This is an optimization exercise on Yosys and OpenROAD, whose aim is small area, a short achievable clock period and few clock cycles, not a production implementation.
At most, simulation tests tie the RTL to the original design; equivalence was not proved.
Not every run is shown, and edits may drop behaviour that the tests do not exercise.
Only the layout flow was run in runs 2 to 9; the RTL was not checked for function there.

===== flow/config.mk =====
export PLATFORM = sky130hd
export DESIGN_NAME = top_module2
export DESIGN_NICKNAME = top_module2
export VERILOG_FILES = /design/flow/design.v
export SDC_FILE = /design/flow/constraint.sdc
export NUM_CORES = 4
export LEC_CHECK = 0
export CAP_MARGIN = 20
export CORE_MARGIN = 2
export CORE_UTILIZATION = 40
export SLEW_MARGIN = 20

===== flow/constraint.sdc =====
create_clock -name core_clock -period 7.0 [get_ports {clock}]
set_input_delay 1.4000 -clock core_clock [delete_from_list [all_inputs] [get_ports {clock}]]
set_output_delay 1.4000 -clock core_clock [all_outputs]
set_load 0.01 [all_outputs]

===== flow/design.v =====
module counter #(parameter N=4)(input clock,input load, input en,input[N-1:0] par_load,output logic[N-1:0] count);
always @(posedge clock) begin
   if(load)begin
        count<=par_load;
   end
   else if(en)begin
         count<=count+1;
   end
end
endmodule
module n_register #(parameter N=8)(input logic clock,input logic reset, input logic enable,input logic [N-1:0] data_in,output logic [N-1:0] data_out );
    always @(posedge clock or posedge reset) begin
        if (reset)
         begin
            data_out <= 0; 
        end 
        else if (enable)
         begin
            data_out <= data_in; 
        end
    end
endmodule
module multiplier(input signed [7:0] x,input signed [7:0] y,output signed [15:0] multiplier_result);
       assign multiplier_result =x*y;
endmodule
module multiplier2 (input signed [15:0] x,input signed [7:0] y,output signed [15:0] multiplier_result);
       assign multiplier_result =x*y;
endmodule
module adder(input signed [15:0] a, input signed [15:0] b, output signed [15:0] result);
    assign result = a + b; 
endmodule
module subtractor(input signed [15:0] a, input signed [15:0] b, output signed [15:0] result);
    assign result = a - b; 
endmodule
module determinant_calculator2_2_datapath(input clock,input reset,input [1:7] en,input[7:0] data_in,input s1,
input cload,input cen ,output logic [2:0]z, output logic[15:0] out_put );
logic [7:0] a;
logic [7:0] b;
logic [7:0] c;
logic [7:0] d;
logic [15:0] ad;
logic [15:0] bc;
logic [15:0] ad_bc;
logic [7:0] x;
logic [7:0] y;
logic [15:0] multiplier_result;
counter #(3) count0to3(clock,cload,cen,3'b000,z);
n_register #(8) ra(clock,reset,en[1],data_in,a);
n_register #(8) rb(clock,reset,en[2],data_in,b);
n_register #(8) rc(clock,reset,en[3],data_in,c);
n_register #(8) rd(clock,reset,en[4],data_in,d);
n_register #(16) rad(clock,reset,en[5],multiplier_result,ad);
n_register #(16) rbc(clock,reset,en[6],multiplier_result,bc);
n_register #(16) rad_bc(clock,reset,en[7],ad_bc,out_put);
assign x= s1? b:a;
assign y= s1? c:d;
multiplier mult(x,y,multiplier_result);
subtractor subt(ad,bc,ad_bc);
endmodule
module determinant_calculator2_2_controller(input clock,input reset,input start,input [2:0]z,
output logic [1:7] en,output logic s1, output logic cload,output logic cen,output logic done );
parameter [2:0] idle=0 ,loading=1,first_multiplier=2,second_multiplier=3,subtraction=4;
logic [2:0] p_state,n_state;
always @(*)begin
    done=0;
    cload=0;
    cen=0;
    en = '0;
    s1=0;
    n_state=idle;
    case(p_state)
     idle:begin
        done=1;
        cload=1;
        n_state=(start)?loading: idle;
     end
      loading:begin
        cen=1;
        if(z<4) en[z+1]=1;
        n_state=(z==4)?first_multiplier: loading;
      end
       first_multiplier:begin
          s1=0;
          en[5]=1;
          n_state=second_multiplier;
       end
       second_multiplier:begin
         s1=1;
         en[6]=1;
         n_state=subtraction;
       end
       subtraction:begin
         en[7]=1;
         n_state=idle;
       end
       default: n_state=idle;
    endcase
end
always @( posedge clock or posedge reset)begin
  if(reset)begin
    p_state<=idle;
  end
  else begin
     p_state<=n_state;
  end
end
endmodule
 module top_module1_updated (input [7:0]data_in , input clock , input start,input reset,
  output logic [15:0] out_put,output logic done);
    logic [1:7] en;
    logic s1;
    logic [2:0]z;
    logic cload,cen;
    determinant_calculator2_2_datapath dp(clock,reset,en,data_in,s1,cload,cen,z,out_put);
    determinant_calculator2_2_controller cont(clock,reset,start,z,en,s1,cload,cen,done);
 endmodule
module determinant_calculator3_3_datapath(input clock,input reset,input [15:0] out_put_det2,input [1:13] en,input[7:0] data_in,
input[1:0] s,input[3:0] select,input [3:0] start_adress,input cload,input cen,output logic [15:0] out_put_det3,output logic[3:0] adress,
output logic [3:0]flag,output logic[7:0] k);
logic [7:0] a,b,c,d,e,f,g,h,i;
logic[15:0] multiplier_result,term1,term2,term3,sub_result,final_result;
logic [7:0] A;
counter #(4) countadresses2 (clock,cload,cen,start_adress,adress);
counter #(4) countf(clock,cload,cen,4'b0000,flag);
n_register #(8) ra(clock,reset,en[1],data_in,a);
n_register #(8) rb(clock,reset,en[2],data_in,b);
n_register #(8) rc(clock,reset,en[3],data_in,c);
n_register #(8) rd(clock,reset,en[4],data_in,d);
n_register #(8) re(clock,reset,en[5],data_in,e);
n_register #(8) rf(clock,reset,en[6],data_in,f);
n_register #(8) rg(clock,reset,en[7],data_in,g);
n_register #(8) rh(clock,reset,en[8],data_in,h);
n_register #(8) ri(clock,reset,en[9],data_in,i);
assign A= (s== 2'b00) ? a:  
        (s== 2'b01) ?b:  
        (s== 2'b10) ?c:  
        1'b0;                    
multiplier2 mult2(out_put_det2,A,multiplier_result);
n_register #(16) t1(clock,reset,en[10],multiplier_result,term1);
n_register #(16) t2(clock,reset,en[11],multiplier_result,term2);
n_register #(16) t3(clock,reset,en[12],multiplier_result,term3);
n_register #(16) t4(clock,reset,en[13],final_result,out_put_det3);
subtractor sub2(term1,term2,sub_result);
adder add(sub_result,term3,final_result);
always @(*) begin
        case (select)
            0: k =a; 
            1: k =b; 
            2: k =c; 
            3: k =d; 
            4: k =e; 
            5: k =f; 
            6: k =g; 
            7: k =h; 
            8: k =i; 
            default: k = 8'b00000000; 
        endcase
    end
endmodule
module determinant_calculator3_3_controller(input clock,input reset,input done,output logic start,input Start,input [3:0]flag,
output logic [1:13] en,output logic[1:0] s,output logic [3:0] select,output logic cload,output logic cen,output logic Done );
logic first;
parameter [2:0] idle=0 ,loading=1,det1=2, det2=3, det3=4 ,last=5;
parameter [2:0] init=0 ,E=1,F=2, H=3, I=4 ,G=5, D=6;
logic [2:0] p_state,n_state, p_state_prim , n_state_prim;
logic [1:0]x;
always @(*)begin
    Done=0;
    start=0;
    cload=0;
    cen=0;
    en = '0;
    s=2'b00;
    x=2'b00;
    n_state=idle;
    case(p_state)
     idle:begin
        Done=1;
        cload=1;
        n_state=(Start)?loading: idle;
     end
      loading:begin
        cen=1;
        if(flag<9) en[flag+1]=1;
        n_state=(flag==9)? det1: loading;
      end
       det1:begin
          s=2'b00;
          en[10]=1;
          x=2'b01;
          start=first;
          n_state=(!first && done)?det2:det1;
       end
       det2:begin
          s=2'b01;
          en[11]=1;
          x=2'b10;
          start=first;
          n_state=(!first && done)?det3:det2;
       end
       det3:begin
          s=2'b10;
          en[12]=1;
          x=2'b11;
          start=first;
          n_state=(!first && done)?last:det3;
       end
        last:begin
         en[13]=1;
         n_state=idle;
       end
       default: n_state=idle;
    endcase
end
always @(*)begin
    select=4'b0000;
    n_state_prim=init;
    case(p_state_prim)
     init:begin
         n_state_prim=(!start)?init:
           (x==2'b01)?E:
           (x==2'b10 )?D:
           (x==2'b11 )?D:
           init;
     end
      E:begin
            select=4'b0100;
            n_state_prim=(x==2'b01)?F:
           (x==2'b11 )?G:
            init;
     end
      F:begin
         select=4'b0101;
       n_state_prim=(x==2'b01)?H:
           (x==2'b10 )?G:
            init;
     end
      H:begin
          select=4'b0111;
          n_state_prim=(x==2'b01)?I:init;
     end
       I:begin
          select=4'b1000;
          n_state_prim=init;
     end
     G:begin
       select=4'b0110;
     n_state_prim=(x==2'b10)?I:
           (x==2'b11 )?H:
           init;
     end
      D:begin
          select=4'b0011;
     n_state_prim=(x==2'b10)?F:
           (x==2'b11 )?E:
           init;
     end
     default: n_state_prim=init;
    endcase
end
always @( posedge clock or posedge reset)begin
  if(reset)begin
    p_state<=idle;
    p_state_prim<=init;
    first<=0;
  end
  else begin
     p_state<=n_state;
     p_state_prim<=n_state_prim;
     first<=(n_state!=p_state) && (n_state==det1 || n_state==det2 || n_state==det3);
  end
end
endmodule
 module top_module2 (input [3:0] start_adress,input [7:0]data_in , input clock , input Start,input reset,
  output logic [15:0] out_put_det3,output logic Done,output logic [3:0] adress);
    logic [1:13] en;
    logic [1:0]s;
    logic [3:0] select,flag;
    logic cload,cen;
    logic start;
    logic [15:0] out_put_det2;
    logic [7:0] k;
    logic done;
    determinant_calculator3_3_datapath dp2(clock,reset,out_put_det2 ,en,data_in,s,select,start_adress,cload,cen,out_put_det3,adress,flag,k);
    determinant_calculator3_3_controller cont2(clock,reset,done,start,Start,flag,en,s,select,cload,cen,Done);
    top_module1_updated dc(k,clock,start,reset,out_put_det2,done);
 endmodule

===== flow/run.sh =====
#!/bin/bash
# synth_recipe.tcl (not shown) runs the flow's synth.tcl, then flattens the netlist and writes it again
# the make line also repeats each setting of config.mk as NAME=value (left out here)
make -C /OpenROAD-flow-scripts/flow DESIGN_CONFIG=/design/flow/config.mk WORK_HOME=/design/flow/orfs CLKGATE_MAP_FILE= SYNTH_SCRIPT=/design/flow/synth_recipe.tcl finish

### The metal 1 layer, run 1

Drawn at 2 px/µm.
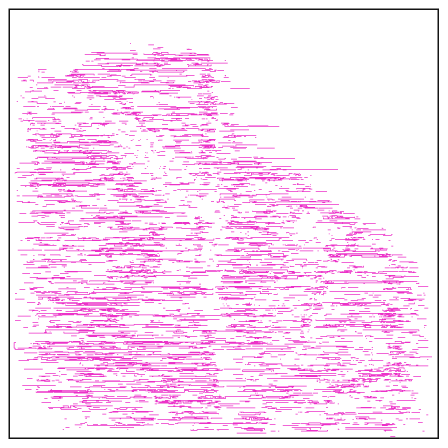
The layer holds 48% of the routed length. The layer carries 17,100 µm of wire.
M1 GR Usage: 22.63%
vias: 11,740
Routed WL: 35,900 µm

### Metal 2, run 1

Drawn at 2 px/µm.
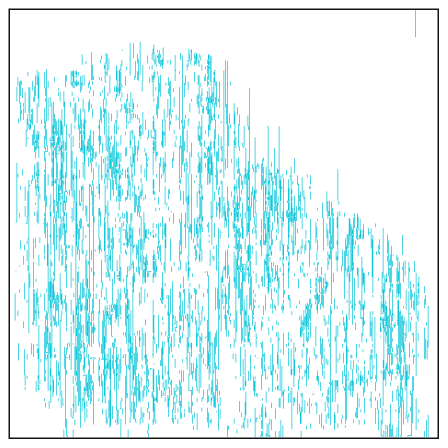
1,696 nets have wire on it. The longest straight run is 89.8 µm. The wires run mostly vertical. The layer holds 48% of the routed length. The layer carries 17,200 µm of wire.

### The metal 3 layer, run 1

Drawn at 2 px/µm.
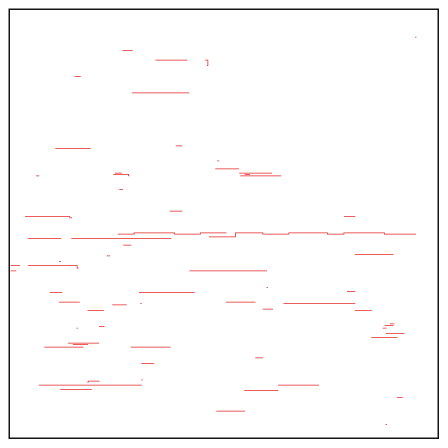
The longest straight run is 51.3 µm. The layer holds 2.4% of the routed length.
met3 Use GR: 2.036%

-- run 1: flip-flops by register name, summed over array words and instances (netlist names), 16 cells and up --
| name | cells |
|---|---|
| dp2.t3.data_out | 16 |
| dp2.t2.data_out | 16 |
| dc.dp.rad.data_out | 16 |
| dp2.t4.data_out | 16 |
| dp2.t1.data_out | 16 |
| dc.dp.rbc.data_out | 16 |
| dc.dp.rad_bc.data_out | 16 |
-- run 1: cell type report --
cell class	count	area (µm²)	share of cell area, %
clock buffers	39	812.0	4.146
clock inverters	11	95.09	0.4856
inverters	233	878.3	4.485
multi-input cells	1185	10650	54.40
flip-flops and latches	237	5916	30.21
well taps	585	732.0	3.738
repair buffers	53	498.0	2.543
-- run 1: synthesized netlist by cell type (8+ instances only) --
| cell | instances |
|---|---|
| o31ai_1 | 11 |
| or2_2 | 23 |
| a21oi_1 | 39 |
| o21ai_0 | 46 |
| and2_1 | 66 |
| nor2_1 | 103 |
| dfrtp_1 | 226 |
| a31oi_1 | 14 |
| nor3_1 | 14 |
| nor2b_1 | 21 |
| o21ai_1 | 23 |
| inv_1 | 232 |
| fa_1 | 133 |
| xnor2_1 | 42 |
| mux2i_1 | 31 |
| mux2_2 | 84 |
| ha_1 | 109 |
| nand2b_1 | 25 |
| nand3_1 | 16 |
| or3_1 | 9 |
| mux2_1 | 96 |
| clkbuf_1 | 33 |
| a21o_1 | 8 |
| xor2_1 | 21 |
| nand2_1 | 142 |
-- run 1: routing by layer --
| layer | track usage [%] | share of wire [%] |
|---|---|---|
| met2 | 28.64 | 48 |
| met3 | 2.036 | 2.4 |
| met5 | 0 | 0 |
| met4 | 3.855 | 2.0 |
| met1 | 22.63 | 48 |
-- run 1: worst max-delay path: cells and delay by family (launching register included) --
family          cells  cell delay, ns
fa+ha+maj           5            2.17
buf+inv             2            0.14
flops               1            0.64
compound gates      7            1.67
simple gates        5            1.48
==> reports/summary.txt, run 1 <==
relative slew slack: 30.66%
CTS hold repair buffers: 0
Root Buffer: clkbuf_16
hold slack: 0.4796 ns
CTS max path bufs: 3
CTS Buf Count: 28
Worst-Margin Slew: 1.040 ns
worst r2r src: cont2.p_state[2]$_DFF_PP0_
Post-synth EDFFs: 4
pin count of the biggest net entering global routing: 170
yosys warns: 7
H-tree depth: 1
Initial DRT Pass Iterations: 6
Layout area overhead: 11.25%
CP endpoint kind: register
Antenna Diode Count: 0
TNS Setup: 0 ns
I/O pins: 36
Final Instance Count excl. Fillers: 2,343
crit-path max FO: 16
die area: 45,700 µm²
CP peak stage delay: 0.64 ns
post-synthesis cell type count: 69
Buffers on Ports: 35
Total GRT Usage: 16.70%
required time worst endpoint: 7.42 ns
reg2reg path depth: 19
main combinational cell family by area after synthesis: adder cells
post_cts resized: 0
worst clock skew: 0.01709 ns
Via density: 5.010
syn nets: 1,958
Final Cycle Share: 89.07%
initial antenna violation count: 0
vias in the first global route: 12,220
Mapped Area: 17,600 µm²
insertion delay to the later sink of the worst-skew pair: 0.57 ns
Area contributors post-synth: dfrtp_1 32%, fa_1 15%, ha_1 7.7%, mux2_1 6.1%, mux2_2 5.4%
Post-Synth XOR/XNOR Area: 3.262%
CP Launch Type: register
CTS tree: yes
worst hold start: dp2.t4.data_out[7]$_DFFE_PP0P_
Final nets: 1,995
critical path launch point: cont2.p_state[2]$_DFF_PP0_
Syn Inst Count: 1,701
Hold Path Sink: dp2.t4.data_out[7]$_DFFE_PP0P_
RD Place Congestion: 0.8265
most common cell after layout, fill and taps aside: inv_1
register area share after synthesis: 33.61%
hold crit path type: register to register
first-pass GRT wire length: 62,020 µm
dpl cells: 2,293
synthesized flop and latch total: 237
layout cell share with drive strength beyond 1: 10.35%
fraction of the mapped netlist area in adder cells: 22.87%
gr ovfl total: 0
f_max: 0.1604 GHz
width of the die: 213.8 µm
CP Class: register to register
pre-CTS setup slack: 0.7207 ns
RR Endpoint: dp2.t1.data_out[14]$_DFFE_PP0P_
status: complete, no violations
Post-CTS Repair Setup Buffers: 0
Avg Cell Area, Syn: 10.35 µm²
setup slack, reg-to-reg: 0.77 ns
DRT iter0 DRCs: 552
Tmin final: 6.235 ns
Starting Density: 40.69%
fin. max-slew vios: 0
clk slew on worst S/H paths: 0.05 ns
Setup-failing EPs final: 0
Critical Path, Cell by Cell: nand3b_1, nand2_1, o21a_1, and2_1, fa_1, inv_1, fa_1, fa_1, fa_1, inv_1, ha_1, nor2b_1, o21ai_1, a21boi_1, o21ai_1, a21boi_1, o211ai_1, nand2_1, o311ai_0
simple-gate share of the synthesized area: 12.82%
Finished Cell Area: 19,580 µm²
Fin. Hold Viols: 0
antenna-violating nets left: 0
Arr. time, crit path: 6.66 ns
unrepaired setup endpoints after global routing: false
final core utilization: 45.26%
post-synthesis mux area share: 13.53%
hold path depth: 2
placed cell areas: 18,680 µm²
Post-DP HPWL: 27,210 µm
area share of the largest cell type after synthesis: 32.13%
most frequent cells in the layout: 231 x inv_1, 226 x dfrtp_1, 142 x nand2_1
Top FF cell, synth: dfrtp_1
Testbench counts for the RTL of run 1, summed over its fixed seeds: cycles 67,200.
### Routing congestion, run 1

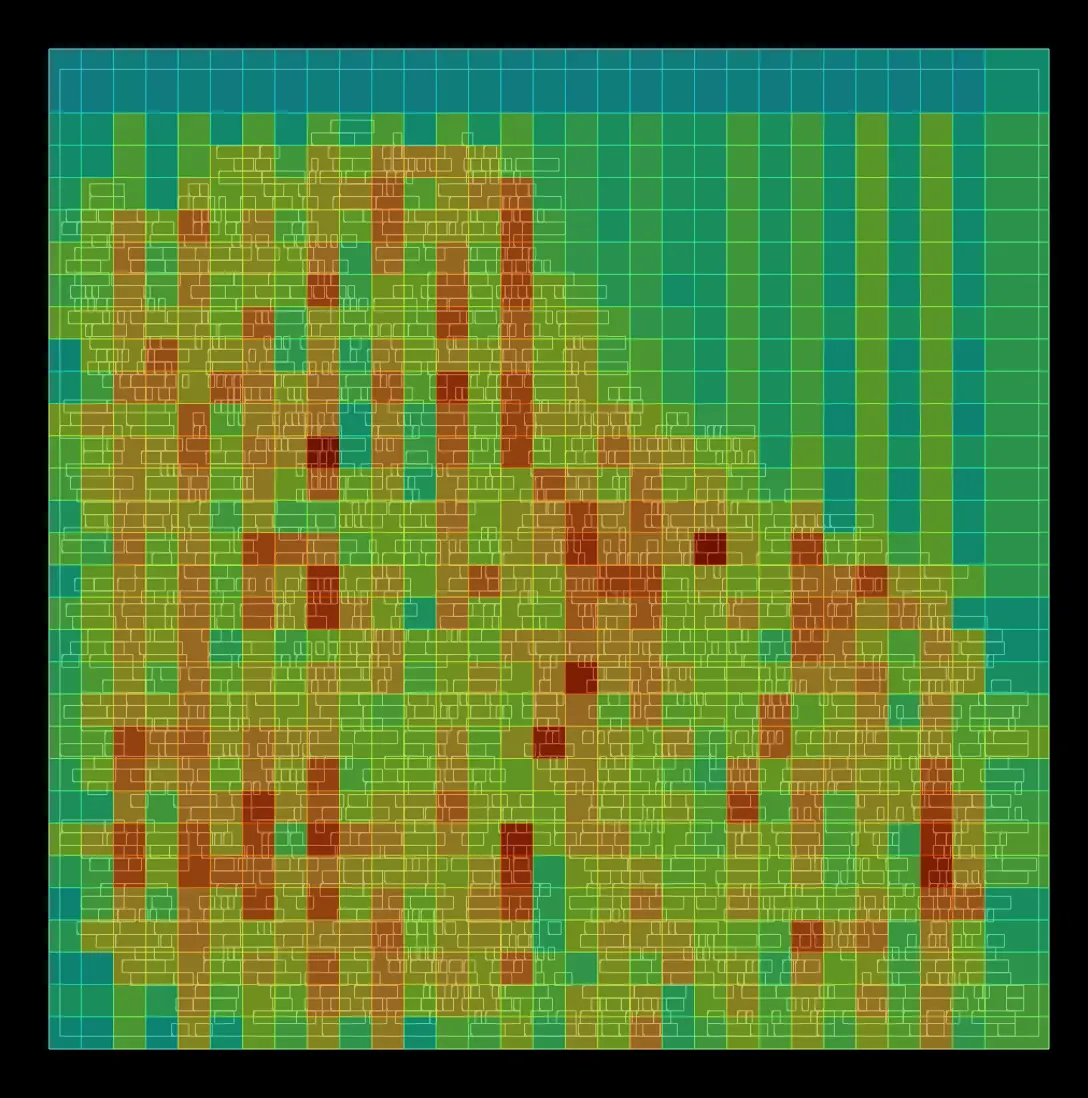

==> run 1 -> run 2 <==
==> flow/design.v (replaced) <==
module top_module2 (input [3:0] start_adress, input [7:0] data_in, input clock, input Start, input reset,
  output logic [15:0] out_put_det3, output logic Done, output logic [3:0] adress);
  logic [3:0] cnt;             
  logic [3:0] addr;
  logic [7:0] q0, q1, q2;      
  logic [7:0] dr;              
  logic [15:0] x2n, x3;
  wire go = Done & Start;
  wire t4 = cnt == 4'd4, t5 = cnt == 4'd5, t6 = cnt == 4'd6;
  wire t7 = cnt == 4'd7, t8 = cnt == 4'd8, t9 = cnt == 4'd9;
  assign adress = Done ? start_adress : addr;
  always @(posedge clock or posedge reset) begin
    if (reset) begin
      Done <= 1'b1;
      cnt  <= 4'd0;
    end else if (go) begin
      Done <= 1'b0;
      cnt  <= 4'd1;
    end else if (!Done) begin
      Done <= t9;
      cnt  <= t9 ? 4'd0 : cnt + 4'd1;
    end
  end
  wire signed [15:0] s_prod = $signed(q0) * $signed(dr);
  wire [15:0] s_res = (t6 ? x2n : 16'd0) - s_prod;
  wire [15:0] b_m = (t7) ? out_put_det3 : t8 ? x2n : t9 ? x3 : {{8{q1[7]}}, q1};
  wire [15:0] b_add = t5 ? x3 : (t6 | t8 | t9) ? out_put_det3 : 16'd0;
  wire signed [15:0] b_prod = $signed(b_m) * $signed(dr);
  wire [15:0] b_res = b_add + b_prod;
  always @(posedge clock) begin
    addr <= go ? start_adress + 4'd1 : addr + 4'd1;
    dr <= data_in;
    q0 <= q1;
    q1 <= q2;
    q2 <= (go || cnt == 4'd1 || cnt == 4'd2) ? data_in : q0;
    if (t4) x2n <= b_res;
    else if (t6) x2n <= s_res;
    if (t4) x3 <= s_res;
    else if (t5) x3 <= b_res;
    if (t5) out_put_det3 <= s_res;
    else if (t6 | t7 | t8 | t9) out_put_det3 <= b_res;
  end
endmodule
### Routing congestion, run 2

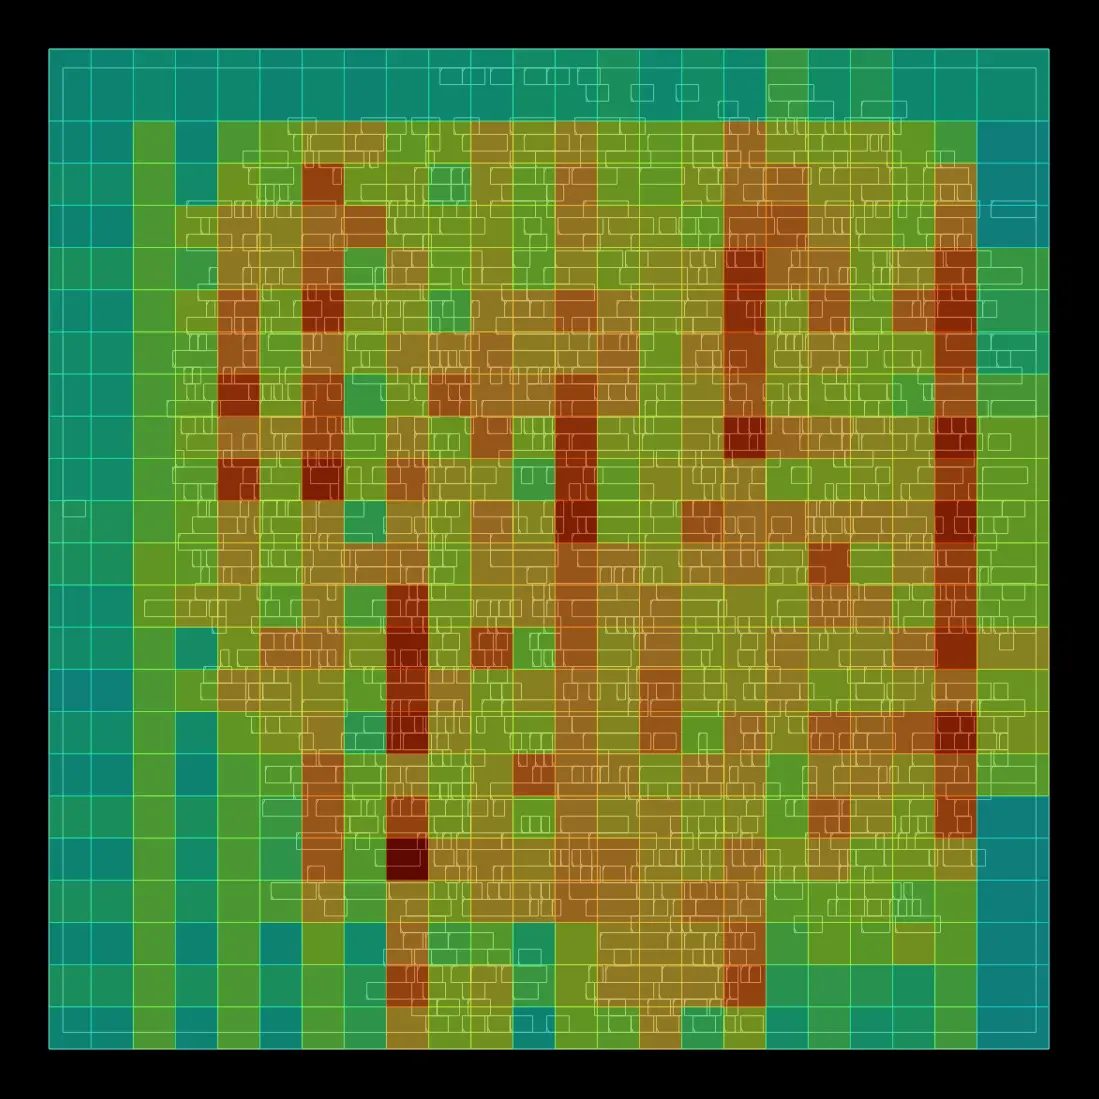
met3 Use GR: 1.193%
GRT busiest layer: met2
final core utilization: 44.89%
M1 GR Usage: 27.53%

### Metal 2, run 2

Drawn at 2 px/µm.
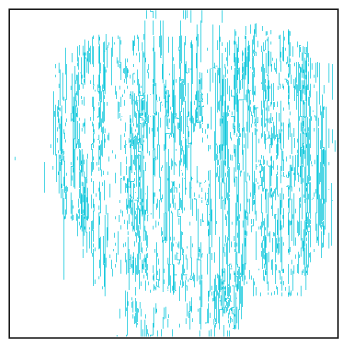
1,071 nets have wire on it. The layer holds 48% of the routed length. The layer carries 11,800 µm of wire. The longest straight run is 80.9 µm.

==> run 2 against run 1 <==
- still clean on timing, DRC and antenna
- first-iteration DRC count is 19% lower
- core utilization is 0.38 points lower
- worst setup slack worse by 0.22 ns
- critical path type unchanged
- critical endpoint is now out_put_det3[15]$_DFFE_PP_
- largest cell class unchanged
==> reports/summary.txt, run 2 <==
Layout area overhead: 10.65%
fraction of the mapped netlist area in adder cells: 35.84%
Synth async-reset ratio: 5.618%
Fin. Hold Viols: 0
Top FF cell, synth: edfxtp_1
Synth Area in Compound Gates: 9.888%
Starting Density: 40.57%
Commonest cells post-synth: 138 x fa_1, 131 x inv_1, 89 x nand2_1, 71 x ha_1, 68 x and2_1
hold crit path type: register to register
relative slew slack: 40.30%
syn nets: 1,261
layout cell share with drive strength beyond 1: 7.263%
width of the die: 163.6 µm
I/O pins: 36
Area contributors post-synth: fa_1 27%, edfxtp_1 14%, ha_1 8.7%, dfxtp_1 7.1%, inv_1 4.8%
register area share after synthesis: 22.47%
Mapped Area: 10,190 µm²
worst clock skew: 0.01025 ns
CTS tree: yes
H-tree depth: 3
Avg Cell Area, Syn: 9.823 µm²
Final Cycle Share: 92.20%
fin. max-slew vios: 0
main combinational cell family by area after synthesis: adder cells
die area: 26,760 µm²
most frequent cells in the layout: 138 x fa_1, 131 x inv_1, 89 x nand2_1
yosys warns: 1
Root Buffer: clkbuf_16
first-pass GRT wire length: 40,320 µm
post-synthesis mux area share: 3.746%
Post-Synth XOR/XNOR Area: 4.262%
unrepaired setup endpoints after global routing: false
Sink Count: 89
f_max: 0.1549 GHz
synthesized flop and latch total: 89
area leader, netlist: fa_1
post_cts resized: 0
pre-CTS setup slack: 0.5832 ns
Routed WL: 24,470 µm
Total GRT Usage: 19.41%
post-route DRC violation count: 0
Worst-Margin Slew: 0.8946 ns
pin count of the biggest net entering global routing: 37
DRT iter0 DRCs: 445
initial antenna violation count: 1
area share of the largest cell type after synthesis: 27.12%
post-synthesis cell type count: 67
Post-synth EDFFs: 48
insertion delay to the later sink of the worst-skew pair: 0.34 ns
gr ovfl total: 0
worst setup margin: 0.5460 ns
RD Place Congestion: 0.8226
CP endpoint kind: register
Finished Cell Area: 11,270 µm²
Antenna Diode Count: 0
simple-gate share of the synthesized area: 16.93%
clk slew on worst S/H paths: 0.07 ns
most frequent cell after synthesis: fa_1
Final Instance Count excl. Fillers: 1,404
max_cap viols: 0
required time worst endpoint: 7.06 ns
Buffers on Ports: 35
Post-DP HPWL: 20,280 µm
Regs by FF count: out_put_det3: 16 flops, x2n: 16 flops, x3: 16 flops
placed cell areas: 10,990 µm²
dpl cells: 1,388
Post-CTS Repair Setup Buffers: 0
vias: 7,118
CTS Buf Count: 9
Setup-failing EPs final: 0
CTS max path bufs: 2
Final nets: 1,293
Tmin final: 6.454 ns
most common cell after layout, fill and taps aside: fa_1
WL/cell: 17.43 µm
Arr. time, crit path: 6.52 ns
TNS Setup: 0 ns
# rows: 58
status: complete, no violations
CTS hold repair buffers: 0
vias in the first global route: 7,336
hold slack: 0.3269 ns
CP Launch Type: register
antenna-violating nets left: 0
CP Class: register to register
Via density: 5.070
Die Y: 163.6 µm
crit-path max FO: 13
Initial DRT Pass Iterations: 5
Syn Inst Count: 1,037
core area: 25,110 µm²
### The metal 1 layer, run 2

Drawn at 2 px/µm.
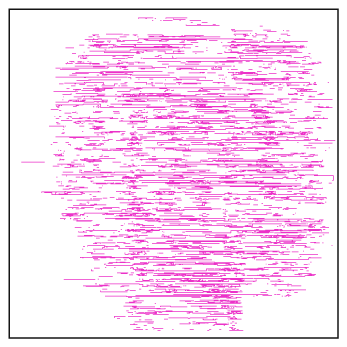
The wires run mostly horizontal. The layer carries 11,700 µm of wire.

-- run 2: cell count changes after synthesis, sizes merged, moves of 38 or more --
cell | before | now
edfxtp | 4 | 48
ha | 109 | 71
dfrtp | 226 | 4
mux2 | 180 | 17
nand2 | 142 | 89
inv | 233 | 132
nor2 | 103 | 43
-- run 2: path summary, 6_finish.rpt --
path	startpoint	end	slack [ns]	cells past startpoint
max reg2reg	cnt[1]$_DFFE_PP0P_	out_put_det3[15]$_DFFE_PP_	0.55	20
max	cnt[1]$_DFFE_PP0P_	out_put_det3[15]$_DFFE_PP_	0.55	20
max in group asynchronous	reset	Done$_DFF_PP1_	5.50	2
min	q2[2]$_DFF_P_	q1[2]$_DFF_P_	0.33	0
min reg2reg	q2[2]$_DFF_P_	q1[2]$_DFF_P_	0.33	0
min in group asynchronous	reset	cnt[2]$_DFFE_PP0P_	1.26	2
-- run 2: critical path, stage by stage (launching register included) --
cell and delay, ns:
dfrtp_1 0.49, nor3b_4 0.53, buf_4 0.22, a211oi_1 0.06
a21oi_1 0.50, nand2b_1 0.21, fa_1 0.45, fa_1 0.51
inv_1 0.07, fa_1 0.45, fa_1 0.52, fa_1 0.42
ha_1 0.32, o21ai_0 0.09, nor2_1 0.09, o211ai_1 0.18
nand2_1 0.09, a41o_1 0.27, o41a_1 0.34, xnor3_1 0.26
mux2i_1 0.08
-- run 2: logic make-up after synthesis --
| family | count (synthesis) |
|---|---|
| fa+ha+maj | 209 |
| mux | 36 |
| flops | 89 |
| compound gates | 158 |
| xor+xnor | 44 |
| buf+inv | 178 |
| simple gates | 323 |
-- run 2: metal layers --
metal / global-route usage, % / part of all wire [%]
met4: 3.190 / 1.1
met1: 27.53 / 48
met5: 0 / 0
met3: 1.193 / 3.0
met2: 33.31 / 48
-- run 2: cell type report --
type	count	area, µm²
inverters	133	499.2
clock inverters	6	47.55
multi-input cells	770	7211
fillers	2426	13840
flip-flops and latches	89	2288
clock buffers	10	229.0
well taps	330	412.9
repair buffers	66	583.1
### The metal 3 layer, run 2

Drawn at 3 px/µm.
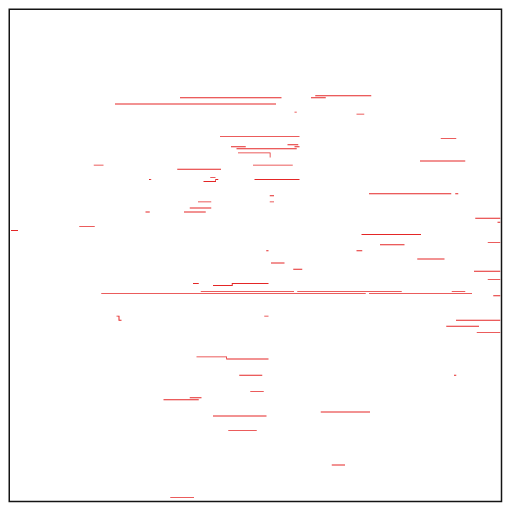

==> run 2 -> run 3 <==
==> flow/design.v (replaced) <==
module top_module2 (input [3:0] start_adress, input [7:0] data_in, input clock, input Start, input reset,
  output logic [15:0] out_put_det3, output logic Done, output logic [3:0] adress);
  logic [9:1] ph;              
  logic [3:0] addr;
  logic [7:0] q0, q1, q2;      
  logic [7:0] dr;              
  logic [15:0] x2n, x3;
  wire go = Done & Start;
  wire t4 = ph[4], t5 = ph[5], t6 = ph[6];
  wire t7 = ph[7], t8 = ph[8], t9 = ph[9];
  assign adress = Done ? start_adress : addr;
  always @(posedge clock or posedge reset) begin
    if (reset) begin
      Done <= 1'b1;
      ph   <= '0;
    end else begin
      Done <= Done ? ~Start : ph[9];
      ph   <= {ph[8:1], go};
    end
  end
  wire signed [15:0] s_prod = $signed(q0) * $signed(dr);
  wire [15:0] s_res = (t6 ? x2n : 16'd0) - s_prod;
  wire [15:0] b_m = ({16{t7}} & out_put_det3) | ({16{t8}} & x2n) | ({16{t9}} & x3)
                  | ({16{t4 | t5 | t6}} & {{8{q1[7]}}, q1});
  wire [15:0] b_add = ({16{t5}} & x3) | ({16{t6 | t8 | t9}} & out_put_det3);
  wire signed [15:0] b_prod = $signed(b_m) * $signed(dr);
  wire [15:0] b_res = b_add + b_prod;
  always @(posedge clock) begin
    addr <= go ? start_adress + 4'd1 : addr + 4'd1;
    dr <= data_in;
    q0 <= q1;
    q1 <= q2;
    q2 <= (go | ph[1] | ph[2]) ? data_in : q0;
    if (t4) x2n <= b_res;
    else if (t6) x2n <= s_res;
    if (t4) x3 <= s_res;
    else if (t5) x3 <= b_res;
    if (t5) out_put_det3 <= s_res;
    else if (t6 | t7 | t8 | t9) out_put_det3 <= b_res;
  end
endmodule
### The metal 3 layer, run 3

Drawn at 3 px/µm.
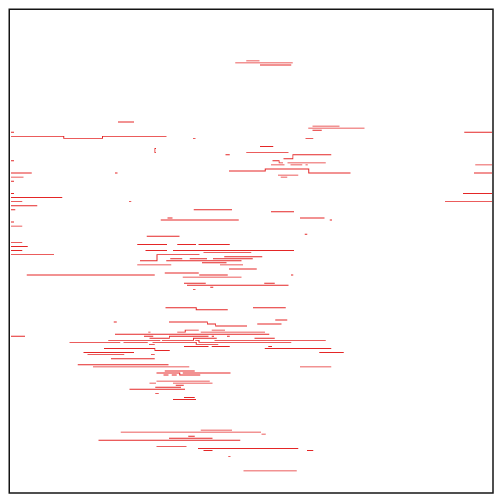
The layer holds 6.2% of the routed length. 112 nets have wire on it. The longest straight run is 51.1 µm. The layer carries 1,580 µm of wire. The wires run mostly horizontal.

### Met4 routing, run 3

Drawn at 3 px/µm.
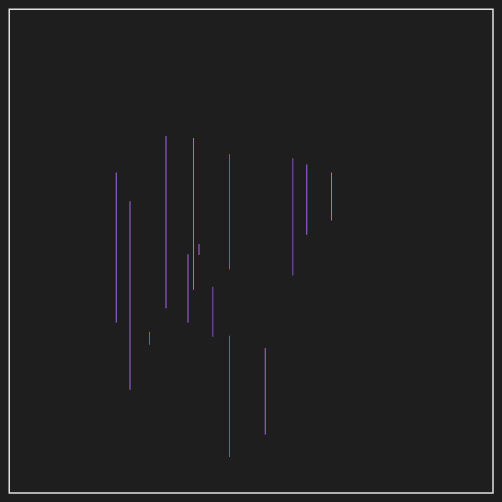
The layer holds 1.8% of the routed length. The longest straight run is 62.6 µm.
Routed WL: 25,650 µm
vias: 6,820

### Metal 2, run 3

Drawn at 2 px/µm.
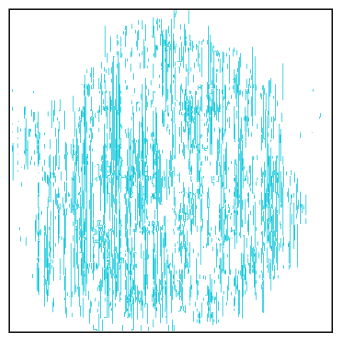
The layer carries 11,300 µm of wire. The longest straight run is 66.3 µm. 1,001 nets have wire on it.

==> run 3 against run 2 <==
- register-to-register slack better by 0.07 ns
- synthesized cell count fell by 7.1%
- cell area down 4.3%
- worst hold slack improved by 0.0026 ns
- wire length is 4.9% higher
==> reports/summary.txt, run 3 <==
post-synthesis cell type count: 53
Top FF cell, synth: edfxtp_1
Layout area overhead: 9.685%
register area share after synthesis: 24.55%
unrepaired setup endpoints after global routing: false
Root Buffer: clkbuf_16
H-tree depth: 3
hold crit path type: register to register
Total GRT Usage: 21.12%
Post-DP HPWL: 20,310 µm
Setup-failing EPs final: 0
area of the multi-input gates: 6714 µm²
Via density: 5.218
CTS max path bufs: 2
Multi-Input Combinational: 690
DRT iter0 DRCs: 612
relative slew slack: 39.25%
Post-synth EDFFs: 48
buffers plus inverters on the worst setup path: 3
register area: 2414 µm²
crit-path max FO: 18
area share of the largest cell type after synthesis: 27.90%
Crit path top cell by count: fa_1
RD Place Congestion: 0.8617
pin count of the biggest net entering global routing: 44
most frequent cells in the layout: 137 x inv_1, 137 x fa_1, 116 x nand2_1
f_max: 0.1566 GHz
layout cell share with drive strength beyond 1: 7.223%
largest cell class by area: multi-input gates
Final Cycle Share: 91.25%
Synth async-reset ratio: 10.64%
CTS hold repair buffers: 0
die area: 25,850 µm²
Post-CTS Repair Setup Buffers: 0
CTS tree: yes
max_cap viols: 0
CP peak stage delay: 0.75 ns
antenna-violating nets left: 0
critical path launch point: ph[9]$_DFF_PP0_
Area contributors post-synth: fa_1 28%, edfxtp_1 15%, ha_1 9.0%, dfxtp_1 7.3%, and2_1 6.3%
fin. max-slew vios: 0
CTS Buf Count: 9
Antenna Diode Count: 0
syn nets: 1,186
status: complete, no violations
Initial DRT Pass Iterations: 7
Inverters: 138
post_cts resized: 0
Sink Count: 94
Top Family by Delay on Critical Path: adder cells
Arr. time, crit path: 6.50 ns
worst r2r src: ph[9]$_DFF_PP0_
Regs by FF count: out_put_det3: 16 flops, x2n: 16 flops, x3: 16 flops
TAP cells: 324
Die Y: 160.8 µm
post-route DRC violation count: 0
final core utilization: 44.47%
yosys warns: 1
slowest CP cell: dfrtp_1
Tmin final: 6.387 ns
Commonest cells post-synth: 137 x fa_1, 137 x inv_1, 116 x nand2_1, 99 x and2_1, 71 x ha_1
multi-input combinational area share: 62.27%
clk slew on worst S/H paths: 0.08 ns
Fin. Hold Viols: 0
worst clock skew: 0.01020 ns
fillers: 2,324
core area: 24,250 µm²
Worst-Margin Slew: 0.9112 ns
TNS Setup: 0 ns
CP endpoint kind: register
Mapped Area: 9831 µm²
Starting Density: 40.54%
clock network share of area: 2.843%
synthesized flop and latch total: 94
Clock Buffer Count: 9
vias in the first global route: 7,039
worst hold start: q2[6]$_DFF_P_
Buffers on Ports: 35
CP Class: register to register
non-clk buf share: 3.945%
Avg Cell Area, Syn: 10.21 µm²
required time worst endpoint: 7.11 ns
Final nets: 1,201
CP Launch Type: register
first-pass GRT wire length: 41,420 µm
sequential cell area share: 22.38%
I/O pins: 36
area leader, netlist: fa_1
Critical Path, Cell by Cell: or3_1, a22oi_1, fa_1, inv_1, fa_1, ha_1, inv_1, fa_1, inv_1, ha_1, ha_1, fa_1, a21o_1, a21oi_1, nor2b_1, o21a_1, o211ai_1, a2111oi_0, nand4bb_1, mux2_2
initial antenna violation count: 0
width of the die: 160.8 µm
# rows: 57
WL/cell: 19.63 µm
Buffers, non-clock: 45
insertion delay to the later sink of the worst-skew pair: 0.37 ns
gr ovfl total: 0
Syn Inst Count: 963
Seq cells: 94
-- run 3: cell count changes after synthesis, moves of 7 or more --
cell | previous run | this run
a211oi_1 | 16 | 2
mux2_2 | 17 | 37
clkbuf_1 | 35 | 28
nand2_1 | 89 | 116
nor2b_1 | 55 | 4
o21ai_0 | 45 | 18
xor2_1 | 4 | 12
nand2b_1 | 32 | 2
a21oi_1 | 39 | 28
a222oi_1 | 0 | 16
mux2i_1 | 19 | 2
and2_1 | 68 | 99
nor2_1 | 42 | 34
-- run 3: through the flow --
step	setup WS (ns)	area [µm²]	hold WS, ns	instances
finish	0.6128	10780	0.3294	1307
detailed placement	0.6616	10480	0.3158	1291
global placement	0.8217	10480	0.3106	1291
global route	0.2879	10780	0.3318	1307
floorplan	1.129	9831	0.3096	963
CTS	0.6752	10780	0.3276	1307
-- run 3: kinds of logic after synthesis --
group	Yosys count	share of synthesized area [%]
AOI/OAI and AO/OA	112	8.069
buffers and inverters	179	7.153
DFF	94	24.55
and+or+nand+nor	283	14.08
adders and majority gates	208	36.94
xor gates and xnor gates	48	4.773
muxes	39	4.442
-- run 3: worst paths after layout --
kind / to / slack [ns] / depth (start not counted)
setup / recovery: out_put_det3[14]$_DFFE_PP_ / 0.61 / 20
hold / removal: q1[6]$_DFF_P_ / 0.33 / 0
setup reg to reg: out_put_det3[14]$_DFFE_PP_ / 0.61 / 20
hold reg to reg: q1[6]$_DFF_P_ / 0.33 / 0
max in group asynchronous: Done$_DFF_PP1_ / 5.34 / 2
min in group asynchronous: ph[2]$_DFF_PP0_ / 1.33 / 2
-- run 3: routing by layer --
| layer | global-route usage [%] | up-vias | share of wire [%] | wire length [µm] |
|---|---|---|---|---|
| met5 | 0 | - | 0 | 0 |
| met4 | 4.586 | 0 | 1.8 | 450 |
| met3 | 4.003 | 31 | 6.2 | 1578 |
| met2 | 32.13 | 254 | 44 | 11330 |
| met1 | 31.45 | 3382 | 48 | 12300 |
| li1 | - | 3153 | - | - |
### The metal 1 layer, run 3

Drawn at 2 px/µm.
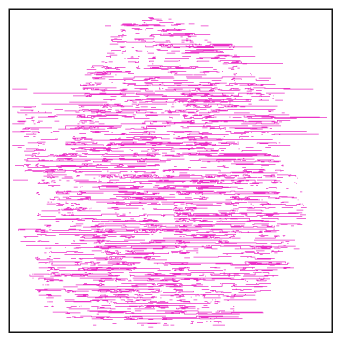

==> run 3 -> run 4 <==
--- a/flow/config.mk
+++ b/flow/config.mk
@@ -6,6 +6,8 @@
 export NUM_CORES = 4
 export LEC_CHECK = 0
+export ABC_CLOCK_PERIOD_IN_PS = 3500
 export CAP_MARGIN = 20
 export CORE_MARGIN = 2
 export CORE_UTILIZATION = 40
+export SETUP_SLACK_MARGIN = 3.0
 export SLEW_MARGIN = 20
### The metal 1 layer, run 4

Drawn at 2 px/µm.
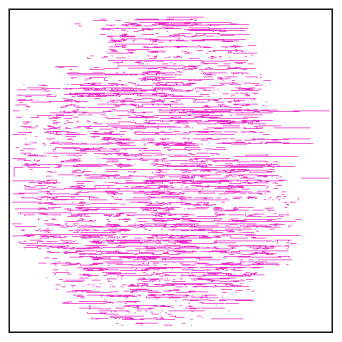
The layer carries 11,700 µm of wire. The layer holds 45% of the routed length. The wires run mostly horizontal. The longest straight run is 47.4 µm. 1,146 nets have wire on it.
vias: 6,915
Routed WL: 25,790 µm
M1 GR Usage: 28.95%

### Routing congestion, run 4

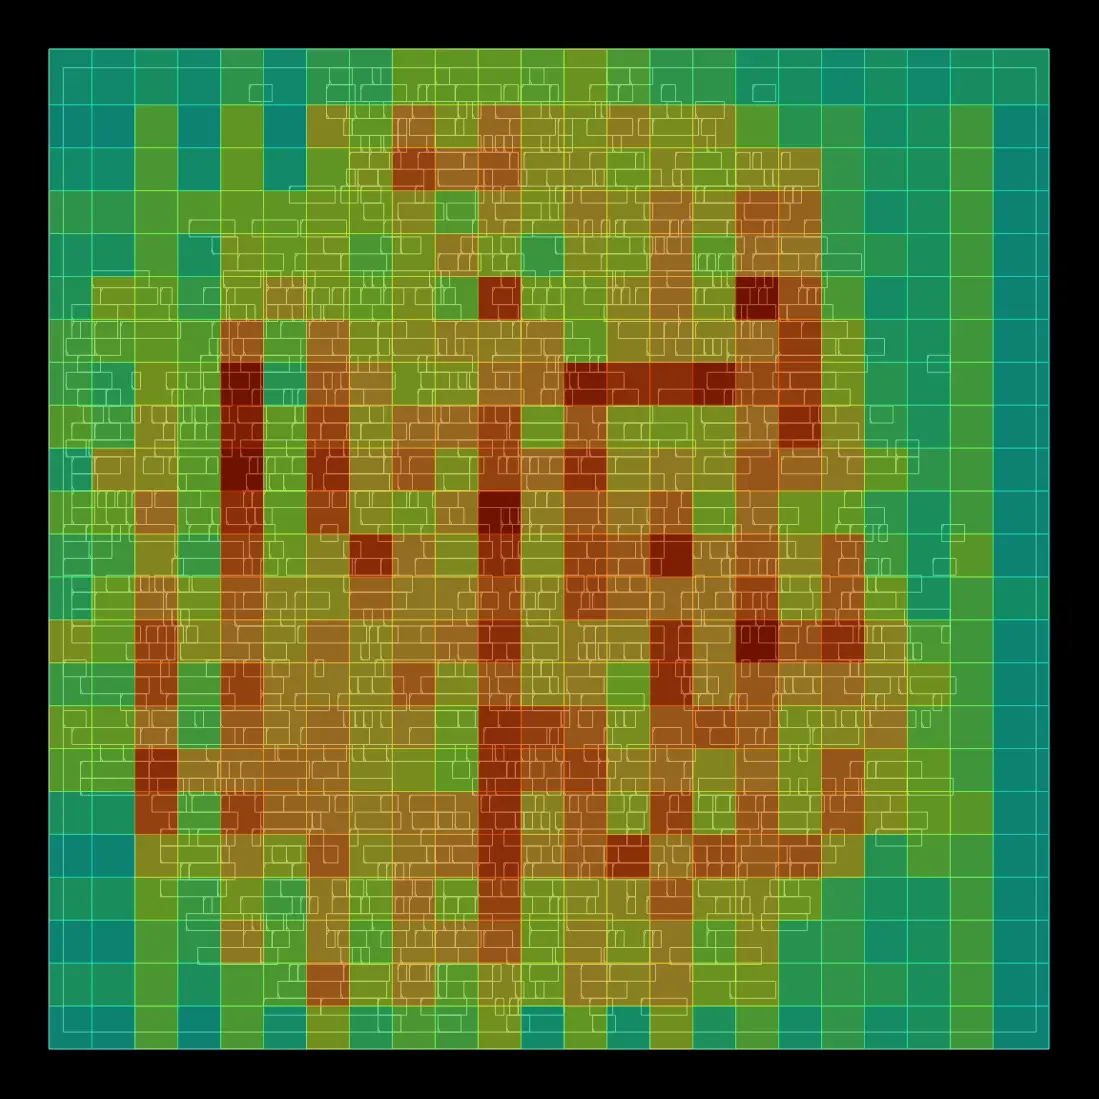
met2 usage: 33.56%
final core utilization: 47.07%
met3 Use GR: 4.055%
WL/cell: 19.33 µm

==> run 4 against run 3 <==
- maximum frequency is 6.1% higher
- wire length is 0.54% higher
- largest cell class unchanged
- final cell count is 2.1% higher
- critical endpoint is now out_put_det3[13]$_DFFE_PP_
- sequential cell count stayed put
==> reports/summary.txt, run 4 <==
status: complete, no violations
Regs by FF count: out_put_det3: 16 flops, x2n: 16 flops, x3: 16 flops
post-synthesis mux area share: 4.442%
reg2reg path depth: 21
TNS Setup: 0 ns
H-tree depth: 3
worst clock skew: 0.01214 ns
core area: 24,250 µm²
Final Instance Count excl. Fillers: 1,334
RR Endpoint: out_put_det3[13]$_DFFE_PP_
hold path depth: 0
Post-DP HPWL: 19,970 µm
critical path launch point: ph[9]$_DFF_PP0_
hold crit path type: register to register
CP endpoint kind: register
f_max: 0.1661 GHz
area share of the largest cell type after synthesis: 27.90%
Multi-Input Combinational: 690
Post-synth EDFFs: 48
Initial DRT Pass Iterations: 7
worst r2r src: ph[9]$_DFF_PP0_
area leader, netlist: fa_1
relative slew slack: 43.73%
CTS Buf Count: 9
fin. max-slew vios: 0
Area contributors post-synth: fa_1 28%, edfxtp_1 15%, ha_1 9.0%, dfxtp_1 7.3%, and2_1 6.3%
Commonest cells post-synth: 137 x fa_1, 137 x inv_1, 116 x nand2_1, 99 x and2_1, 71 x ha_1
simple-gate share of the synthesized area: 14.08%
most common cell after layout, fill and taps aside: fa_1
clock network share of area: 2.565%
main combinational cell family by area after synthesis: adder cells
CTS max path bufs: 2
most frequent cells in the layout: 134 x fa_1, 132 x inv_1, 104 x nand2_1
Hold Path Sink: q1[6]$_DFF_P_
Post-Synth XOR/XNOR Area: 4.773%
syn nets: 1,186
insertion delay to the later sink of the worst-skew pair: 0.36 ns
crit-path max FO: 8
largest cell class by area: multi-input gates
pin count of the biggest net entering global routing: 26
Fin. Hold Viols: 0
Buffers, non-clock: 72
initial antenna violation count: 0
post-route DRC violation count: 0
first-pass GRT wire length: 40,990 µm
multi-input combinational area share: 62.37%
antenna-violating nets left: 0
non-clk buf share: 5.667%
Clock Buffer Count: 9
die area: 25,850 µm²
fraction of the mapped netlist area in adder cells: 36.94%
worst hold start: q2[6]$_DFF_P_
gr ovfl total: 0
Synth Area in Compound Gates: 8.069%
Antenna Diode Count: 0
Starting Density: 40.54%
Sink Count: 94
# rows: 57
sequential cell area share: 21.31%
layout cell share with drive strength beyond 1: 15.84%
area of the multi-input gates: 7119 µm²
Syn Inst Count: 963
Layout area overhead: 16.11%
CP Launch Type: register
unrepaired setup endpoints after global routing: true
Mapped Area: 9831 µm²
Final nets: 1,228
clk slew on worst S/H paths: 0.07 ns
Buffers on Ports: 35
post-synthesis cell type count: 53
Worst-Margin Slew: 0.8432 ns
required time worst endpoint: 7.11 ns
Seq cells: 94
setup slack, reg-to-reg: 0.98 ns
yosys warns: 1
CP Class: register to register
Root Buffer: clkbuf_16
register area share after synthesis: 24.55%
Tmin final: 6.021 ns
Via density: 5.184
vias in the first global route: 7,103
dpl cells: 1,290
Die Y: 160.8 µm
Total GRT Usage: 20.76%
max_cap viols: 0
register area: 2432 µm²
Inverters: 138
Arr. time, crit path: 6.13 ns
GRT busiest layer: met2
synthesized flop and latch total: 94
RD Place Congestion: 0.8929
Final Cycle Share: 86.01%
Synth async-reset ratio: 10.64%
Setup-failing EPs final: 0
DRT iter0 DRCs: 727
I/O pins: 36
Top FF cell, synth: edfxtp_1
Avg Cell Area, Syn: 10.21 µm²
CTS tree: yes
fillers: 2,336
TAP cells: 324
width of the die: 160.8 µm
### Met4 routing, run 4

Drawn at 3 px/µm.
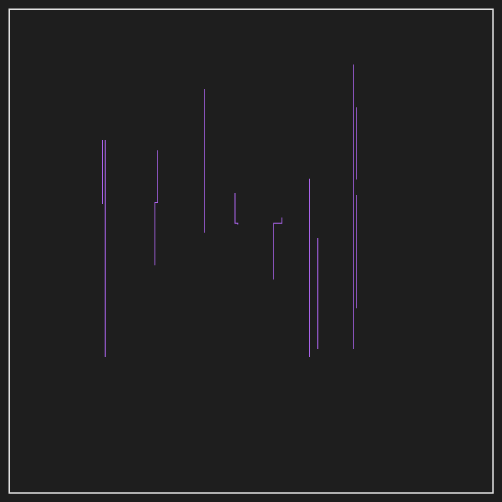
9 nets have wire on it. The layer holds 1.8% of the routed length. The longest straight run is 94.5 µm. The wires run mostly vertical.

-- run 4: cell counts after synthesis --
No cell type changed its count.
-- run 4: timing repair --
action                     CTS  global route
pin swaps                   21            23
hold buffers                 0             0
resized for setup           46            35
setup endpoints to repair   40            41
buffers inserted            16            12
-- run 4: worst max-delay path: stages (launching register included) --
cell       delay (ns)
dfrtp_4          0.53
a222oi_1         0.60
nand2_2          0.19
and2_4           0.20
fa_1             0.53
inv_2            0.04
fa_1             0.52
inv_1            0.05
fa_1             0.46
fa_1             0.50
inv_1            0.05
fa_1             0.50
inv_2            0.05
ha_4             0.27
buf_4            0.13
o21ai_4          0.05
o21ai_2          0.13
o2111ai_2        0.17
o22ai_2          0.26
nor2_2           0.08
xnor2_2          0.18
mux2_4           0.28
-- run 4: how the worst max path moves through the flow --
stage	end	slack, ns	cells after the start
final	out_put_det3[13]$_DFFE_PP_	0.98	21
after global routing	out_put_det3[14]$_DFFE_PP_	0.85	20
after CTS	out_put_det3[14]$_DFFE_PP_	1.07	20
after detailed placement	out_put_det3[14]$_DFFE_PP_	0.70	20
after global placement	x3[14]$_DFFE_PP_	0.80	20
after floorplan	x2n[14]$_DFFE_PP_	1.29	23
-- run 4: metal layers --
metal  vias to the layer above  share of wire [%]
met5                         -                  0
met4                         0                1.8
met3                        24                6.0
met2                       231                 47
met1                      3453                 45
li1                       3207                  -
-- run 4: cell families after synthesis --
logic type,Yosys count
compound gates,112
simple gates,283
mux,39
xor+xnor,48
flops,94
fa+ha+maj,208
buf+inv,179
-- run 4: metrics by stage --
stage / area [µm²] / worst slack [ns] / hold slack [ns]
floorplan: 9962 / 1.291 / 0.3096
global route: 11410 / 0.8502 / 0.3335
detailed placement: 10590 / 0.7008 / 0.3132
global placement: 10590 / 0.7968 / 0.3102
CTS: 11150 / 1.068 / 0.3288
finish: 11410 / 0.9794 / 0.3290
### The metal 3 layer, run 4

Drawn at 3 px/µm.
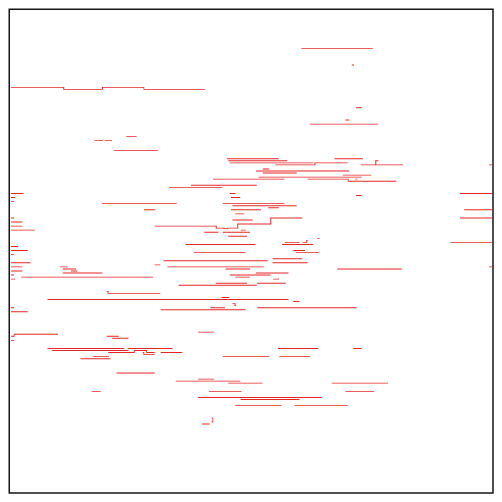

==> run 4 -> run 5 <==
==> flow/design.v (replaced) <==
module top_module2 (input [3:0] start_adress, input [7:0] data_in, input clock, input Start, input reset,
  output logic [15:0] out_put_det3, output logic Done, output logic [3:0] adress);
  logic [10:1] ph;             
  logic [3:0] base;            
  logic [7:0] dr, pr;          
  logic [15:0] x2n, x3;
  wire go = Done & Start;
  logic [3:0] off;
  always @(*) begin
    off = 4'd0;
    if (ph[1]) off = 4'd4;
    if (ph[2]) off = 4'd2;
    if (ph[3]) off = 4'd3;
    if (ph[4]) off = 4'd1;
    if (ph[5]) off = 4'd5;
    if (ph[7]) off = 4'd6;
    if (ph[8]) off = 4'd7;
    if (ph[9]) off = 4'd8;
  end
  assign adress = Done ? start_adress : base + off;
  always @(posedge clock or posedge reset) begin
    if (reset) begin
      Done <= 1'b1;
      ph   <= '0;
    end else begin
      Done <= Done ? ~Start : ph[10];
      ph   <= {ph[9:1], go};
    end
  end
  wire [15:0] m = ({16{ph[8]}} & out_put_det3) | ({16{ph[9] | ph[10]}} & x2n)
                | ({16{~(ph[8] | ph[9] | ph[10])}} & {{8{pr[7]}}, pr});
  wire [15:0] add = ({16{ph[5]}} & x3) | ({16{ph[7]}} & x2n)
                  | ({16{ph[6] | ph[9] | ph[10]}} & out_put_det3);
  wire sub = ph[3] | ph[5] | ph[7];
  wire signed [15:0] prod = $signed(m) * $signed(dr);
  wire [15:0] r = sub ? add - prod : add + prod;
  always @(posedge clock) begin
    if (go) base <= start_adress;
    dr <= data_in;
    pr <= dr;
    if (ph[2] | ph[5]) x3 <= r;
    if (ph[4] | ph[7]) x2n <= r;
    else if (ph[9]) x2n <= x3;
    if (ph[3] | ph[6] | ph[8] | ph[9] | ph[10]) out_put_det3 <= r;
  end
endmodule
--- a/flow/config.mk
+++ b/flow/config.mk
@@ -6,8 +6,6 @@
 export NUM_CORES = 4
 export LEC_CHECK = 0
-export ABC_CLOCK_PERIOD_IN_PS = 3500
 export CAP_MARGIN = 20
 export CORE_MARGIN = 2
 export CORE_UTILIZATION = 40
-export SETUP_SLACK_MARGIN = 3.0
 export SLEW_MARGIN = 20
### The metal 3 layer, run 5

Drawn at 3 px/µm.
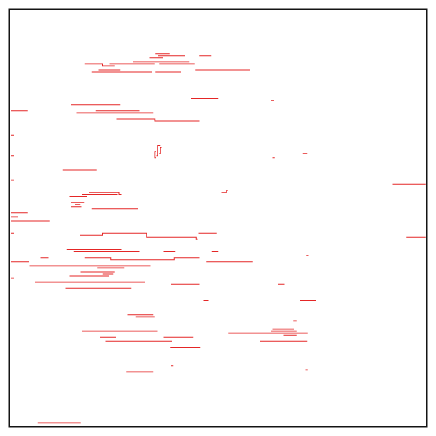
The layer holds 4.4% of the routed length. The layer carries 821 µm of wire. The wires run mostly horizontal. The longest straight run is 40.0 µm. 66 nets have wire on it.
Routed WL: 18,520 µm
vias: 5,528
met3 Use GR: 2.659%

### Routing congestion, run 5

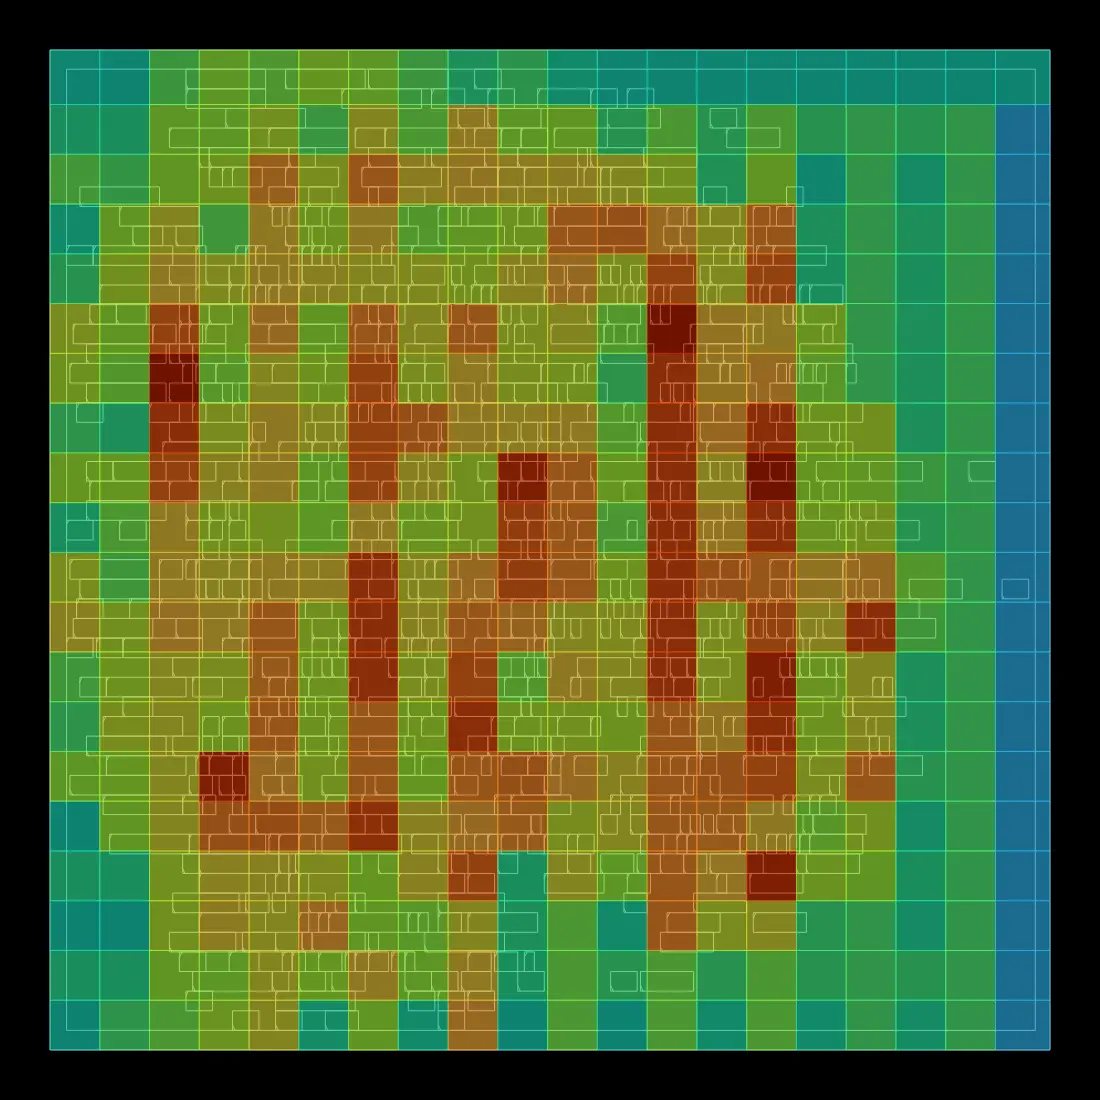
M1 GR Usage: 27.39%
Total GRT Usage: 19.34%
met2 usage: 31.61%
final core utilization: 48.53%
WL/cell: 17.99 µm

==> run 5 against run 4 <==
- first-iteration DRC count fell by 43%
- clock skew fell by 0.0025 ns
- non-clock buffer count rose by 9
- register-to-register slack got worse by 0.83 ns
==> reports/summary.txt, run 5 <==
status: complete, no violations
metal3 WL: 821 µm
CTS tree: yes
Final Cycle Share: 97.87%
area leader, netlist: edfxtp_1
I/O pins: 36
Tmin final: 6.851 ns
Worst-Margin Slew: 1.019 ns
first-pass GRT wire length: 29,370 µm
Mapped Area: 7253 µm²
required time worst endpoint: 7.10 ns
synthesized flop and latch total: 79
GRT busiest layer: met2
Crit path top cell by count: buf_4
unrepaired setup endpoints after global routing: true
die area: 19,230 µm²
Root Buffer: clkbuf_16
Setup-failing EPs final: 0
Die Y: 138.7 µm
Starting Density: 40.52%
CP Launch Type: register
Arr. time, crit path: 6.95 ns
Regs by FF count: out_put_det3: 16 flops, x2n: 16 flops, x3: 16 flops
most frequent cells in the layout: 122 x inv_1, 62 x fa_1, 57 x and2_1
H-tree depth: 3
Final nets: 926
CP peak stage delay: 0.54 ns
register area share after synthesis: 29.76%
pre-CTS setup slack: 0.02239 ns
Antenna Diode Count: 0
CTS max path bufs: 2
CTS Buf Count: 9
Top FF cell, synth: edfxtp_1
initial antenna violation count: 0
Synth async-reset ratio: 13.92%
width of the die: 138.7 µm
post-route DRC violation count: 0
Commonest cells post-synth: 126 x inv_1, 63 x fa_1, 59 x and2_1, 53 x ha_1, 52 x edfxtp_1
crit-path max FO: 9
hold crit path type: register to register
worst clock skew: 0.009662 ns
Met2 Wirelength: 9049 µm
clk slew on worst S/H paths: 0.07 ns
Post-DP HPWL: 13,990 µm
hold path depth: 0
gr ovfl total: 0
fin. max-slew vios: 0
pin count of the biggest net entering global routing: 25
Avg Cell Area, Syn: 9.963 µm²
insertion delay to the later sink of the worst-skew pair: 0.35 ns
Syn Inst Count: 728
worst setup margin: 0.1492 ns
RD Place Congestion: 0.8744
Initial DRT Pass Iterations: 5
hold slack: 0.3682 ns
yosys warns: 1
reg2reg path depth: 28
Area contributors post-synth: edfxtp_1 22%, fa_1 17%, ha_1 9.1%, inv_1 6.5%, and2_1 5.1%
Fin. Hold Viols: 0
max_cap viols: 0
### The metal 1 layer, run 5

Drawn at 3 px/µm.
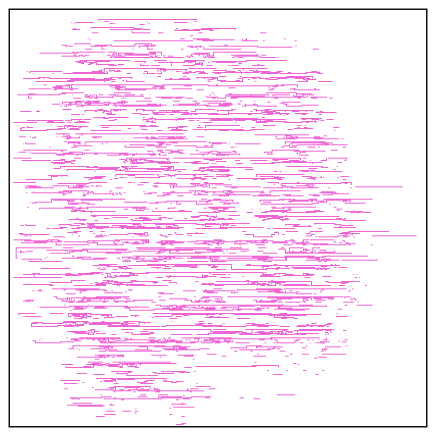
The longest straight run is 45.1 µm. 877 nets have wire on it.

## run 5: changes by cell type after synthesis, sizes merged, moves of 18 or more
cell   delta
and2     -40
nand2    -73
fa       -74
mux2     -23
ha       -18
dfxtp    -20
## run 5: area by class of cell
class | instances | area (µm²)
fill | 1685 | 9214
multi-input combinational | 497 | 4750
sequential | 79 | 2162
timing repair buffer | 81 | 715.7
inverter | 127 | 476.7
tap | 229 | 286.5
clock buffer | 10 | 229.0
clock inverter | 6 | 68.82
## run 5: metrics by stage
step	area (µm²)	cells	TNS, ns
finish	8688	1029	0
global route	8688	1029	-0.2161
CTS	8320	1014	0
detailed placement	8019	998	0
global placement	8019	998	0
floorplan	7268	728	0
## run 5: worst paths after layout
kind | endpoint | slack [ns] | startpoint
worst max-delay path | x2n[15]$_DFFE_PP_ | 0.15 | ph[9]$_DFF_PP0_
worst min-delay path | ph[7]$_DFF_PP0_ | 0.37 | ph[6]$_DFF_PP0_
worst max register to register | x2n[15]$_DFFE_PP_ | 0.15 | ph[9]$_DFF_PP0_
worst min register to register | ph[7]$_DFF_PP0_ | 0.37 | ph[6]$_DFF_PP0_
max in group asynchronous | ph[8]$_DFF_PP0_ | 5.24 | reset
min in group asynchronous | ph[7]$_DFF_PP0_ | 1.38 | reset
## run 5: cell families (layout without fill, tap and decap cells)
kind of cell	after synthesis	count (layout)	share of synthesized area [%]
AO/OA/AOI/OAI	113	113	11.64
XOR/XNOR	48	48	6.383
adder cells (fa/ha/maj)	116	116	26.53
buffers and inverters	153	224	8.263
flip-flops	79	79	29.76
multiplexers	15	15	2.312
AND/OR/NAND/NOR	204	205	15.11
## run 5: timing repair
action	4_1_cts	5_1_grt
setup buffers	0	14
hold buffers	0	0
endpoints found under the setup margin	1	13
gates resized for setup	2	57
cloned	0	1
pin swaps	0	24
## run 5: critical path, delay by kind of cell, from the launching register on
kind / cells / cell delay [ns]
compound gates: 6 / 1.21
flops: 1 / 0.40
xor+xnor: 2 / 0.36
mux: 1 / 0.27
buf+inv: 8 / 0.97
fa+ha+maj: 6 / 2.57
simple gates: 5 / 0.82
### Metal 2, run 5

Drawn at 3 px/µm.
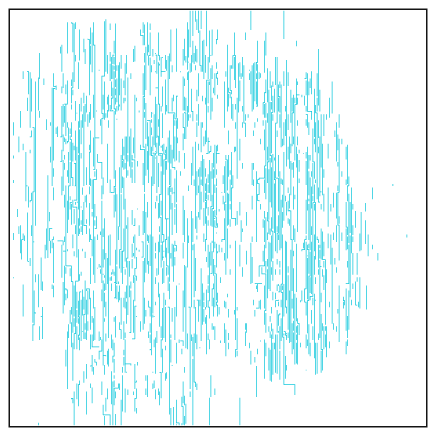

--- run 6 (changed files replaced; the others as in run 5) ---
==> flow/design.v <==
module mac16 (input [15:0] m, input [7:0] x, input sub, input [15:0] add, output [15:0] r);
  wire p1;
  wire p2;
  wire p3;
  wire p4;
  wire p5;
  wire p6;
  wire p7;
  wire p8;
  wire p9;
  wire p10;
  wire p11;
  wire p12;
  wire p13;
  wire p14;
  wire p15;
  wire p16;
  wire p17;
  wire p18;
  wire p19;
  wire p20;
  wire p21;
  wire p22;
  wire p23;
  wire p24;
  wire p25;
  wire p26;
  wire p27;
  wire p28;
  wire p29;
  wire p30;
  wire p31;
  wire p32;
  wire p33;
  wire p34;
  wire p35;
  wire p36;
  wire p37;
  wire p38;
  wire p39;
  wire p40;
  wire p41;
  wire p42;
  wire p43;
  wire p44;
  wire p45;
  wire p46;
  wire p47;
  wire p48;
  wire p49;
  wire p50;
  wire p51;
  wire p52;
  wire s53;
  wire c54;
  wire s55;
  wire c56;
  wire s57;
  wire c58;
  wire s59;
  wire c60;
  wire s61;
  wire c62;
  wire s63;
  wire c64;
  wire s65;
  wire c66;
  wire s67;
  wire c68;
  wire s69;
  wire c70;
  wire s71;
  wire c72;
  wire s73;
  wire c74;
  wire s75;
  wire c76;
  wire s77;
  wire c78;
  wire s79;
  wire c80;
  wire s81;
  wire c82;
  wire s83;
  wire c84;
  wire s85;
  wire c86;
  wire s87;
  wire c88;
  wire s89;
  wire c90;
  wire s91;
  wire c92;
  wire s93;
  wire s94;
  wire s95;
  wire c96;
  wire s97;
  wire c98;
  wire s99;
  wire c100;
  wire s101;
  wire c102;
  wire s103;
  wire c104;
  wire s105;
  wire c106;
  wire s107;
  wire c108;
  wire s109;
  wire c110;
  wire s111;
  wire c112;
  wire s113;
  wire c114;
  wire s115;
  wire c116;
  wire s117;
  wire c118;
  wire s119;
  wire c120;
  wire s121;
  wire s122;
  wire c123;
  wire s124;
  wire c125;
  wire s126;
  wire c127;
  wire s128;
  wire c129;
  wire s130;
  wire c131;
  wire s132;
  wire c133;
  wire s134;
  wire c135;
  wire s136;
  wire c137;
  wire s138;
  wire c139;
  wire s140;
  wire c141;
  wire s142;
  wire c143;
  wire s144;
  wire c145;
  wire s146;
  wire c147;
  wire s148;
  wire c149;
  wire s150;
  wire c151;
  wire s152;
  wire one0 = x[0] ^ 1'b0;
  wire two0 = (x[1] & ~x[0] & ~1'b0) | (~x[1] & x[0] & 1'b0);
  wire neg0 = x[1] ^ sub;
  assign p1 = (one0 & m[0]) ^ neg0;
  assign p2 = ((one0 & m[1]) | (two0 & m[0])) ^ neg0;
  assign p3 = ((one0 & m[2]) | (two0 & m[1])) ^ neg0;
  assign p4 = ((one0 & m[3]) | (two0 & m[2])) ^ neg0;
  assign p5 = ((one0 & m[4]) | (two0 & m[3])) ^ neg0;
  assign p6 = ((one0 & m[5]) | (two0 & m[4])) ^ neg0;
  assign p7 = ((one0 & m[6]) | (two0 & m[5])) ^ neg0;
  assign p8 = ((one0 & m[7]) | (two0 & m[6])) ^ neg0;
  assign p9 = ((one0 & m[8]) | (two0 & m[7])) ^ neg0;
  assign p10 = ((one0 & m[9]) | (two0 & m[8])) ^ neg0;
  assign p11 = ((one0 & m[10]) | (two0 & m[9])) ^ neg0;
  assign p12 = ((one0 & m[11]) | (two0 & m[10])) ^ neg0;
  assign p13 = ((one0 & m[12]) | (two0 & m[11])) ^ neg0;
  assign p14 = ((one0 & m[13]) | (two0 & m[12])) ^ neg0;
  assign p15 = ((one0 & m[14]) | (two0 & m[13])) ^ neg0;
  assign p16 = ((one0 & m[15]) | (two0 & m[14])) ^ neg0;
  wire one1 = x[2] ^ x[1];
  wire two1 = (x[3] & ~x[2] & ~x[1]) | (~x[3] & x[2] & x[1]);
  wire neg1 = x[3] ^ sub;
  assign p17 = (one1 & m[0]) ^ neg1;
  assign p18 = ((one1 & m[1]) | (two1 & m[0])) ^ neg1;
  assign p19 = ((one1 & m[2]) | (two1 & m[1])) ^ neg1;
  assign p20 = ((one1 & m[3]) | (two1 & m[2])) ^ neg1;
  assign p21 = ((one1 & m[4]) | (two1 & m[3])) ^ neg1;
  assign p22 = ((one1 & m[5]) | (two1 & m[4])) ^ neg1;
  assign p23 = ((one1 & m[6]) | (two1 & m[5])) ^ neg1;
  assign p24 = ((one1 & m[7]) | (two1 & m[6])) ^ neg1;
  assign p25 = ((one1 & m[8]) | (two1 & m[7])) ^ neg1;
  assign p26 = ((one1 & m[9]) | (two1 & m[8])) ^ neg1;
  assign p27 = ((one1 & m[10]) | (two1 & m[9])) ^ neg1;
  assign p28 = ((one1 & m[11]) | (two1 & m[10])) ^ neg1;
  assign p29 = ((one1 & m[12]) | (two1 & m[11])) ^ neg1;
  assign p30 = ((one1 & m[13]) | (two1 & m[12])) ^ neg1;
  wire one2 = x[4] ^ x[3];
  wire two2 = (x[5] & ~x[4] & ~x[3]) | (~x[5] & x[4] & x[3]);
  wire neg2 = x[5] ^ sub;
  assign p31 = (one2 & m[0]) ^ neg2;
  assign p32 = ((one2 & m[1]) | (two2 & m[0])) ^ neg2;
  assign p33 = ((one2 & m[2]) | (two2 & m[1])) ^ neg2;
  assign p34 = ((one2 & m[3]) | (two2 & m[2])) ^ neg2;
  assign p35 = ((one2 & m[4]) | (two2 & m[3])) ^ neg2;
  assign p36 = ((one2 & m[5]) | (two2 & m[4])) ^ neg2;
  assign p37 = ((one2 & m[6]) | (two2 & m[5])) ^ neg2;
  assign p38 = ((one2 & m[7]) | (two2 & m[6])) ^ neg2;
  assign p39 = ((one2 & m[8]) | (two2 & m[7])) ^ neg2;
  assign p40 = ((one2 & m[9]) | (two2 & m[8])) ^ neg2;
  assign p41 = ((one2 & m[10]) | (two2 & m[9])) ^ neg2;
  assign p42 = ((one2 & m[11]) | (two2 & m[10])) ^ neg2;
  wire one3 = x[6] ^ x[5];
  wire two3 = (x[7] & ~x[6] & ~x[5]) | (~x[7] & x[6] & x[5]);
  wire neg3 = x[7] ^ sub;
  assign p43 = (one3 & m[0]) ^ neg3;
  assign p44 = ((one3 & m[1]) | (two3 & m[0])) ^ neg3;
  assign p45 = ((one3 & m[2]) | (two3 & m[1])) ^ neg3;
  assign p46 = ((one3 & m[3]) | (two3 & m[2])) ^ neg3;
  assign p47 = ((one3 & m[4]) | (two3 & m[3])) ^ neg3;
  assign p48 = ((one3 & m[5]) | (two3 & m[4])) ^ neg3;
  assign p49 = ((one3 & m[6]) | (two3 & m[5])) ^ neg3;
  assign p50 = ((one3 & m[7]) | (two3 & m[6])) ^ neg3;
  assign p51 = ((one3 & m[8]) | (two3 & m[7])) ^ neg3;
  assign p52 = ((one3 & m[9]) | (two3 & m[8])) ^ neg3;
  assign s53 = p5 ^ p19;
  assign c54 = p5 & p19;
  assign s55 = p6 ^ p20;
  assign c56 = p6 & p20;
  assign s57 = p7 ^ p21 ^ p33;
  assign c58 = (p7 & p21) | (p7 & p33) | (p21 & p33);
  assign s59 = p43 ^ neg3;
  assign c60 = p43 & neg3;
  assign s61 = p8 ^ p22 ^ p34;
  assign c62 = (p8 & p22) | (p8 & p34) | (p22 & p34);
  assign s63 = p44 ^ add[7];
  assign c64 = p44 & add[7];
  assign s65 = p9 ^ p23 ^ p35;
  assign c66 = (p9 & p23) | (p9 & p35) | (p23 & p35);
  assign s67 = p45 ^ add[8];
  assign c68 = p45 & add[8];
  assign s69 = p10 ^ p24 ^ p36;
  assign c70 = (p10 & p24) | (p10 & p36) | (p24 & p36);
  assign s71 = p46 ^ add[9];
  assign c72 = p46 & add[9];
  assign s73 = p11 ^ p25 ^ p37;
  assign c74 = (p11 & p25) | (p11 & p37) | (p25 & p37);
  assign s75 = p47 ^ add[10];
  assign c76 = p47 & add[10];
  assign s77 = p12 ^ p26 ^ p38;
  assign c78 = (p12 & p26) | (p12 & p38) | (p26 & p38);
  assign s79 = p48 ^ add[11];
  assign c80 = p48 & add[11];
  assign s81 = p13 ^ p27 ^ p39;
  assign c82 = (p13 & p27) | (p13 & p39) | (p27 & p39);
  assign s83 = p49 ^ add[12];
  assign c84 = p49 & add[12];
  assign s85 = p14 ^ p28 ^ p40;
  assign c86 = (p14 & p28) | (p14 & p40) | (p28 & p40);
  assign s87 = p50 ^ add[13];
  assign c88 = p50 & add[13];
  assign s89 = p15 ^ p29 ^ p41;
  assign c90 = (p15 & p29) | (p15 & p41) | (p29 & p41);
  assign s91 = p51 ^ add[14];
  assign c92 = p51 & add[14];
  assign s93 = p16 ^ p30 ^ p42;
  assign s94 = p52 ^ add[15];
  assign s95 = p3 ^ p17;
  assign c96 = p3 & p17;
  assign s97 = p4 ^ p18;
  assign c98 = p4 & p18;
  assign s99 = s53 ^ p31 ^ neg2;
  assign c100 = (s53 & p31) | (s53 & neg2) | (p31 & neg2);
  assign s101 = c54 ^ s55 ^ p32;
  assign c102 = (c54 & s55) | (c54 & p32) | (s55 & p32);
  assign s103 = c56 ^ s57 ^ s59;
  assign c104 = (c56 & s57) | (c56 & s59) | (s57 & s59);
  assign s105 = c58 ^ c60 ^ s61;
  assign c106 = (c58 & c60) | (c58 & s61) | (c60 & s61);
  assign s107 = c62 ^ c64 ^ s65;
  assign c108 = (c62 & c64) | (c62 & s65) | (c64 & s65);
  assign s109 = c66 ^ c68 ^ s69;
  assign c110 = (c66 & c68) | (c66 & s69) | (c68 & s69);
  assign s111 = c70 ^ c72 ^ s73;
  assign c112 = (c70 & c72) | (c70 & s73) | (c72 & s73);
  assign s113 = c74 ^ c76 ^ s77;
  assign c114 = (c74 & c76) | (c74 & s77) | (c76 & s77);
  assign s115 = c78 ^ c80 ^ s81;
  assign c116 = (c78 & c80) | (c78 & s81) | (c80 & s81);
  assign s117 = c82 ^ c84 ^ s85;
  assign c118 = (c82 & c84) | (c82 & s85) | (c84 & s85);
  assign s119 = c86 ^ c88 ^ s89;
  assign c120 = (c86 & c88) | (c86 & s89) | (c88 & s89);
  assign s121 = c90 ^ c92 ^ s93;
  assign s122 = p1 ^ neg0;
  assign c123 = p1 & neg0;
  assign s124 = p2 ^ add[1];
  assign c125 = p2 & add[1];
  assign s126 = s95 ^ neg1 ^ add[2];
  assign c127 = (s95 & neg1) | (s95 & add[2]) | (neg1 & add[2]);
  assign s128 = c96 ^ s97 ^ add[3];
  assign c129 = (c96 & s97) | (c96 & add[3]) | (s97 & add[3]);
  assign s130 = c98 ^ s99 ^ add[4];
  assign c131 = (c98 & s99) | (c98 & add[4]) | (s99 & add[4]);
  assign s132 = c100 ^ s101 ^ add[5];
  assign c133 = (c100 & s101) | (c100 & add[5]) | (s101 & add[5]);
  assign s134 = c102 ^ s103 ^ add[6];
  assign c135 = (c102 & s103) | (c102 & add[6]) | (s103 & add[6]);
  assign s136 = c104 ^ s105 ^ s63;
  assign c137 = (c104 & s105) | (c104 & s63) | (s105 & s63);
  assign s138 = c106 ^ s107 ^ s67;
  assign c139 = (c106 & s107) | (c106 & s67) | (s107 & s67);
  assign s140 = c108 ^ s109 ^ s71;
  assign c141 = (c108 & s109) | (c108 & s71) | (s109 & s71);
  assign s142 = c110 ^ s111 ^ s75;
  assign c143 = (c110 & s111) | (c110 & s75) | (s111 & s75);
  assign s144 = c112 ^ s113 ^ s79;
  assign c145 = (c112 & s113) | (c112 & s79) | (s113 & s79);
  assign s146 = c114 ^ s115 ^ s83;
  assign c147 = (c114 & s115) | (c114 & s83) | (s115 & s83);
  assign s148 = c116 ^ s117 ^ s87;
  assign c149 = (c116 & s117) | (c116 & s87) | (s117 & s87);
  assign s150 = c118 ^ s119 ^ s91;
  assign c151 = (c118 & s119) | (c118 & s91) | (s119 & s91);
  assign s152 = c120 ^ s121 ^ s94;
  assign r = {c151, c149, c147, c145, c143, c141, c139, c137, c135, c133, c131, c129, c127, c125, c123, s122} + {s152, s150, s148, s146, s144, s142, s140, s138, s136, s134, s132, s130, s128, s126, s124, add[0]};
endmodule
module top_module2 (input [3:0] start_adress, input [7:0] data_in, input clock, input Start, input reset,
  output logic [15:0] out_put_det3, output logic Done, output logic [3:0] adress);
  logic [10:1] ph;             
  logic [3:0] base;            
  logic [7:0] dr;              
  logic [15:0] mr;             
  logic [15:0] x2n, x3;
  wire go = Done & Start;
  logic [3:0] off;
  always @(*) begin
    off = 4'd0;
    if (ph[1]) off = 4'd4;
    if (ph[2]) off = 4'd2;
    if (ph[3]) off = 4'd3;
    if (ph[4]) off = 4'd1;
    if (ph[5]) off = 4'd5;
    if (ph[7]) off = 4'd6;
    if (ph[8]) off = 4'd7;
    if (ph[9]) off = 4'd8;
  end
  assign adress = Done ? start_adress : base + off;
  always @(posedge clock or posedge reset) begin
    if (reset) begin
      Done <= 1'b1;
      ph   <= '0;
    end else begin
      Done <= Done ? ~Start : ph[10];
      ph   <= {ph[9:1], go};
    end
  end
  wire [15:0] add = ({16{ph[5]}} & x3) | ({16{ph[7]}} & x2n)
                  | ({16{ph[6] | ph[9] | ph[10]}} & out_put_det3);
  wire sub = ph[3] | ph[5] | ph[7];
  wire [15:0] r;
  mac16 mac (.m(mr), .x(dr), .sub(sub), .add(add), .r(r));
  always @(posedge clock) begin
    if (go) base <= start_adress;
    dr <= data_in;
    mr <= ph[7] ? out_put_det3 : ph[8] ? x2n : ph[9] ? x3 : {{8{dr[7]}}, dr};
    if (ph[2] | ph[5]) x3 <= r;
    if (ph[4] | ph[7]) x2n <= r;
    if (ph[3] | ph[6] | ph[8] | ph[9] | ph[10]) out_put_det3 <= r;
  end
endmodule
### Metal 2, run 6

Drawn at 3 px/µm.
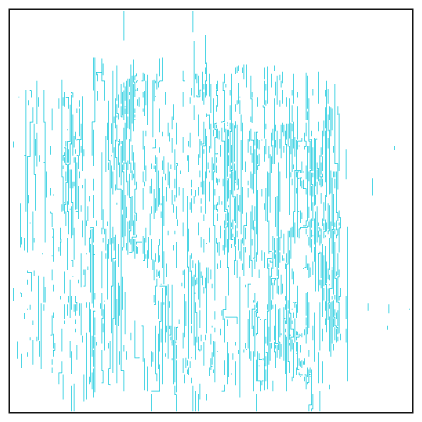
The longest straight run is 60.5 µm. The layer holds 44% of the routed length. 612 nets have wire on it. The wires run mostly vertical.

### The metal 1 layer, run 6

Drawn at 3 px/µm.
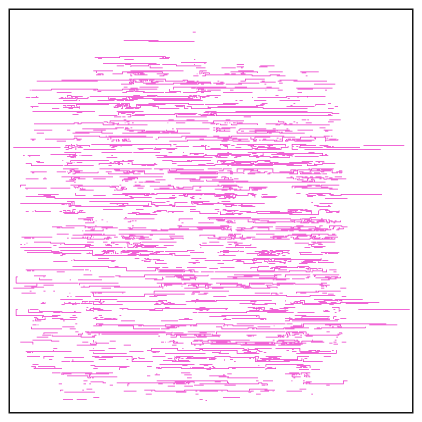
The wires run mostly horizontal. The layer carries 8,040 µm of wire. The longest straight run is 40.5 µm. The layer holds 49% of the routed length.

### Met4 routing, run 6

Drawn at 4 px/µm.
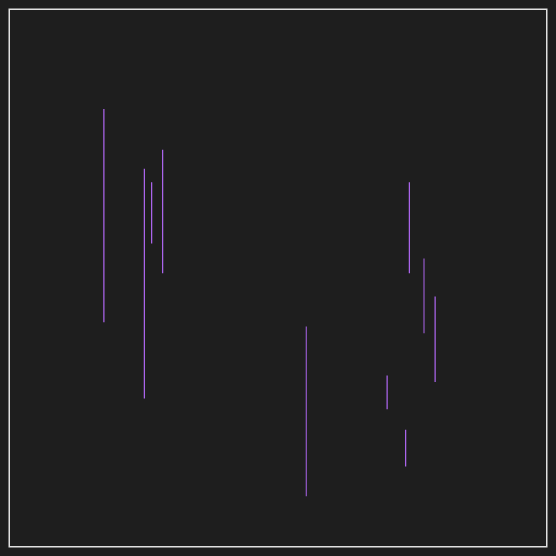
The layer holds 1.7% of the routed length. The longest straight run is 57.1 µm. The layer carries 277 µm of wire.

==> run 6 against run 5 <==
- worst hold slack improved by 0.011 ns
- largest cell class unchanged
- critical path type unchanged
- critical endpoint unchanged
- clock skew up 0.0013 ns
- still clean on timing, DRC and antenna
==> reports/summary.txt, run 6 <==
pin count of the biggest net entering global routing: 55
Area contributors post-synth: edfxtp_1 23%, fa_1 10%, dfxtp_1 7.1%, xor2_1 6.9%, ha_1 5.7%
Post-DP HPWL: 11,820 µm
area share of the largest cell type after synthesis: 23.09%
Finished Cell Area: 7490 µm²
vias: 5,065
core area: 16,520 µm²
Die Y: 134.0 µm
required time worst endpoint: 7.16 ns
CTS max path bufs: 2
final core utilization: 45.32%
# rows: 47
CP Class: register to register
Met2 Wirelength: 7301 µm
CP Launch Type: register
unrepaired setup endpoints after global routing: false
die area: 17,960 µm²
status: complete, no violations
relative slew slack: 35.82%
Worst-Margin Slew: 0.9614 ns
CP peak stage delay: 0.95 ns
yosys warns: 1
fin. max-slew vios: 0
DRT iter0 DRCs: 584
most frequent cells in the layout: 62 x a21oi_1, 54 x inv_1, 53 x xor2_1
RD Place Congestion: 0.8431
placed cell areas: 7209 µm²
area leader, netlist: edfxtp_1
fillers: 1,536
Setup-failing EPs final: 0
Crit path top cell by count: fa_1
buffers plus inverters on the worst setup path: 0
initial antenna violation count: 0
Synth async-reset ratio: 12.64%
CTS hold repair buffers: 0
Via density: 5.634
CTS Buf Count: 9
CTS tree: yes
metal1 wirelength: 8042 µm
Syn Inst Count: 679
register area share after synthesis: 34.29%
syn nets: 759
insertion delay to the later sink of the worst-skew pair: 0.35 ns
Total GRT Usage: 19.42%
Final nets: 754
worst clock skew: 0.01100 ns
Starting Density: 40.92%
Top Family by Delay on Critical Path: adder cells
Antenna Diode Count: 0
antenna-violating nets left: 0
metal3 WL: 930 µm
Avg Cell Area, Syn: 9.958 µm²
Root Buffer: clkbuf_16
Sink Count: 87
slowest CP cell: dfxtp_1
most frequent cell after synthesis: a21oi_1
vias in the first global route: 5,141
TNS Setup: 0 ns
hold slack: 0.3790 ns
[run 6: cell count changes in the layout (fill, tap and decap cells not counted), moves of 16 or more]
cell	change
inv_1	-68
a21oi_1	+50
and2_1	-50
buf_4	-37
xor2_1	+36
fa_1	-28
a221oi_1	+27
ha_1	-16
xnor2_1	+16
[run 6: stage by stage]
| step | std cells | setup slack (ns) |
|---|---|---|
| floorplan | 679 | 2.244 |
| global placement | 883 | 1.380 |
| detailed placement | 883 | 1.336 |
| CTS | 899 | 1.274 |
| global route | 899 | 0.8531 |
| finish | 899 | 1.267 |
[run 6: per-layer routing]
layer | GRT usage (%) | vias up
met4 | 6.433 | 0
met3 | 3.477 | 24
met2 | 29.63 | 168
met5 | 0 | -
li1 | - | 2413
met1 | 27.97 | 2460
[run 6: worst paths after layout]
check                                    end  slack (ns)  cells after the start             from
max                        x2n[15]$_DFFE_PP_        1.27                     14    dr[3]$_DFF_P_
min                          ph[2]$_DFF_PP0_        0.38                      0  ph[1]$_DFF_PP0_
max reg2reg                x2n[15]$_DFFE_PP_        1.27                     14    dr[3]$_DFF_P_
min reg2reg                  ph[2]$_DFF_PP0_        0.38                      0  ph[1]$_DFF_PP0_
max in group asynchronous     Done$_DFF_PP1_        5.36                      2            reset
min in group asynchronous   ph[10]$_DFF_PP0_        1.32                      2            reset
[run 6: logic make-up (layout without fill, tap and decap cells)]
logic type               after synthesis  count (layout)  share of synthesized area (%)
AO/OA/AOI/OAI                        168             168                          16.78
XOR/XNOR                              95              95                          12.42
adder cells (fa/ha/maj)               65              65                          15.80
buffers and inverters                111             111                          6.366
flip-flops                            87              87                          34.29
multiplexers                          35              35                          5.681
AND/OR/NAND/NOR                      118             118                          8.660
[run 6: final cells by class]
class	count	area [µm²]	share of cell area [%]
clock buffers	11	232.7	3.107
flip-flops and latches	87	2318	30.96
multi-input cells	481	4023	53.71
clock inverters	5	42.54	0.5680
inverters	54	202.7	2.706
repair buffers	41	395.4	5.279
well taps	220	275.3	3.675
### The metal 3 layer, run 6

Drawn at 4 px/µm.
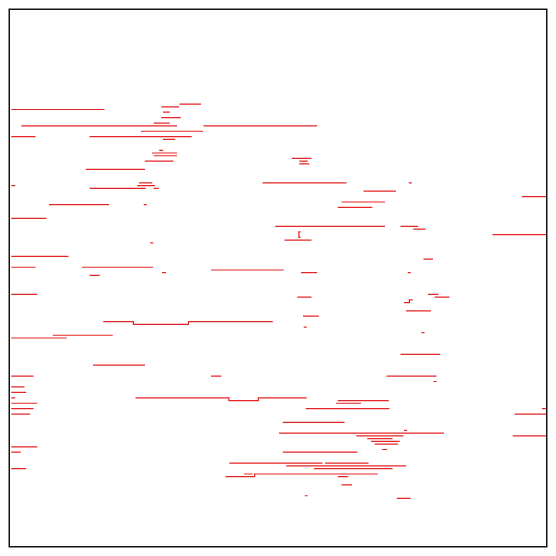

==> run 6 -> run 7 <==
--- a/flow/design.v
+++ b/flow/design.v
@@ -1,3 +1,3 @@
-module mac16 (input [15:0] m, input [7:0] x, input sub, input [15:0] add, output [15:0] r);
+module mac16e (input [15:0] m, input [3:0] one, input [3:0] two, input [3:0] neg, input [15:0] add, output [15:0] r);
   wire p1;
   wire p2;
@@ -152,7 +152,7 @@
   wire c151;
   wire s152;
-  wire one0 = x[0] ^ 1'b0;
-  wire two0 = (x[1] & ~x[0] & ~1'b0) | (~x[1] & x[0] & 1'b0);
-  wire neg0 = x[1] ^ sub;
+  wire one0 = one[0];
+  wire two0 = two[0];
+  wire neg0 = neg[0];
   assign p1 = (one0 & m[0]) ^ neg0;
   assign p2 = ((one0 & m[1]) | (two0 & m[0])) ^ neg0;
@@ -171,7 +171,7 @@
   assign p15 = ((one0 & m[14]) | (two0 & m[13])) ^ neg0;
   assign p16 = ((one0 & m[15]) | (two0 & m[14])) ^ neg0;
-  wire one1 = x[2] ^ x[1];
-  wire two1 = (x[3] & ~x[2] & ~x[1]) | (~x[3] & x[2] & x[1]);
-  wire neg1 = x[3] ^ sub;
+  wire one1 = one[1];
+  wire two1 = two[1];
+  wire neg1 = neg[1];
   assign p17 = (one1 & m[0]) ^ neg1;
   assign p18 = ((one1 & m[1]) | (two1 & m[0])) ^ neg1;
@@ -188,7 +188,7 @@
   assign p29 = ((one1 & m[12]) | (two1 & m[11])) ^ neg1;
   assign p30 = ((one1 & m[13]) | (two1 & m[12])) ^ neg1;
-  wire one2 = x[4] ^ x[3];
-  wire two2 = (x[5] & ~x[4] & ~x[3]) | (~x[5] & x[4] & x[3]);
-  wire neg2 = x[5] ^ sub;
+  wire one2 = one[2];
+  wire two2 = two[2];
+  wire neg2 = neg[2];
   assign p31 = (one2 & m[0]) ^ neg2;
   assign p32 = ((one2 & m[1]) | (two2 & m[0])) ^ neg2;
@@ -203,7 +203,7 @@
   assign p41 = ((one2 & m[10]) | (two2 & m[9])) ^ neg2;
   assign p42 = ((one2 & m[11]) | (two2 & m[10])) ^ neg2;
-  wire one3 = x[6] ^ x[5];
-  wire two3 = (x[7] & ~x[6] & ~x[5]) | (~x[7] & x[6] & x[5]);
-  wire neg3 = x[7] ^ sub;
+  wire one3 = one[3];
+  wire two3 = two[3];
+  wire neg3 = neg[3];
   assign p43 = (one3 & m[0]) ^ neg3;
   assign p44 = ((one3 & m[1]) | (two3 & m[0])) ^ neg3;
@@ -325,4 +325,5 @@
   logic [15:0] mr;             
   logic [15:0] x2n, x3;
+  logic [3:0] b_one, b_two, b_neg;   
   wire go = Done & Start;
   logic [3:0] off;
@@ -350,10 +351,22 @@
   wire [15:0] add = ({16{ph[5]}} & x3) | ({16{ph[7]}} & x2n)
                   | ({16{ph[6] | ph[9] | ph[10]}} & out_put_det3);
-  wire sub = ph[3] | ph[5] | ph[7];
   wire [15:0] r;
-  mac16 mac (.m(mr), .x(dr), .sub(sub), .add(add), .r(r));
+  mac16e mac (.m(mr), .one(b_one), .two(b_two), .neg(b_neg), .add(add), .r(r));
+  wire sub_next = ph[2] | ph[4] | ph[6];
+  wire [8:0] de = {data_in, 1'b0};
+  logic [3:0] e_one, e_two, e_neg;
+  always @(*) begin
+    for (int j = 0; j < 4; j++) begin
+      e_one[j] = de[2*j+1] ^ de[2*j];
+      e_two[j] = (de[2*j+2] & ~de[2*j+1] & ~de[2*j]) | (~de[2*j+2] & de[2*j+1] & de[2*j]);
+      e_neg[j] = de[2*j+2] ^ sub_next;
+    end
+  end
   always @(posedge clock) begin
     if (go) base <= start_adress;
     dr <= data_in;
+    b_one <= e_one;
+    b_two <= e_two;
+    b_neg <= e_neg;
     mr <= ph[7] ? out_put_det3 : ph[8] ? x2n : ph[9] ? x3 : {{8{dr[7]}}, dr};
     if (ph[2] | ph[5]) x3 <= r;
### The metal 3 layer, run 7

Drawn at 4 px/µm.
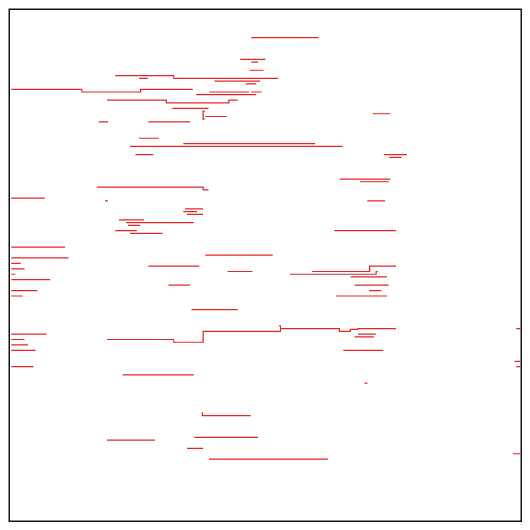
The layer carries 847 µm of wire. The wires run mostly horizontal. 65 nets have wire on it. The longest straight run is 52.9 µm.

### Cell area per tile, run 7

Drawn at 3 px/µm. The die is cut into 13 by 13 equal tiles; dark blue is low, red is high, 0 to 100% covered.
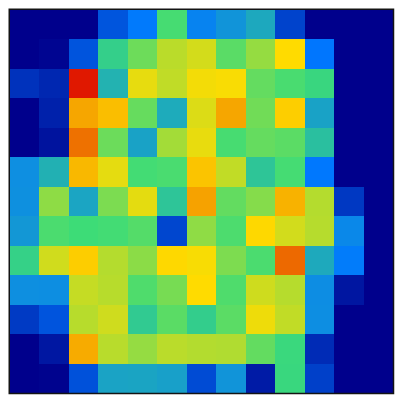
The fullest tile reaches 97%. 10% of the tiles are over 75% full. The mean over all tiles is 41%.
Starting Density: 40.50%
core area: 15,090 µm²

==> run 7 against run 6 <==
- critical path depth fell by 2
- final cell count is 16% lower
- wire length is 13% lower
- sequential share of layout area increased by 6.2 points
- worst setup slack improved by 0.53 ns
- maximum frequency is 10% higher
- count of clock-buffer cells in the layout down 2
- highest routed layer unchanged
==> reports/summary.txt, run 7 <==
# rows: 45
Final Cycle Share: 74.38%
critical path launch point: ph[9]$_DFF_PP0_
TNS Setup: 0 ns
reg2reg path depth: 12
Tmin final: 5.206 ns
Sink Count: 98
unrepaired setup endpoints after global routing: false
clk slew on worst S/H paths: 0.07 ns
CP Launch Type: register
insertion delay to the later sink of the worst-skew pair: 0.36 ns
status: complete, no violations
Final nets: 645
DRT iter0 DRCs: 597
H-tree depth: 3
post-route DRC violation count: 0
hold crit path type: register to register
Initial DRT Pass Iterations: 6
hold path depth: 0
Commonest cells post-synth: 61 x xnor2_1, 54 x inv_1, 52 x edfxtp_1, 48 x a22oi_1, 35 x dfxtp_1
first-pass GRT wire length: 23,430 µm
fillers: 1,407
area leader, netlist: edfxtp_1
layout cell share with drive strength beyond 1: 4.211%
relative slew slack: 28.37%
gr ovfl total: 0
RR Endpoint: out_put_det3[15]$_DFFE_PP_
Layout area overhead: 11.86%
Hold Path Sink: ph[2]$_DFF_PP0_
pin count of the biggest net entering global routing: 34
area share of the largest cell type after synthesis: 25.55%
required time worst endpoint: 7.17 ns
Via density: 5.595
setup slack, reg-to-reg: 1.79 ns
Worst-Margin Slew: 1.066 ns
WL/cell: 18.91 µm
worst clock skew: 0.01173 ns
CTS tree: yes
Critical Path End: out_put_det3[15]$_DFFE_PP_
Post-CTS Repair Setup Buffers: 0
Fin. Hold Viols: 0
CTS Buf Count: 9
post_cts resized: 0
Synth async-reset ratio: 11.22%
worst hold start: ph[1]$_DFF_PP0_
vias in the first global route: 4,274
initial antenna violation count: 0
antenna-violating nets left: 0
fin. max-slew vios: 0
Post-DP HPWL: 10,670 µm
f_max: 0.1921 GHz
register area share after synthesis: 41.54%
Buffers on Ports: 35
Top FF cell, synth: edfxtp_1
Syn Inst Count: 558
Die Y: 127.6 µm
worst r2r src: ph[9]$_DFF_PP0_
CP endpoint kind: register
CTS hold repair buffers: 0
CTS max path bufs: 2
Root Buffer: clkbuf_16
crit-path max FO: 22
I/O pins: 36
synthesized flop and latch total: 98
Mapped Area: 6111 µm²
Antenna Diode Count: 0
width of the die: 127.6 µm
most frequent cell after synthesis: xnor2_1
Arr. time, crit path: 5.38 ns
most common cell after layout, fill and taps aside: xnor2_1
RD Place Congestion: 0.8798
Routed WL: 14,330 µm
yosys warns: 1
Setup-failing EPs final: 0
vias: 4,241
max_cap viols: 0
most frequent cells in the layout: 61 x xnor2_1, 54 x inv_1, 52 x edfxtp_1
Area contributors post-synth: edfxtp_1 26%, dfxtp_1 11%, fa_1 11%, xnor2_1 8.7%, ha_1 6.3%
Total GRT Usage: 18.62%
syn nets: 638
post-synthesis cell type count: 44
CP Class: register to register
Post-synth EDFFs: 52
Avg Cell Area, Syn: 10.95 µm²
die area: 16,280 µm²
### The metal 1 layer, run 7

Drawn at 3 px/µm.
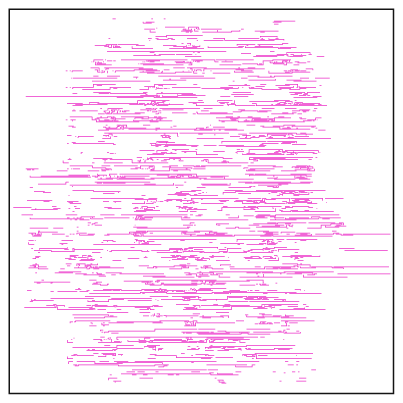
The layer holds 48% of the routed length. The wires run mostly horizontal. The longest straight run is 46.9 µm.

[run 7: worst max-delay path: stages, from the launching register on]
cell and delay, ns:
dfrtp_1 0.75, or3_1 0.81, a222oi_1 0.44, inv_1 0.08
ha_1 0.21, fa_1 0.55, fa_1 0.43, ha_1 0.32
a211o_1 0.30, o32ai_1 0.52, o31a_1 0.23, o21ai_0 0.12
xnor2_1 0.26
[run 7: kinds of logic (layout without fill, tap and decap cells)]
family	count (synthesis)	count (layout)	share of synthesized area, %
simple gates	77	77	5.651
mux	10	10	1.679
fa+ha+maj	65	65	17.49
xor+xnor	80	80	11.59
compound gates	134	134	16.15
buf+inv	94	106	5.897
flops	98	98	41.54
[run 7: per-stage QoR]
stage	hold slack (ns)	util (%)	setup WS (ns)	instances	area, µm²
after CTS	0.3865	45.30	1.745	758	6835
after floorplan	0.3463	-	2.755	558	6111
after global routing	0.4153	45.30	1.504	758	6835
after global placement	0.3651	43.38	1.927	742	6546
final	0.3946	45.30	1.794	758	6835
after detailed placement	0.3666	43.38	1.787	742	6546
[run 7: routing by layer]
layer	up-vias	GRT usage, %	part of all wire [%]
li1	1993	-	-
met1	2102	26.50	48
met2	137	28.66	45
met3	9	4.229	5.9
met4	0	5.236	1.1
met5	-	0	0
[run 7: layout make-up]
type / count / area, µm² / area share (%)
timing repair buffer: 36 / 357.8 / 5.235
tap: 188 / 235.2 / 3.441
sequential: 98 / 2539 / 37.14
clock buffer: 9 / 225.2 / 3.295
inverter: 54 / 202.7 / 2.965
multi-input combinational: 366 / 3212 / 46.99
clock inverter: 7 / 63.81 / 0.9336
### Routing congestion, run 7

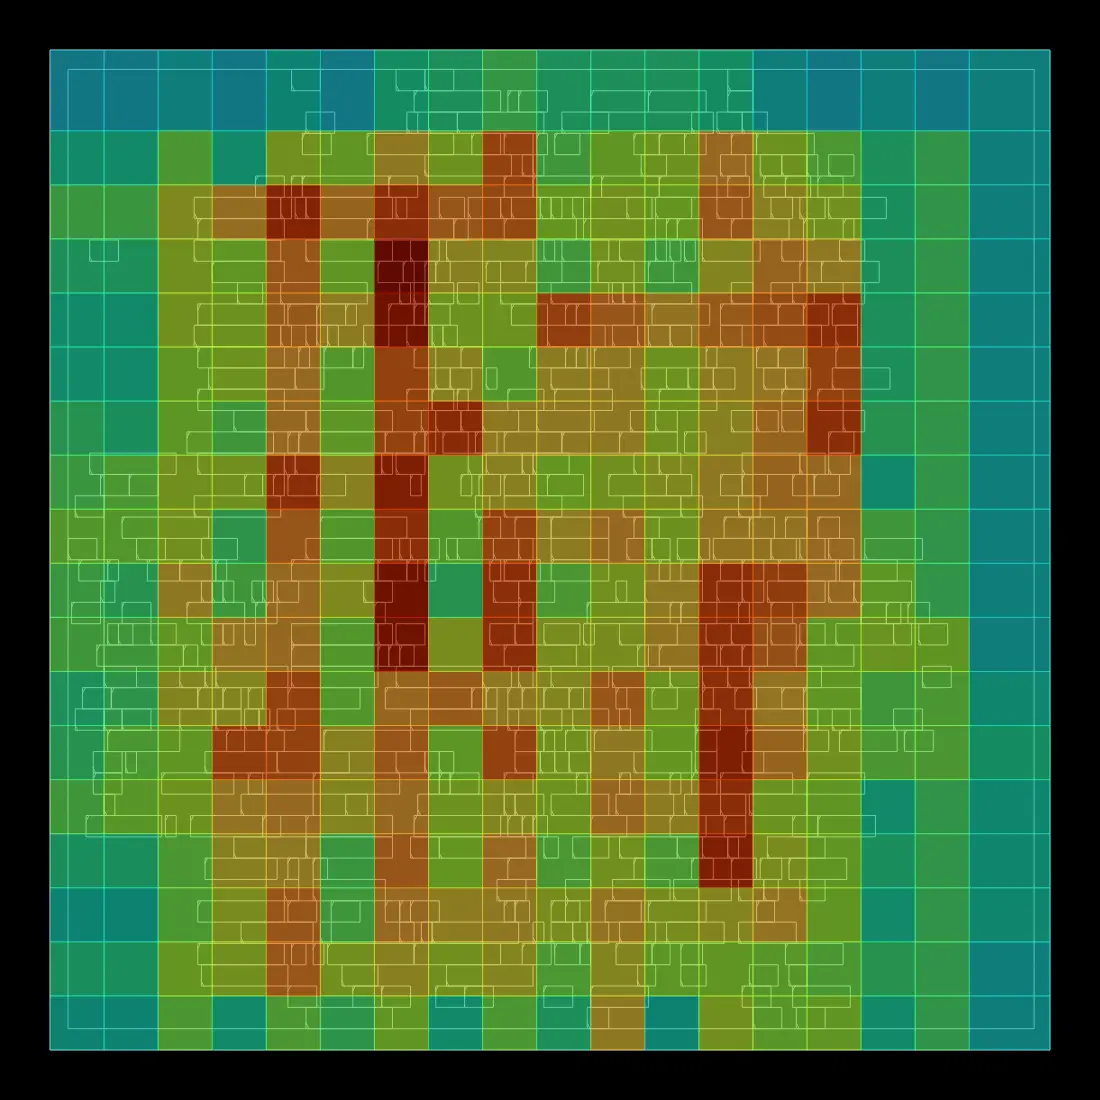

==> run 7 -> run 8 <==
--- a/flow/config.mk
+++ b/flow/config.mk
@@ -6,6 +6,8 @@
 export NUM_CORES = 4
 export LEC_CHECK = 0
+export ABC_CLOCK_PERIOD_IN_PS = 3000
 export CAP_MARGIN = 20
 export CORE_MARGIN = 2
 export CORE_UTILIZATION = 40
+export SETUP_SLACK_MARGIN = 3.7
 export SLEW_MARGIN = 20
### Routing congestion, run 8

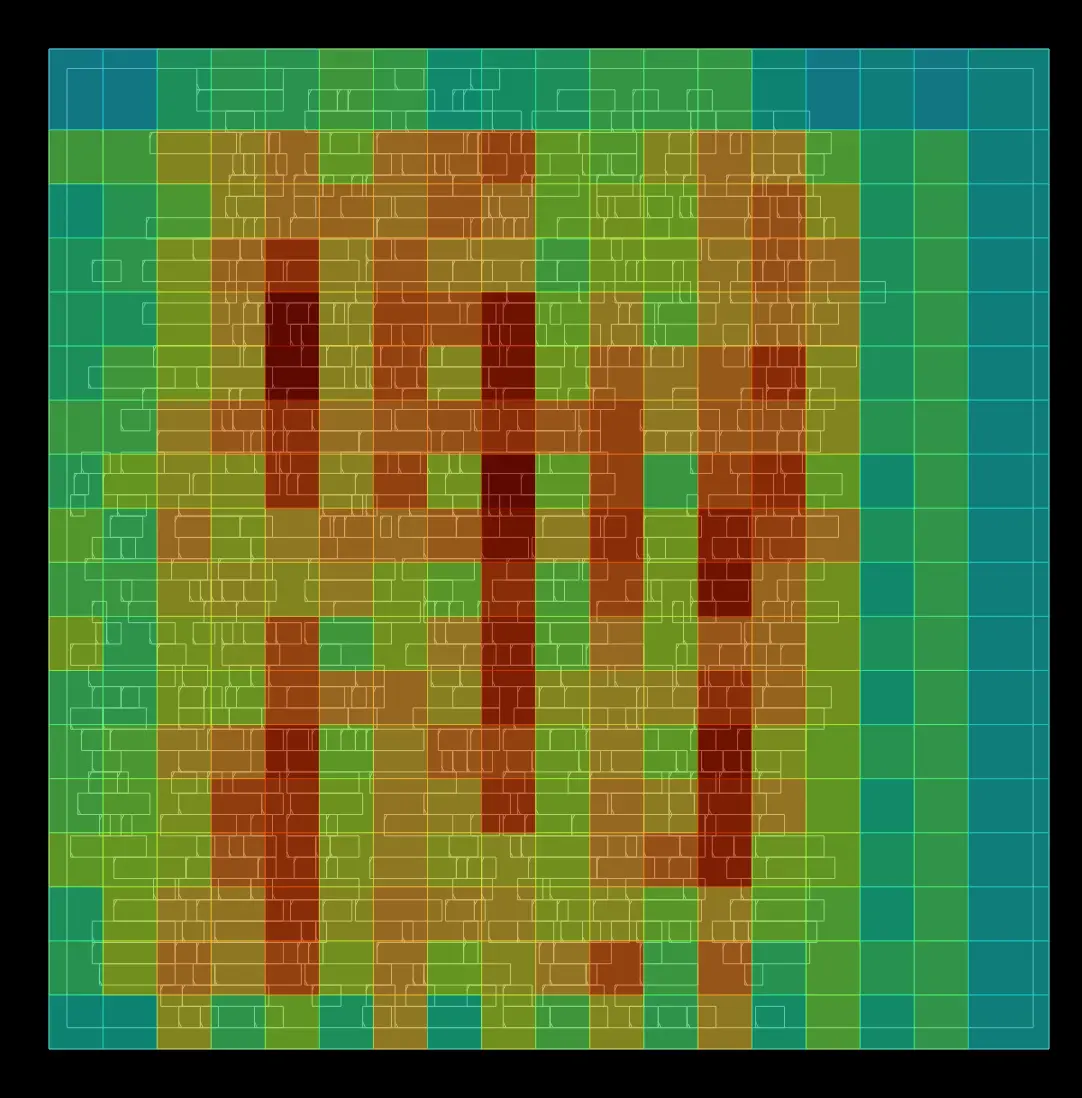
Total GRT Usage: 20.99%
met2 usage: 33.60%
M1 GR Usage: 29.11%

### The metal 3 layer, run 8

Drawn at 4 px/µm.
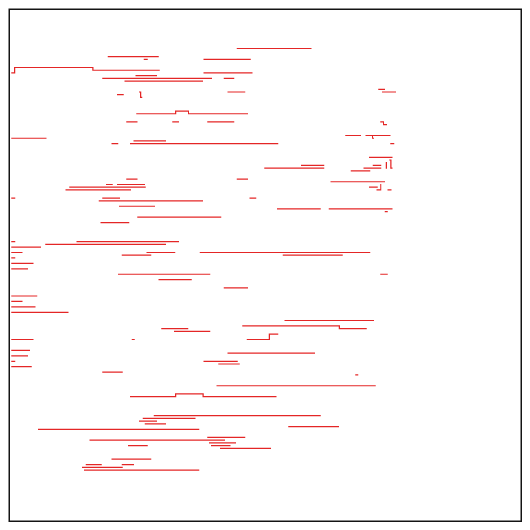
The layer holds 6.7% of the routed length. The longest straight run is 42.3 µm. The layer carries 1,140 µm of wire. The wires run mostly horizontal. 85 nets have wire on it.

### Met4 routing, run 8

Drawn at 4 px/µm.
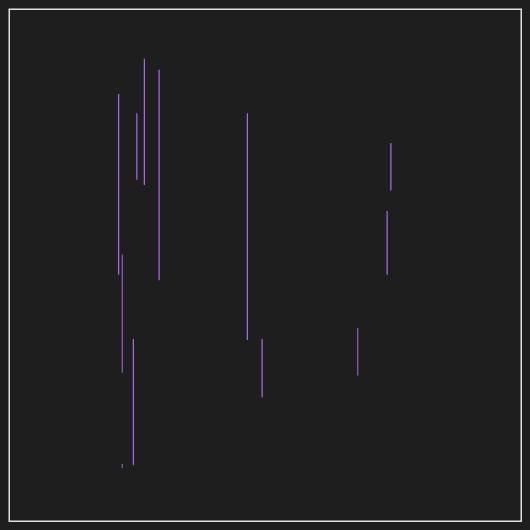
9 nets have wire on it. The wires run mostly vertical. The layer carries 316 µm of wire. The longest straight run is 56.4 µm. The layer holds 1.9% of the routed length.
vias: 4,621
Routed WL: 16,870 µm

==> run 8 against run 7 <==
- count of clock-buffer cells in the layout did not move
- die area did not move
- still clean
- register-to-register slack improved by 1.2 ns
- critical path depth rose by 1
- critical endpoint is now x2n[15]$_DFFE_PP_
==> reports/summary.txt, run 8 <==
vias in the first global route: 4,742
Post-CTS Repair Setup Buffers: 30
slowest CP cell: fa_1
relative slew slack: 20.69%
required time worst endpoint: 7.09 ns
hold crit path type: register to register
Critical Path, Cell by Cell: or3_4, a222oi_1, inv_1, ha_2, fa_1, fa_1, ha_4, a21o_1, a21o_1, a21oi_2, o31a_1, o21ai_2, xnor2_2
Final Cycle Share: 57.79%
CP Launch Type: register
most frequent cells in the layout: 52 x edfxtp_1, 51 x xnor2_1, 50 x inv_1
area share of the largest cell type after synthesis: 25.55%
first-pass GRT wire length: 26,230 µm
initial antenna violation count: 0
syn nets: 638
Post-DP HPWL: 10,890 µm
clk slew on worst S/H paths: 0.07 ns
Setup-failing EPs final: 0
core area: 15,090 µm²
DRT iter0 DRCs: 484
f_max: 0.2472 GHz
pin count of the biggest net entering global routing: 20
most common cell after layout, fill and taps aside: edfxtp_1
Syn Inst Count: 558
TNS Setup: 0 ns
dpl cells: 742
max_cap viols: 0
gr ovfl total: 0
post-route DRC violation count: 0
width of the die: 127.6 µm
Commonest cells post-synth: 61 x xnor2_1, 54 x inv_1, 52 x edfxtp_1, 48 x a22oi_1, 35 x dfxtp_1
Buffers on Ports: 35
unrepaired setup endpoints after global routing: true
Sink Count: 98
Initial DRT Pass Iterations: 9
Antenna Diode Count: 0
layout cell share with drive strength beyond 1: 28.43%
Root Buffer: clkbuf_16
WL/cell: 20.90 µm
H-tree depth: 3
CP peak stage delay: 0.58 ns
synthesized flop and latch total: 98
Area contributors post-synth: edfxtp_1 26%, dfxtp_1 11%, fa_1 11%, xnor2_1 8.7%, ha_1 6.3%
Starting Density: 40.50%
antenna-violating nets left: 0
CTS tree: yes
yosys warns: 1
status: complete, no violations
area leader, netlist: edfxtp_1
Die Y: 127.6 µm
CTS max path bufs: 2
worst clock skew: 0.007851 ns
Via density: 5.726
RD Place Congestion: 0.8494
Tmin final: 4.046 ns
CTS hold repair buffers: 0
post_cts resized: 110
most frequent cell after synthesis: xnor2_1
fin. max-slew vios: 0
Final nets: 694
Arr. time, crit path: 4.13 ns
Avg Cell Area, Syn: 10.95 µm²
Worst-Margin Slew: 1.181 ns
# rows: 45
register area share after synthesis: 41.54%
final core utilization: 52.60%
CTS Buf Count: 9
crit-path max FO: 5
I/O pins: 36
Final Instance Count excl. Fillers: 807
insertion delay to the later sink of the worst-skew pair: 0.35 ns
die area: 16,280 µm²
Post-synth EDFFs: 52
Top FF cell, synth: edfxtp_1
Layout area overhead: 29.87%
==> run 8: metrics by stage <==
| stage | area [µm²] | hold WS, ns | setup slack (ns) |
|---|---|---|---|
| after floorplan | 6305 | 0.3463 | 3.053 |
| after global placement | 6659 | 0.3622 | 2.233 |
| after detailed placement | 6659 | 0.3714 | 2.172 |
| after CTS | 7595 | 0.3882 | 3.015 |
| after global routing | 7936 | 0.3866 | 2.843 |
| final | 7936 | 0.3809 | 2.954 |
==> run 8: logic make-up (layout without fill, tap and decap cells) <==
logic type	count (synthesis)	in the layout	synth area share [%]
AND/OR/NAND/NOR	77	77	5.651
AO/OA/AOI/OAI	134	134	16.15
multiplexers	10	10	1.679
XOR/XNOR	80	80	11.59
buffers and inverters	94	155	5.897
flip-flops	98	98	41.54
adder cells (fa/ha/maj)	65	65	17.49
==> run 8: final timing paths <==
kind / startpoint / to / slack, ns / depth (start not counted)
min reg2reg: ph[1]$_DFF_PP0_ / ph[2]$_DFF_PP0_ / 0.38 / 0
min in group asynchronous: reset / ph[2]$_DFF_PP0_ / 1.32 / 2
max: ph[9]$_DFF_PP0_ / x2n[15]$_DFFE_PP_ / 2.95 / 13
max in group asynchronous: reset / Done$_DFF_PP1_ / 5.37 / 2
max reg2reg: ph[9]$_DFF_PP0_ / x2n[15]$_DFFE_PP_ / 2.95 / 13
min: ph[1]$_DFF_PP0_ / ph[2]$_DFF_PP0_ / 0.38 / 0
==> run 8: worst max-delay path, delay by kind of cell, from the launching register on <==
family / cells / cell delay [ns]
buf+inv: 1 / 0.12
flops: 1 / 0.47
compound gates: 6 / 1.16
fa+ha+maj: 4 / 1.50
simple gates: 1 / 0.38
xor+xnor: 1 / 0.15
==> run 8: layout make-up <==
cell class	count	area [µm²]
well taps	188	235.2
flip-flops and latches	98	2608
clock inverters	7	95.09
inverters	54	202.7
fillers	1285	7153
repair buffers	85	775.7
multi-input cells	366	3795
clock buffers	9	225.2
==> run 8: metal layers <==
metal	up-vias	share of wire, %	track usage, %
met4	0	1.9	6.787
met5	-	0	0
li1	2082	-	-
met3	27	6.7	3.643
met1	2318	43	29.11
met2	194	48	33.60
### Metal 2, run 8

Drawn at 3 px/µm.
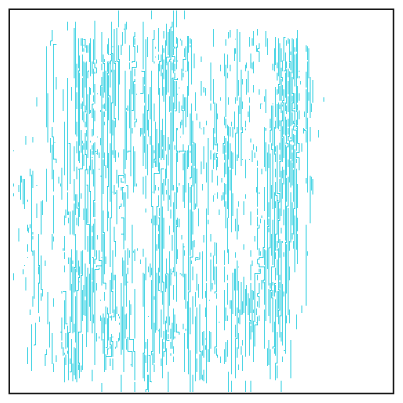

==> run 8 -> run 9 <==
--- a/flow/design.v
+++ b/flow/design.v
@@ -321,4 +321,5 @@
   output logic [15:0] out_put_det3, output logic Done, output logic [3:0] adress);
   logic [10:1] ph;             
+  logic add_acc;               
   logic [3:0] base;            
   logic [7:0] dr;              
@@ -342,13 +343,15 @@
   always @(posedge clock or posedge reset) begin
     if (reset) begin
-      Done <= 1'b1;
-      ph   <= '0;
+      Done    <= 1'b1;
+      ph      <= '0;
+      add_acc <= 1'b0;
     end else begin
-      Done <= Done ? ~Start : ph[10];
-      ph   <= {ph[9:1], go};
+      Done    <= Done ? ~Start : ph[10];
+      ph      <= {ph[9:1], go};
+      add_acc <= ph[5] | ph[8] | ph[9];
     end
   end
   wire [15:0] add = ({16{ph[5]}} & x3) | ({16{ph[7]}} & x2n)
-                  | ({16{ph[6] | ph[9] | ph[10]}} & out_put_det3);
+                  | ({16{add_acc}} & out_put_det3);
   wire [15:0] r;
   mac16e mac (.m(mr), .one(b_one), .two(b_two), .neg(b_neg), .add(add), .r(r));
--- a/flow/config.mk
+++ b/flow/config.mk
@@ -6,5 +6,4 @@
 export NUM_CORES = 4
 export LEC_CHECK = 0
-export ABC_CLOCK_PERIOD_IN_PS = 3000
 export CAP_MARGIN = 20
 export CORE_MARGIN = 2
### Metal 2, run 9

Drawn at 3 px/µm.
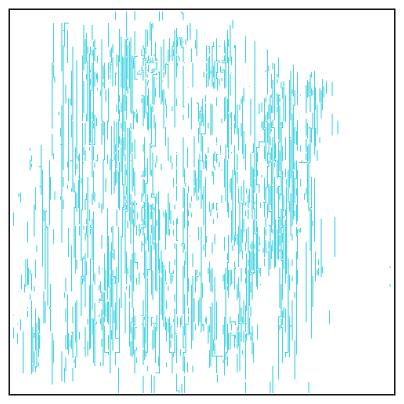
The layer holds 48% of the routed length. The longest straight run is 45.6 µm. The layer carries 7,780 µm of wire. The wires run mostly vertical.
Routed WL: 16,380 µm
met2 usage: 31.74%
vias: 4,579

### Routing congestion, run 9

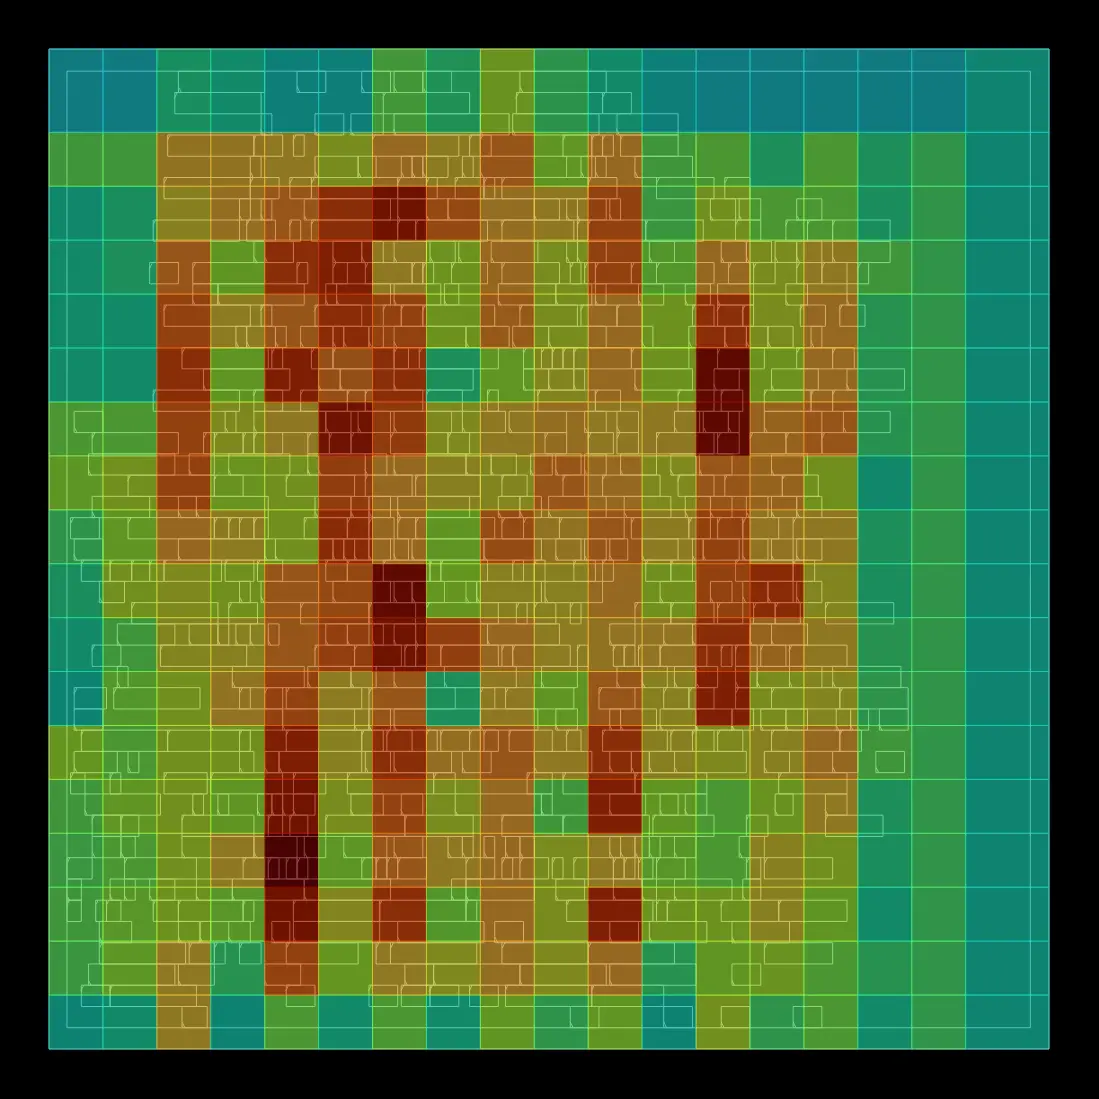
WL/cell: 20.15 µm
Total GRT Usage: 20.42%
met3 Use GR: 3.506%
M1 GR Usage: 28.99%

==> run 9 against run 8 <==
- still clean on timing, DRC and antenna
- register-to-register slack improved by 0.07 ns
- via count decreased by 0.91%
- clock skew increased by 0.0029 ns
- global-route usage decreased by 0.57 points
- core utilization increased by 0.15 points
- sequential share of layout area increased by 0.16 points
- worst setup slack improved by 0.070 ns
- final cell count increased by 0.74%
==> reports/summary.txt, run 9 <==
antenna-violating nets left: 0
Fin. Hold Viols: 0
required time worst endpoint: 7.10 ns
reg2reg path depth: 16
hold slack: 0.3894 ns
yosys warns: 1
Syn Inst Count: 562
RR Endpoint: out_put_det3[13]$_DFFE_PP_
layout cell share with drive strength beyond 1: 29.60%
CP Class: register to register
clock network share of area: 3.584%
hold path depth: 0
Root Buffer: clkbuf_16
TNS Setup: 0 ns
status: complete, no violations
post-route DRC violation count: 0
Post-DP HPWL: 10,790 µm
clk slew on worst S/H paths: 0.07 ns
relative slew slack: 27.19%
Multi-Input Combinational: 372
largest cell class by area: multi-input gates
Final Cycle Share: 56.80%
### The metal 1 layer, run 9

Drawn at 3 px/µm.
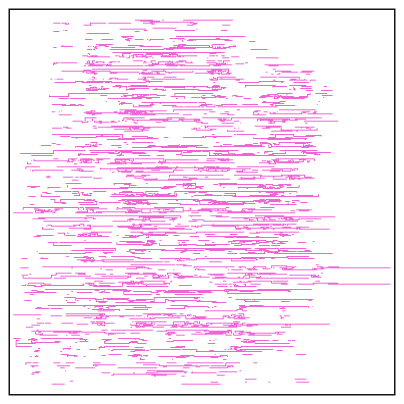
The wires run mostly horizontal. The layer holds 45% of the routed length.

## run 9: cell types whose count changed after synthesis, moves of 3 or more
cell     previous run  this run
inv_1              54        51
xnor2_1            61        58
xor2_1             18        22
nor2_1             25        29
buf_2               3         7
## run 9: metal layers
| metal | vias up | wire, µm |
|---|---|---|
| met4 | 0 | 331 |
| met3 | 26 | 944 |
| li1 | 2096 | - |
| met5 | - | 0 |
| met1 | 2294 | 7321 |
| met2 | 163 | 7783 |
## run 9: how the worst max path moves through the flow
stage | start | endpoint | slack [ns] | depth (start not counted)
2_1_floorplan | b_one[2]$_DFF_P_ | out_put_det3[14]$_DFFE_PP_ | 3.29 | 13
3_3_place_gp | b_one[0]$_DFF_P_ | out_put_det3[10]$_DFFE_PP_ | 2.70 | 12
3_5_place_dp | b_one[0]$_DFF_P_ | x2n[10]$_DFFE_PP_ | 2.63 | 12
4_1_cts | ph[5]$_DFF_PP0_ | adress[3] | 3.06 | 10
5_1_grt | b_one[0]$_DFF_P_ | x3[13]$_DFFE_PP_ | 2.92 | 16
6_report | b_one[0]$_DFF_P_ | out_put_det3[13]$_DFFE_PP_ | 3.02 | 16

## Gallery

Met4 routing.
shot_01.png
Drawn at 4 px/µm.
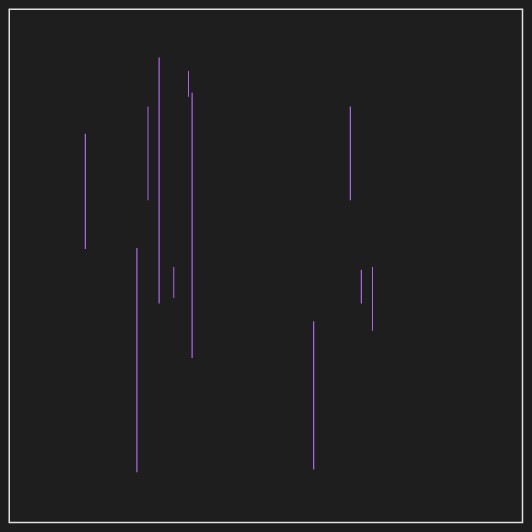
shot_02.png
Drawn at 3 px/µm.
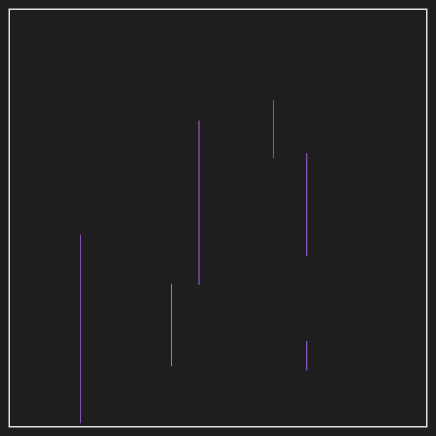
shot_03.png
Drawn at 2 px/µm.
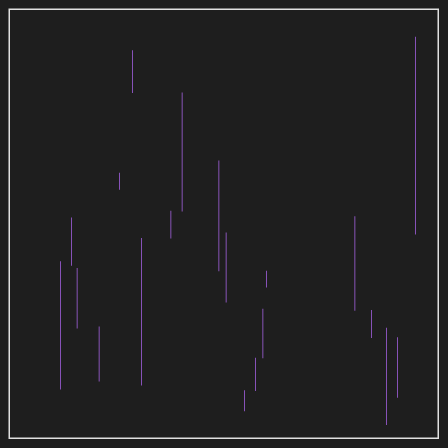
run 1: shot_03.png
run 9: shot_01.png
run 5: shot_02.png
- smallest die: shot_01.png

Key to shot_02.png:
The layer holds 1.1% of the routed length. The layer carries 207 µm of wire.

static timing again, ports no longer ideal:
Ports are ideal in the flow. The routed layouts listed here were re-timed in OpenROAD.
Step 1, drivers: a clkbuf_16 drives clock and a buf_2 each remaining input, both assumed.
Step 2 adds t to the input delays and takes it off the output delays; t is the mean of the earliest and latest rising clock arrival at the registers after step 1. Input paths then give back, and output paths get back, about the clock's delay inside the block.
a / b / c = ideal / step 1 / step 2; a / b = the first two.
| run | shift t [ns] | slack for setup (ns) | worst setup path after step 2 | latest minus earliest clock arrival (ns) | worst slew at a driven data input, ns |
|---|---|---|---|---|---|
| run 1 | 0.613 | 0.765 / 0.765 / 0.765 | register to register | 0.017 / 0.017 | 0.04 |
| run 2 | 0.371 | 0.546 / 0.546 / 0.546 | register to register | 0.010 / 0.010 | 0.04 |
| run 3 | 0.408 | 0.613 / 0.613 / 0.613 | register to register | 0.010 / 0.010 | 0.04 |
| run 4 | 0.394 | 0.979 / 0.979 / 0.979 | register to register | 0.012 / 0.012 | 0.05 |
| run 5 | 0.389 | 0.149 / 0.149 / 0.149 | register to register | 0.010 / 0.009 | 0.04 |
| run 6 | 0.388 | 1.267 / 1.267 / 1.267 | register to register | 0.011 / 0.011 | 0.03 |
| run 7 | 0.393 | 1.794 / 1.794 / 1.794 | register to register | 0.011 / 0.012 | 0.04 |
| run 8 | 0.387 | 2.954 / 2.954 / 2.954 | register to register | 0.008 / 0.008 | 0.03 |
| run 9 | 0.398 | 3.024 / 3.024 / 3.024 | register to register | 0.011 / 0.010 | 0.04 |
After both steps setup and hold are still met in every run listed.
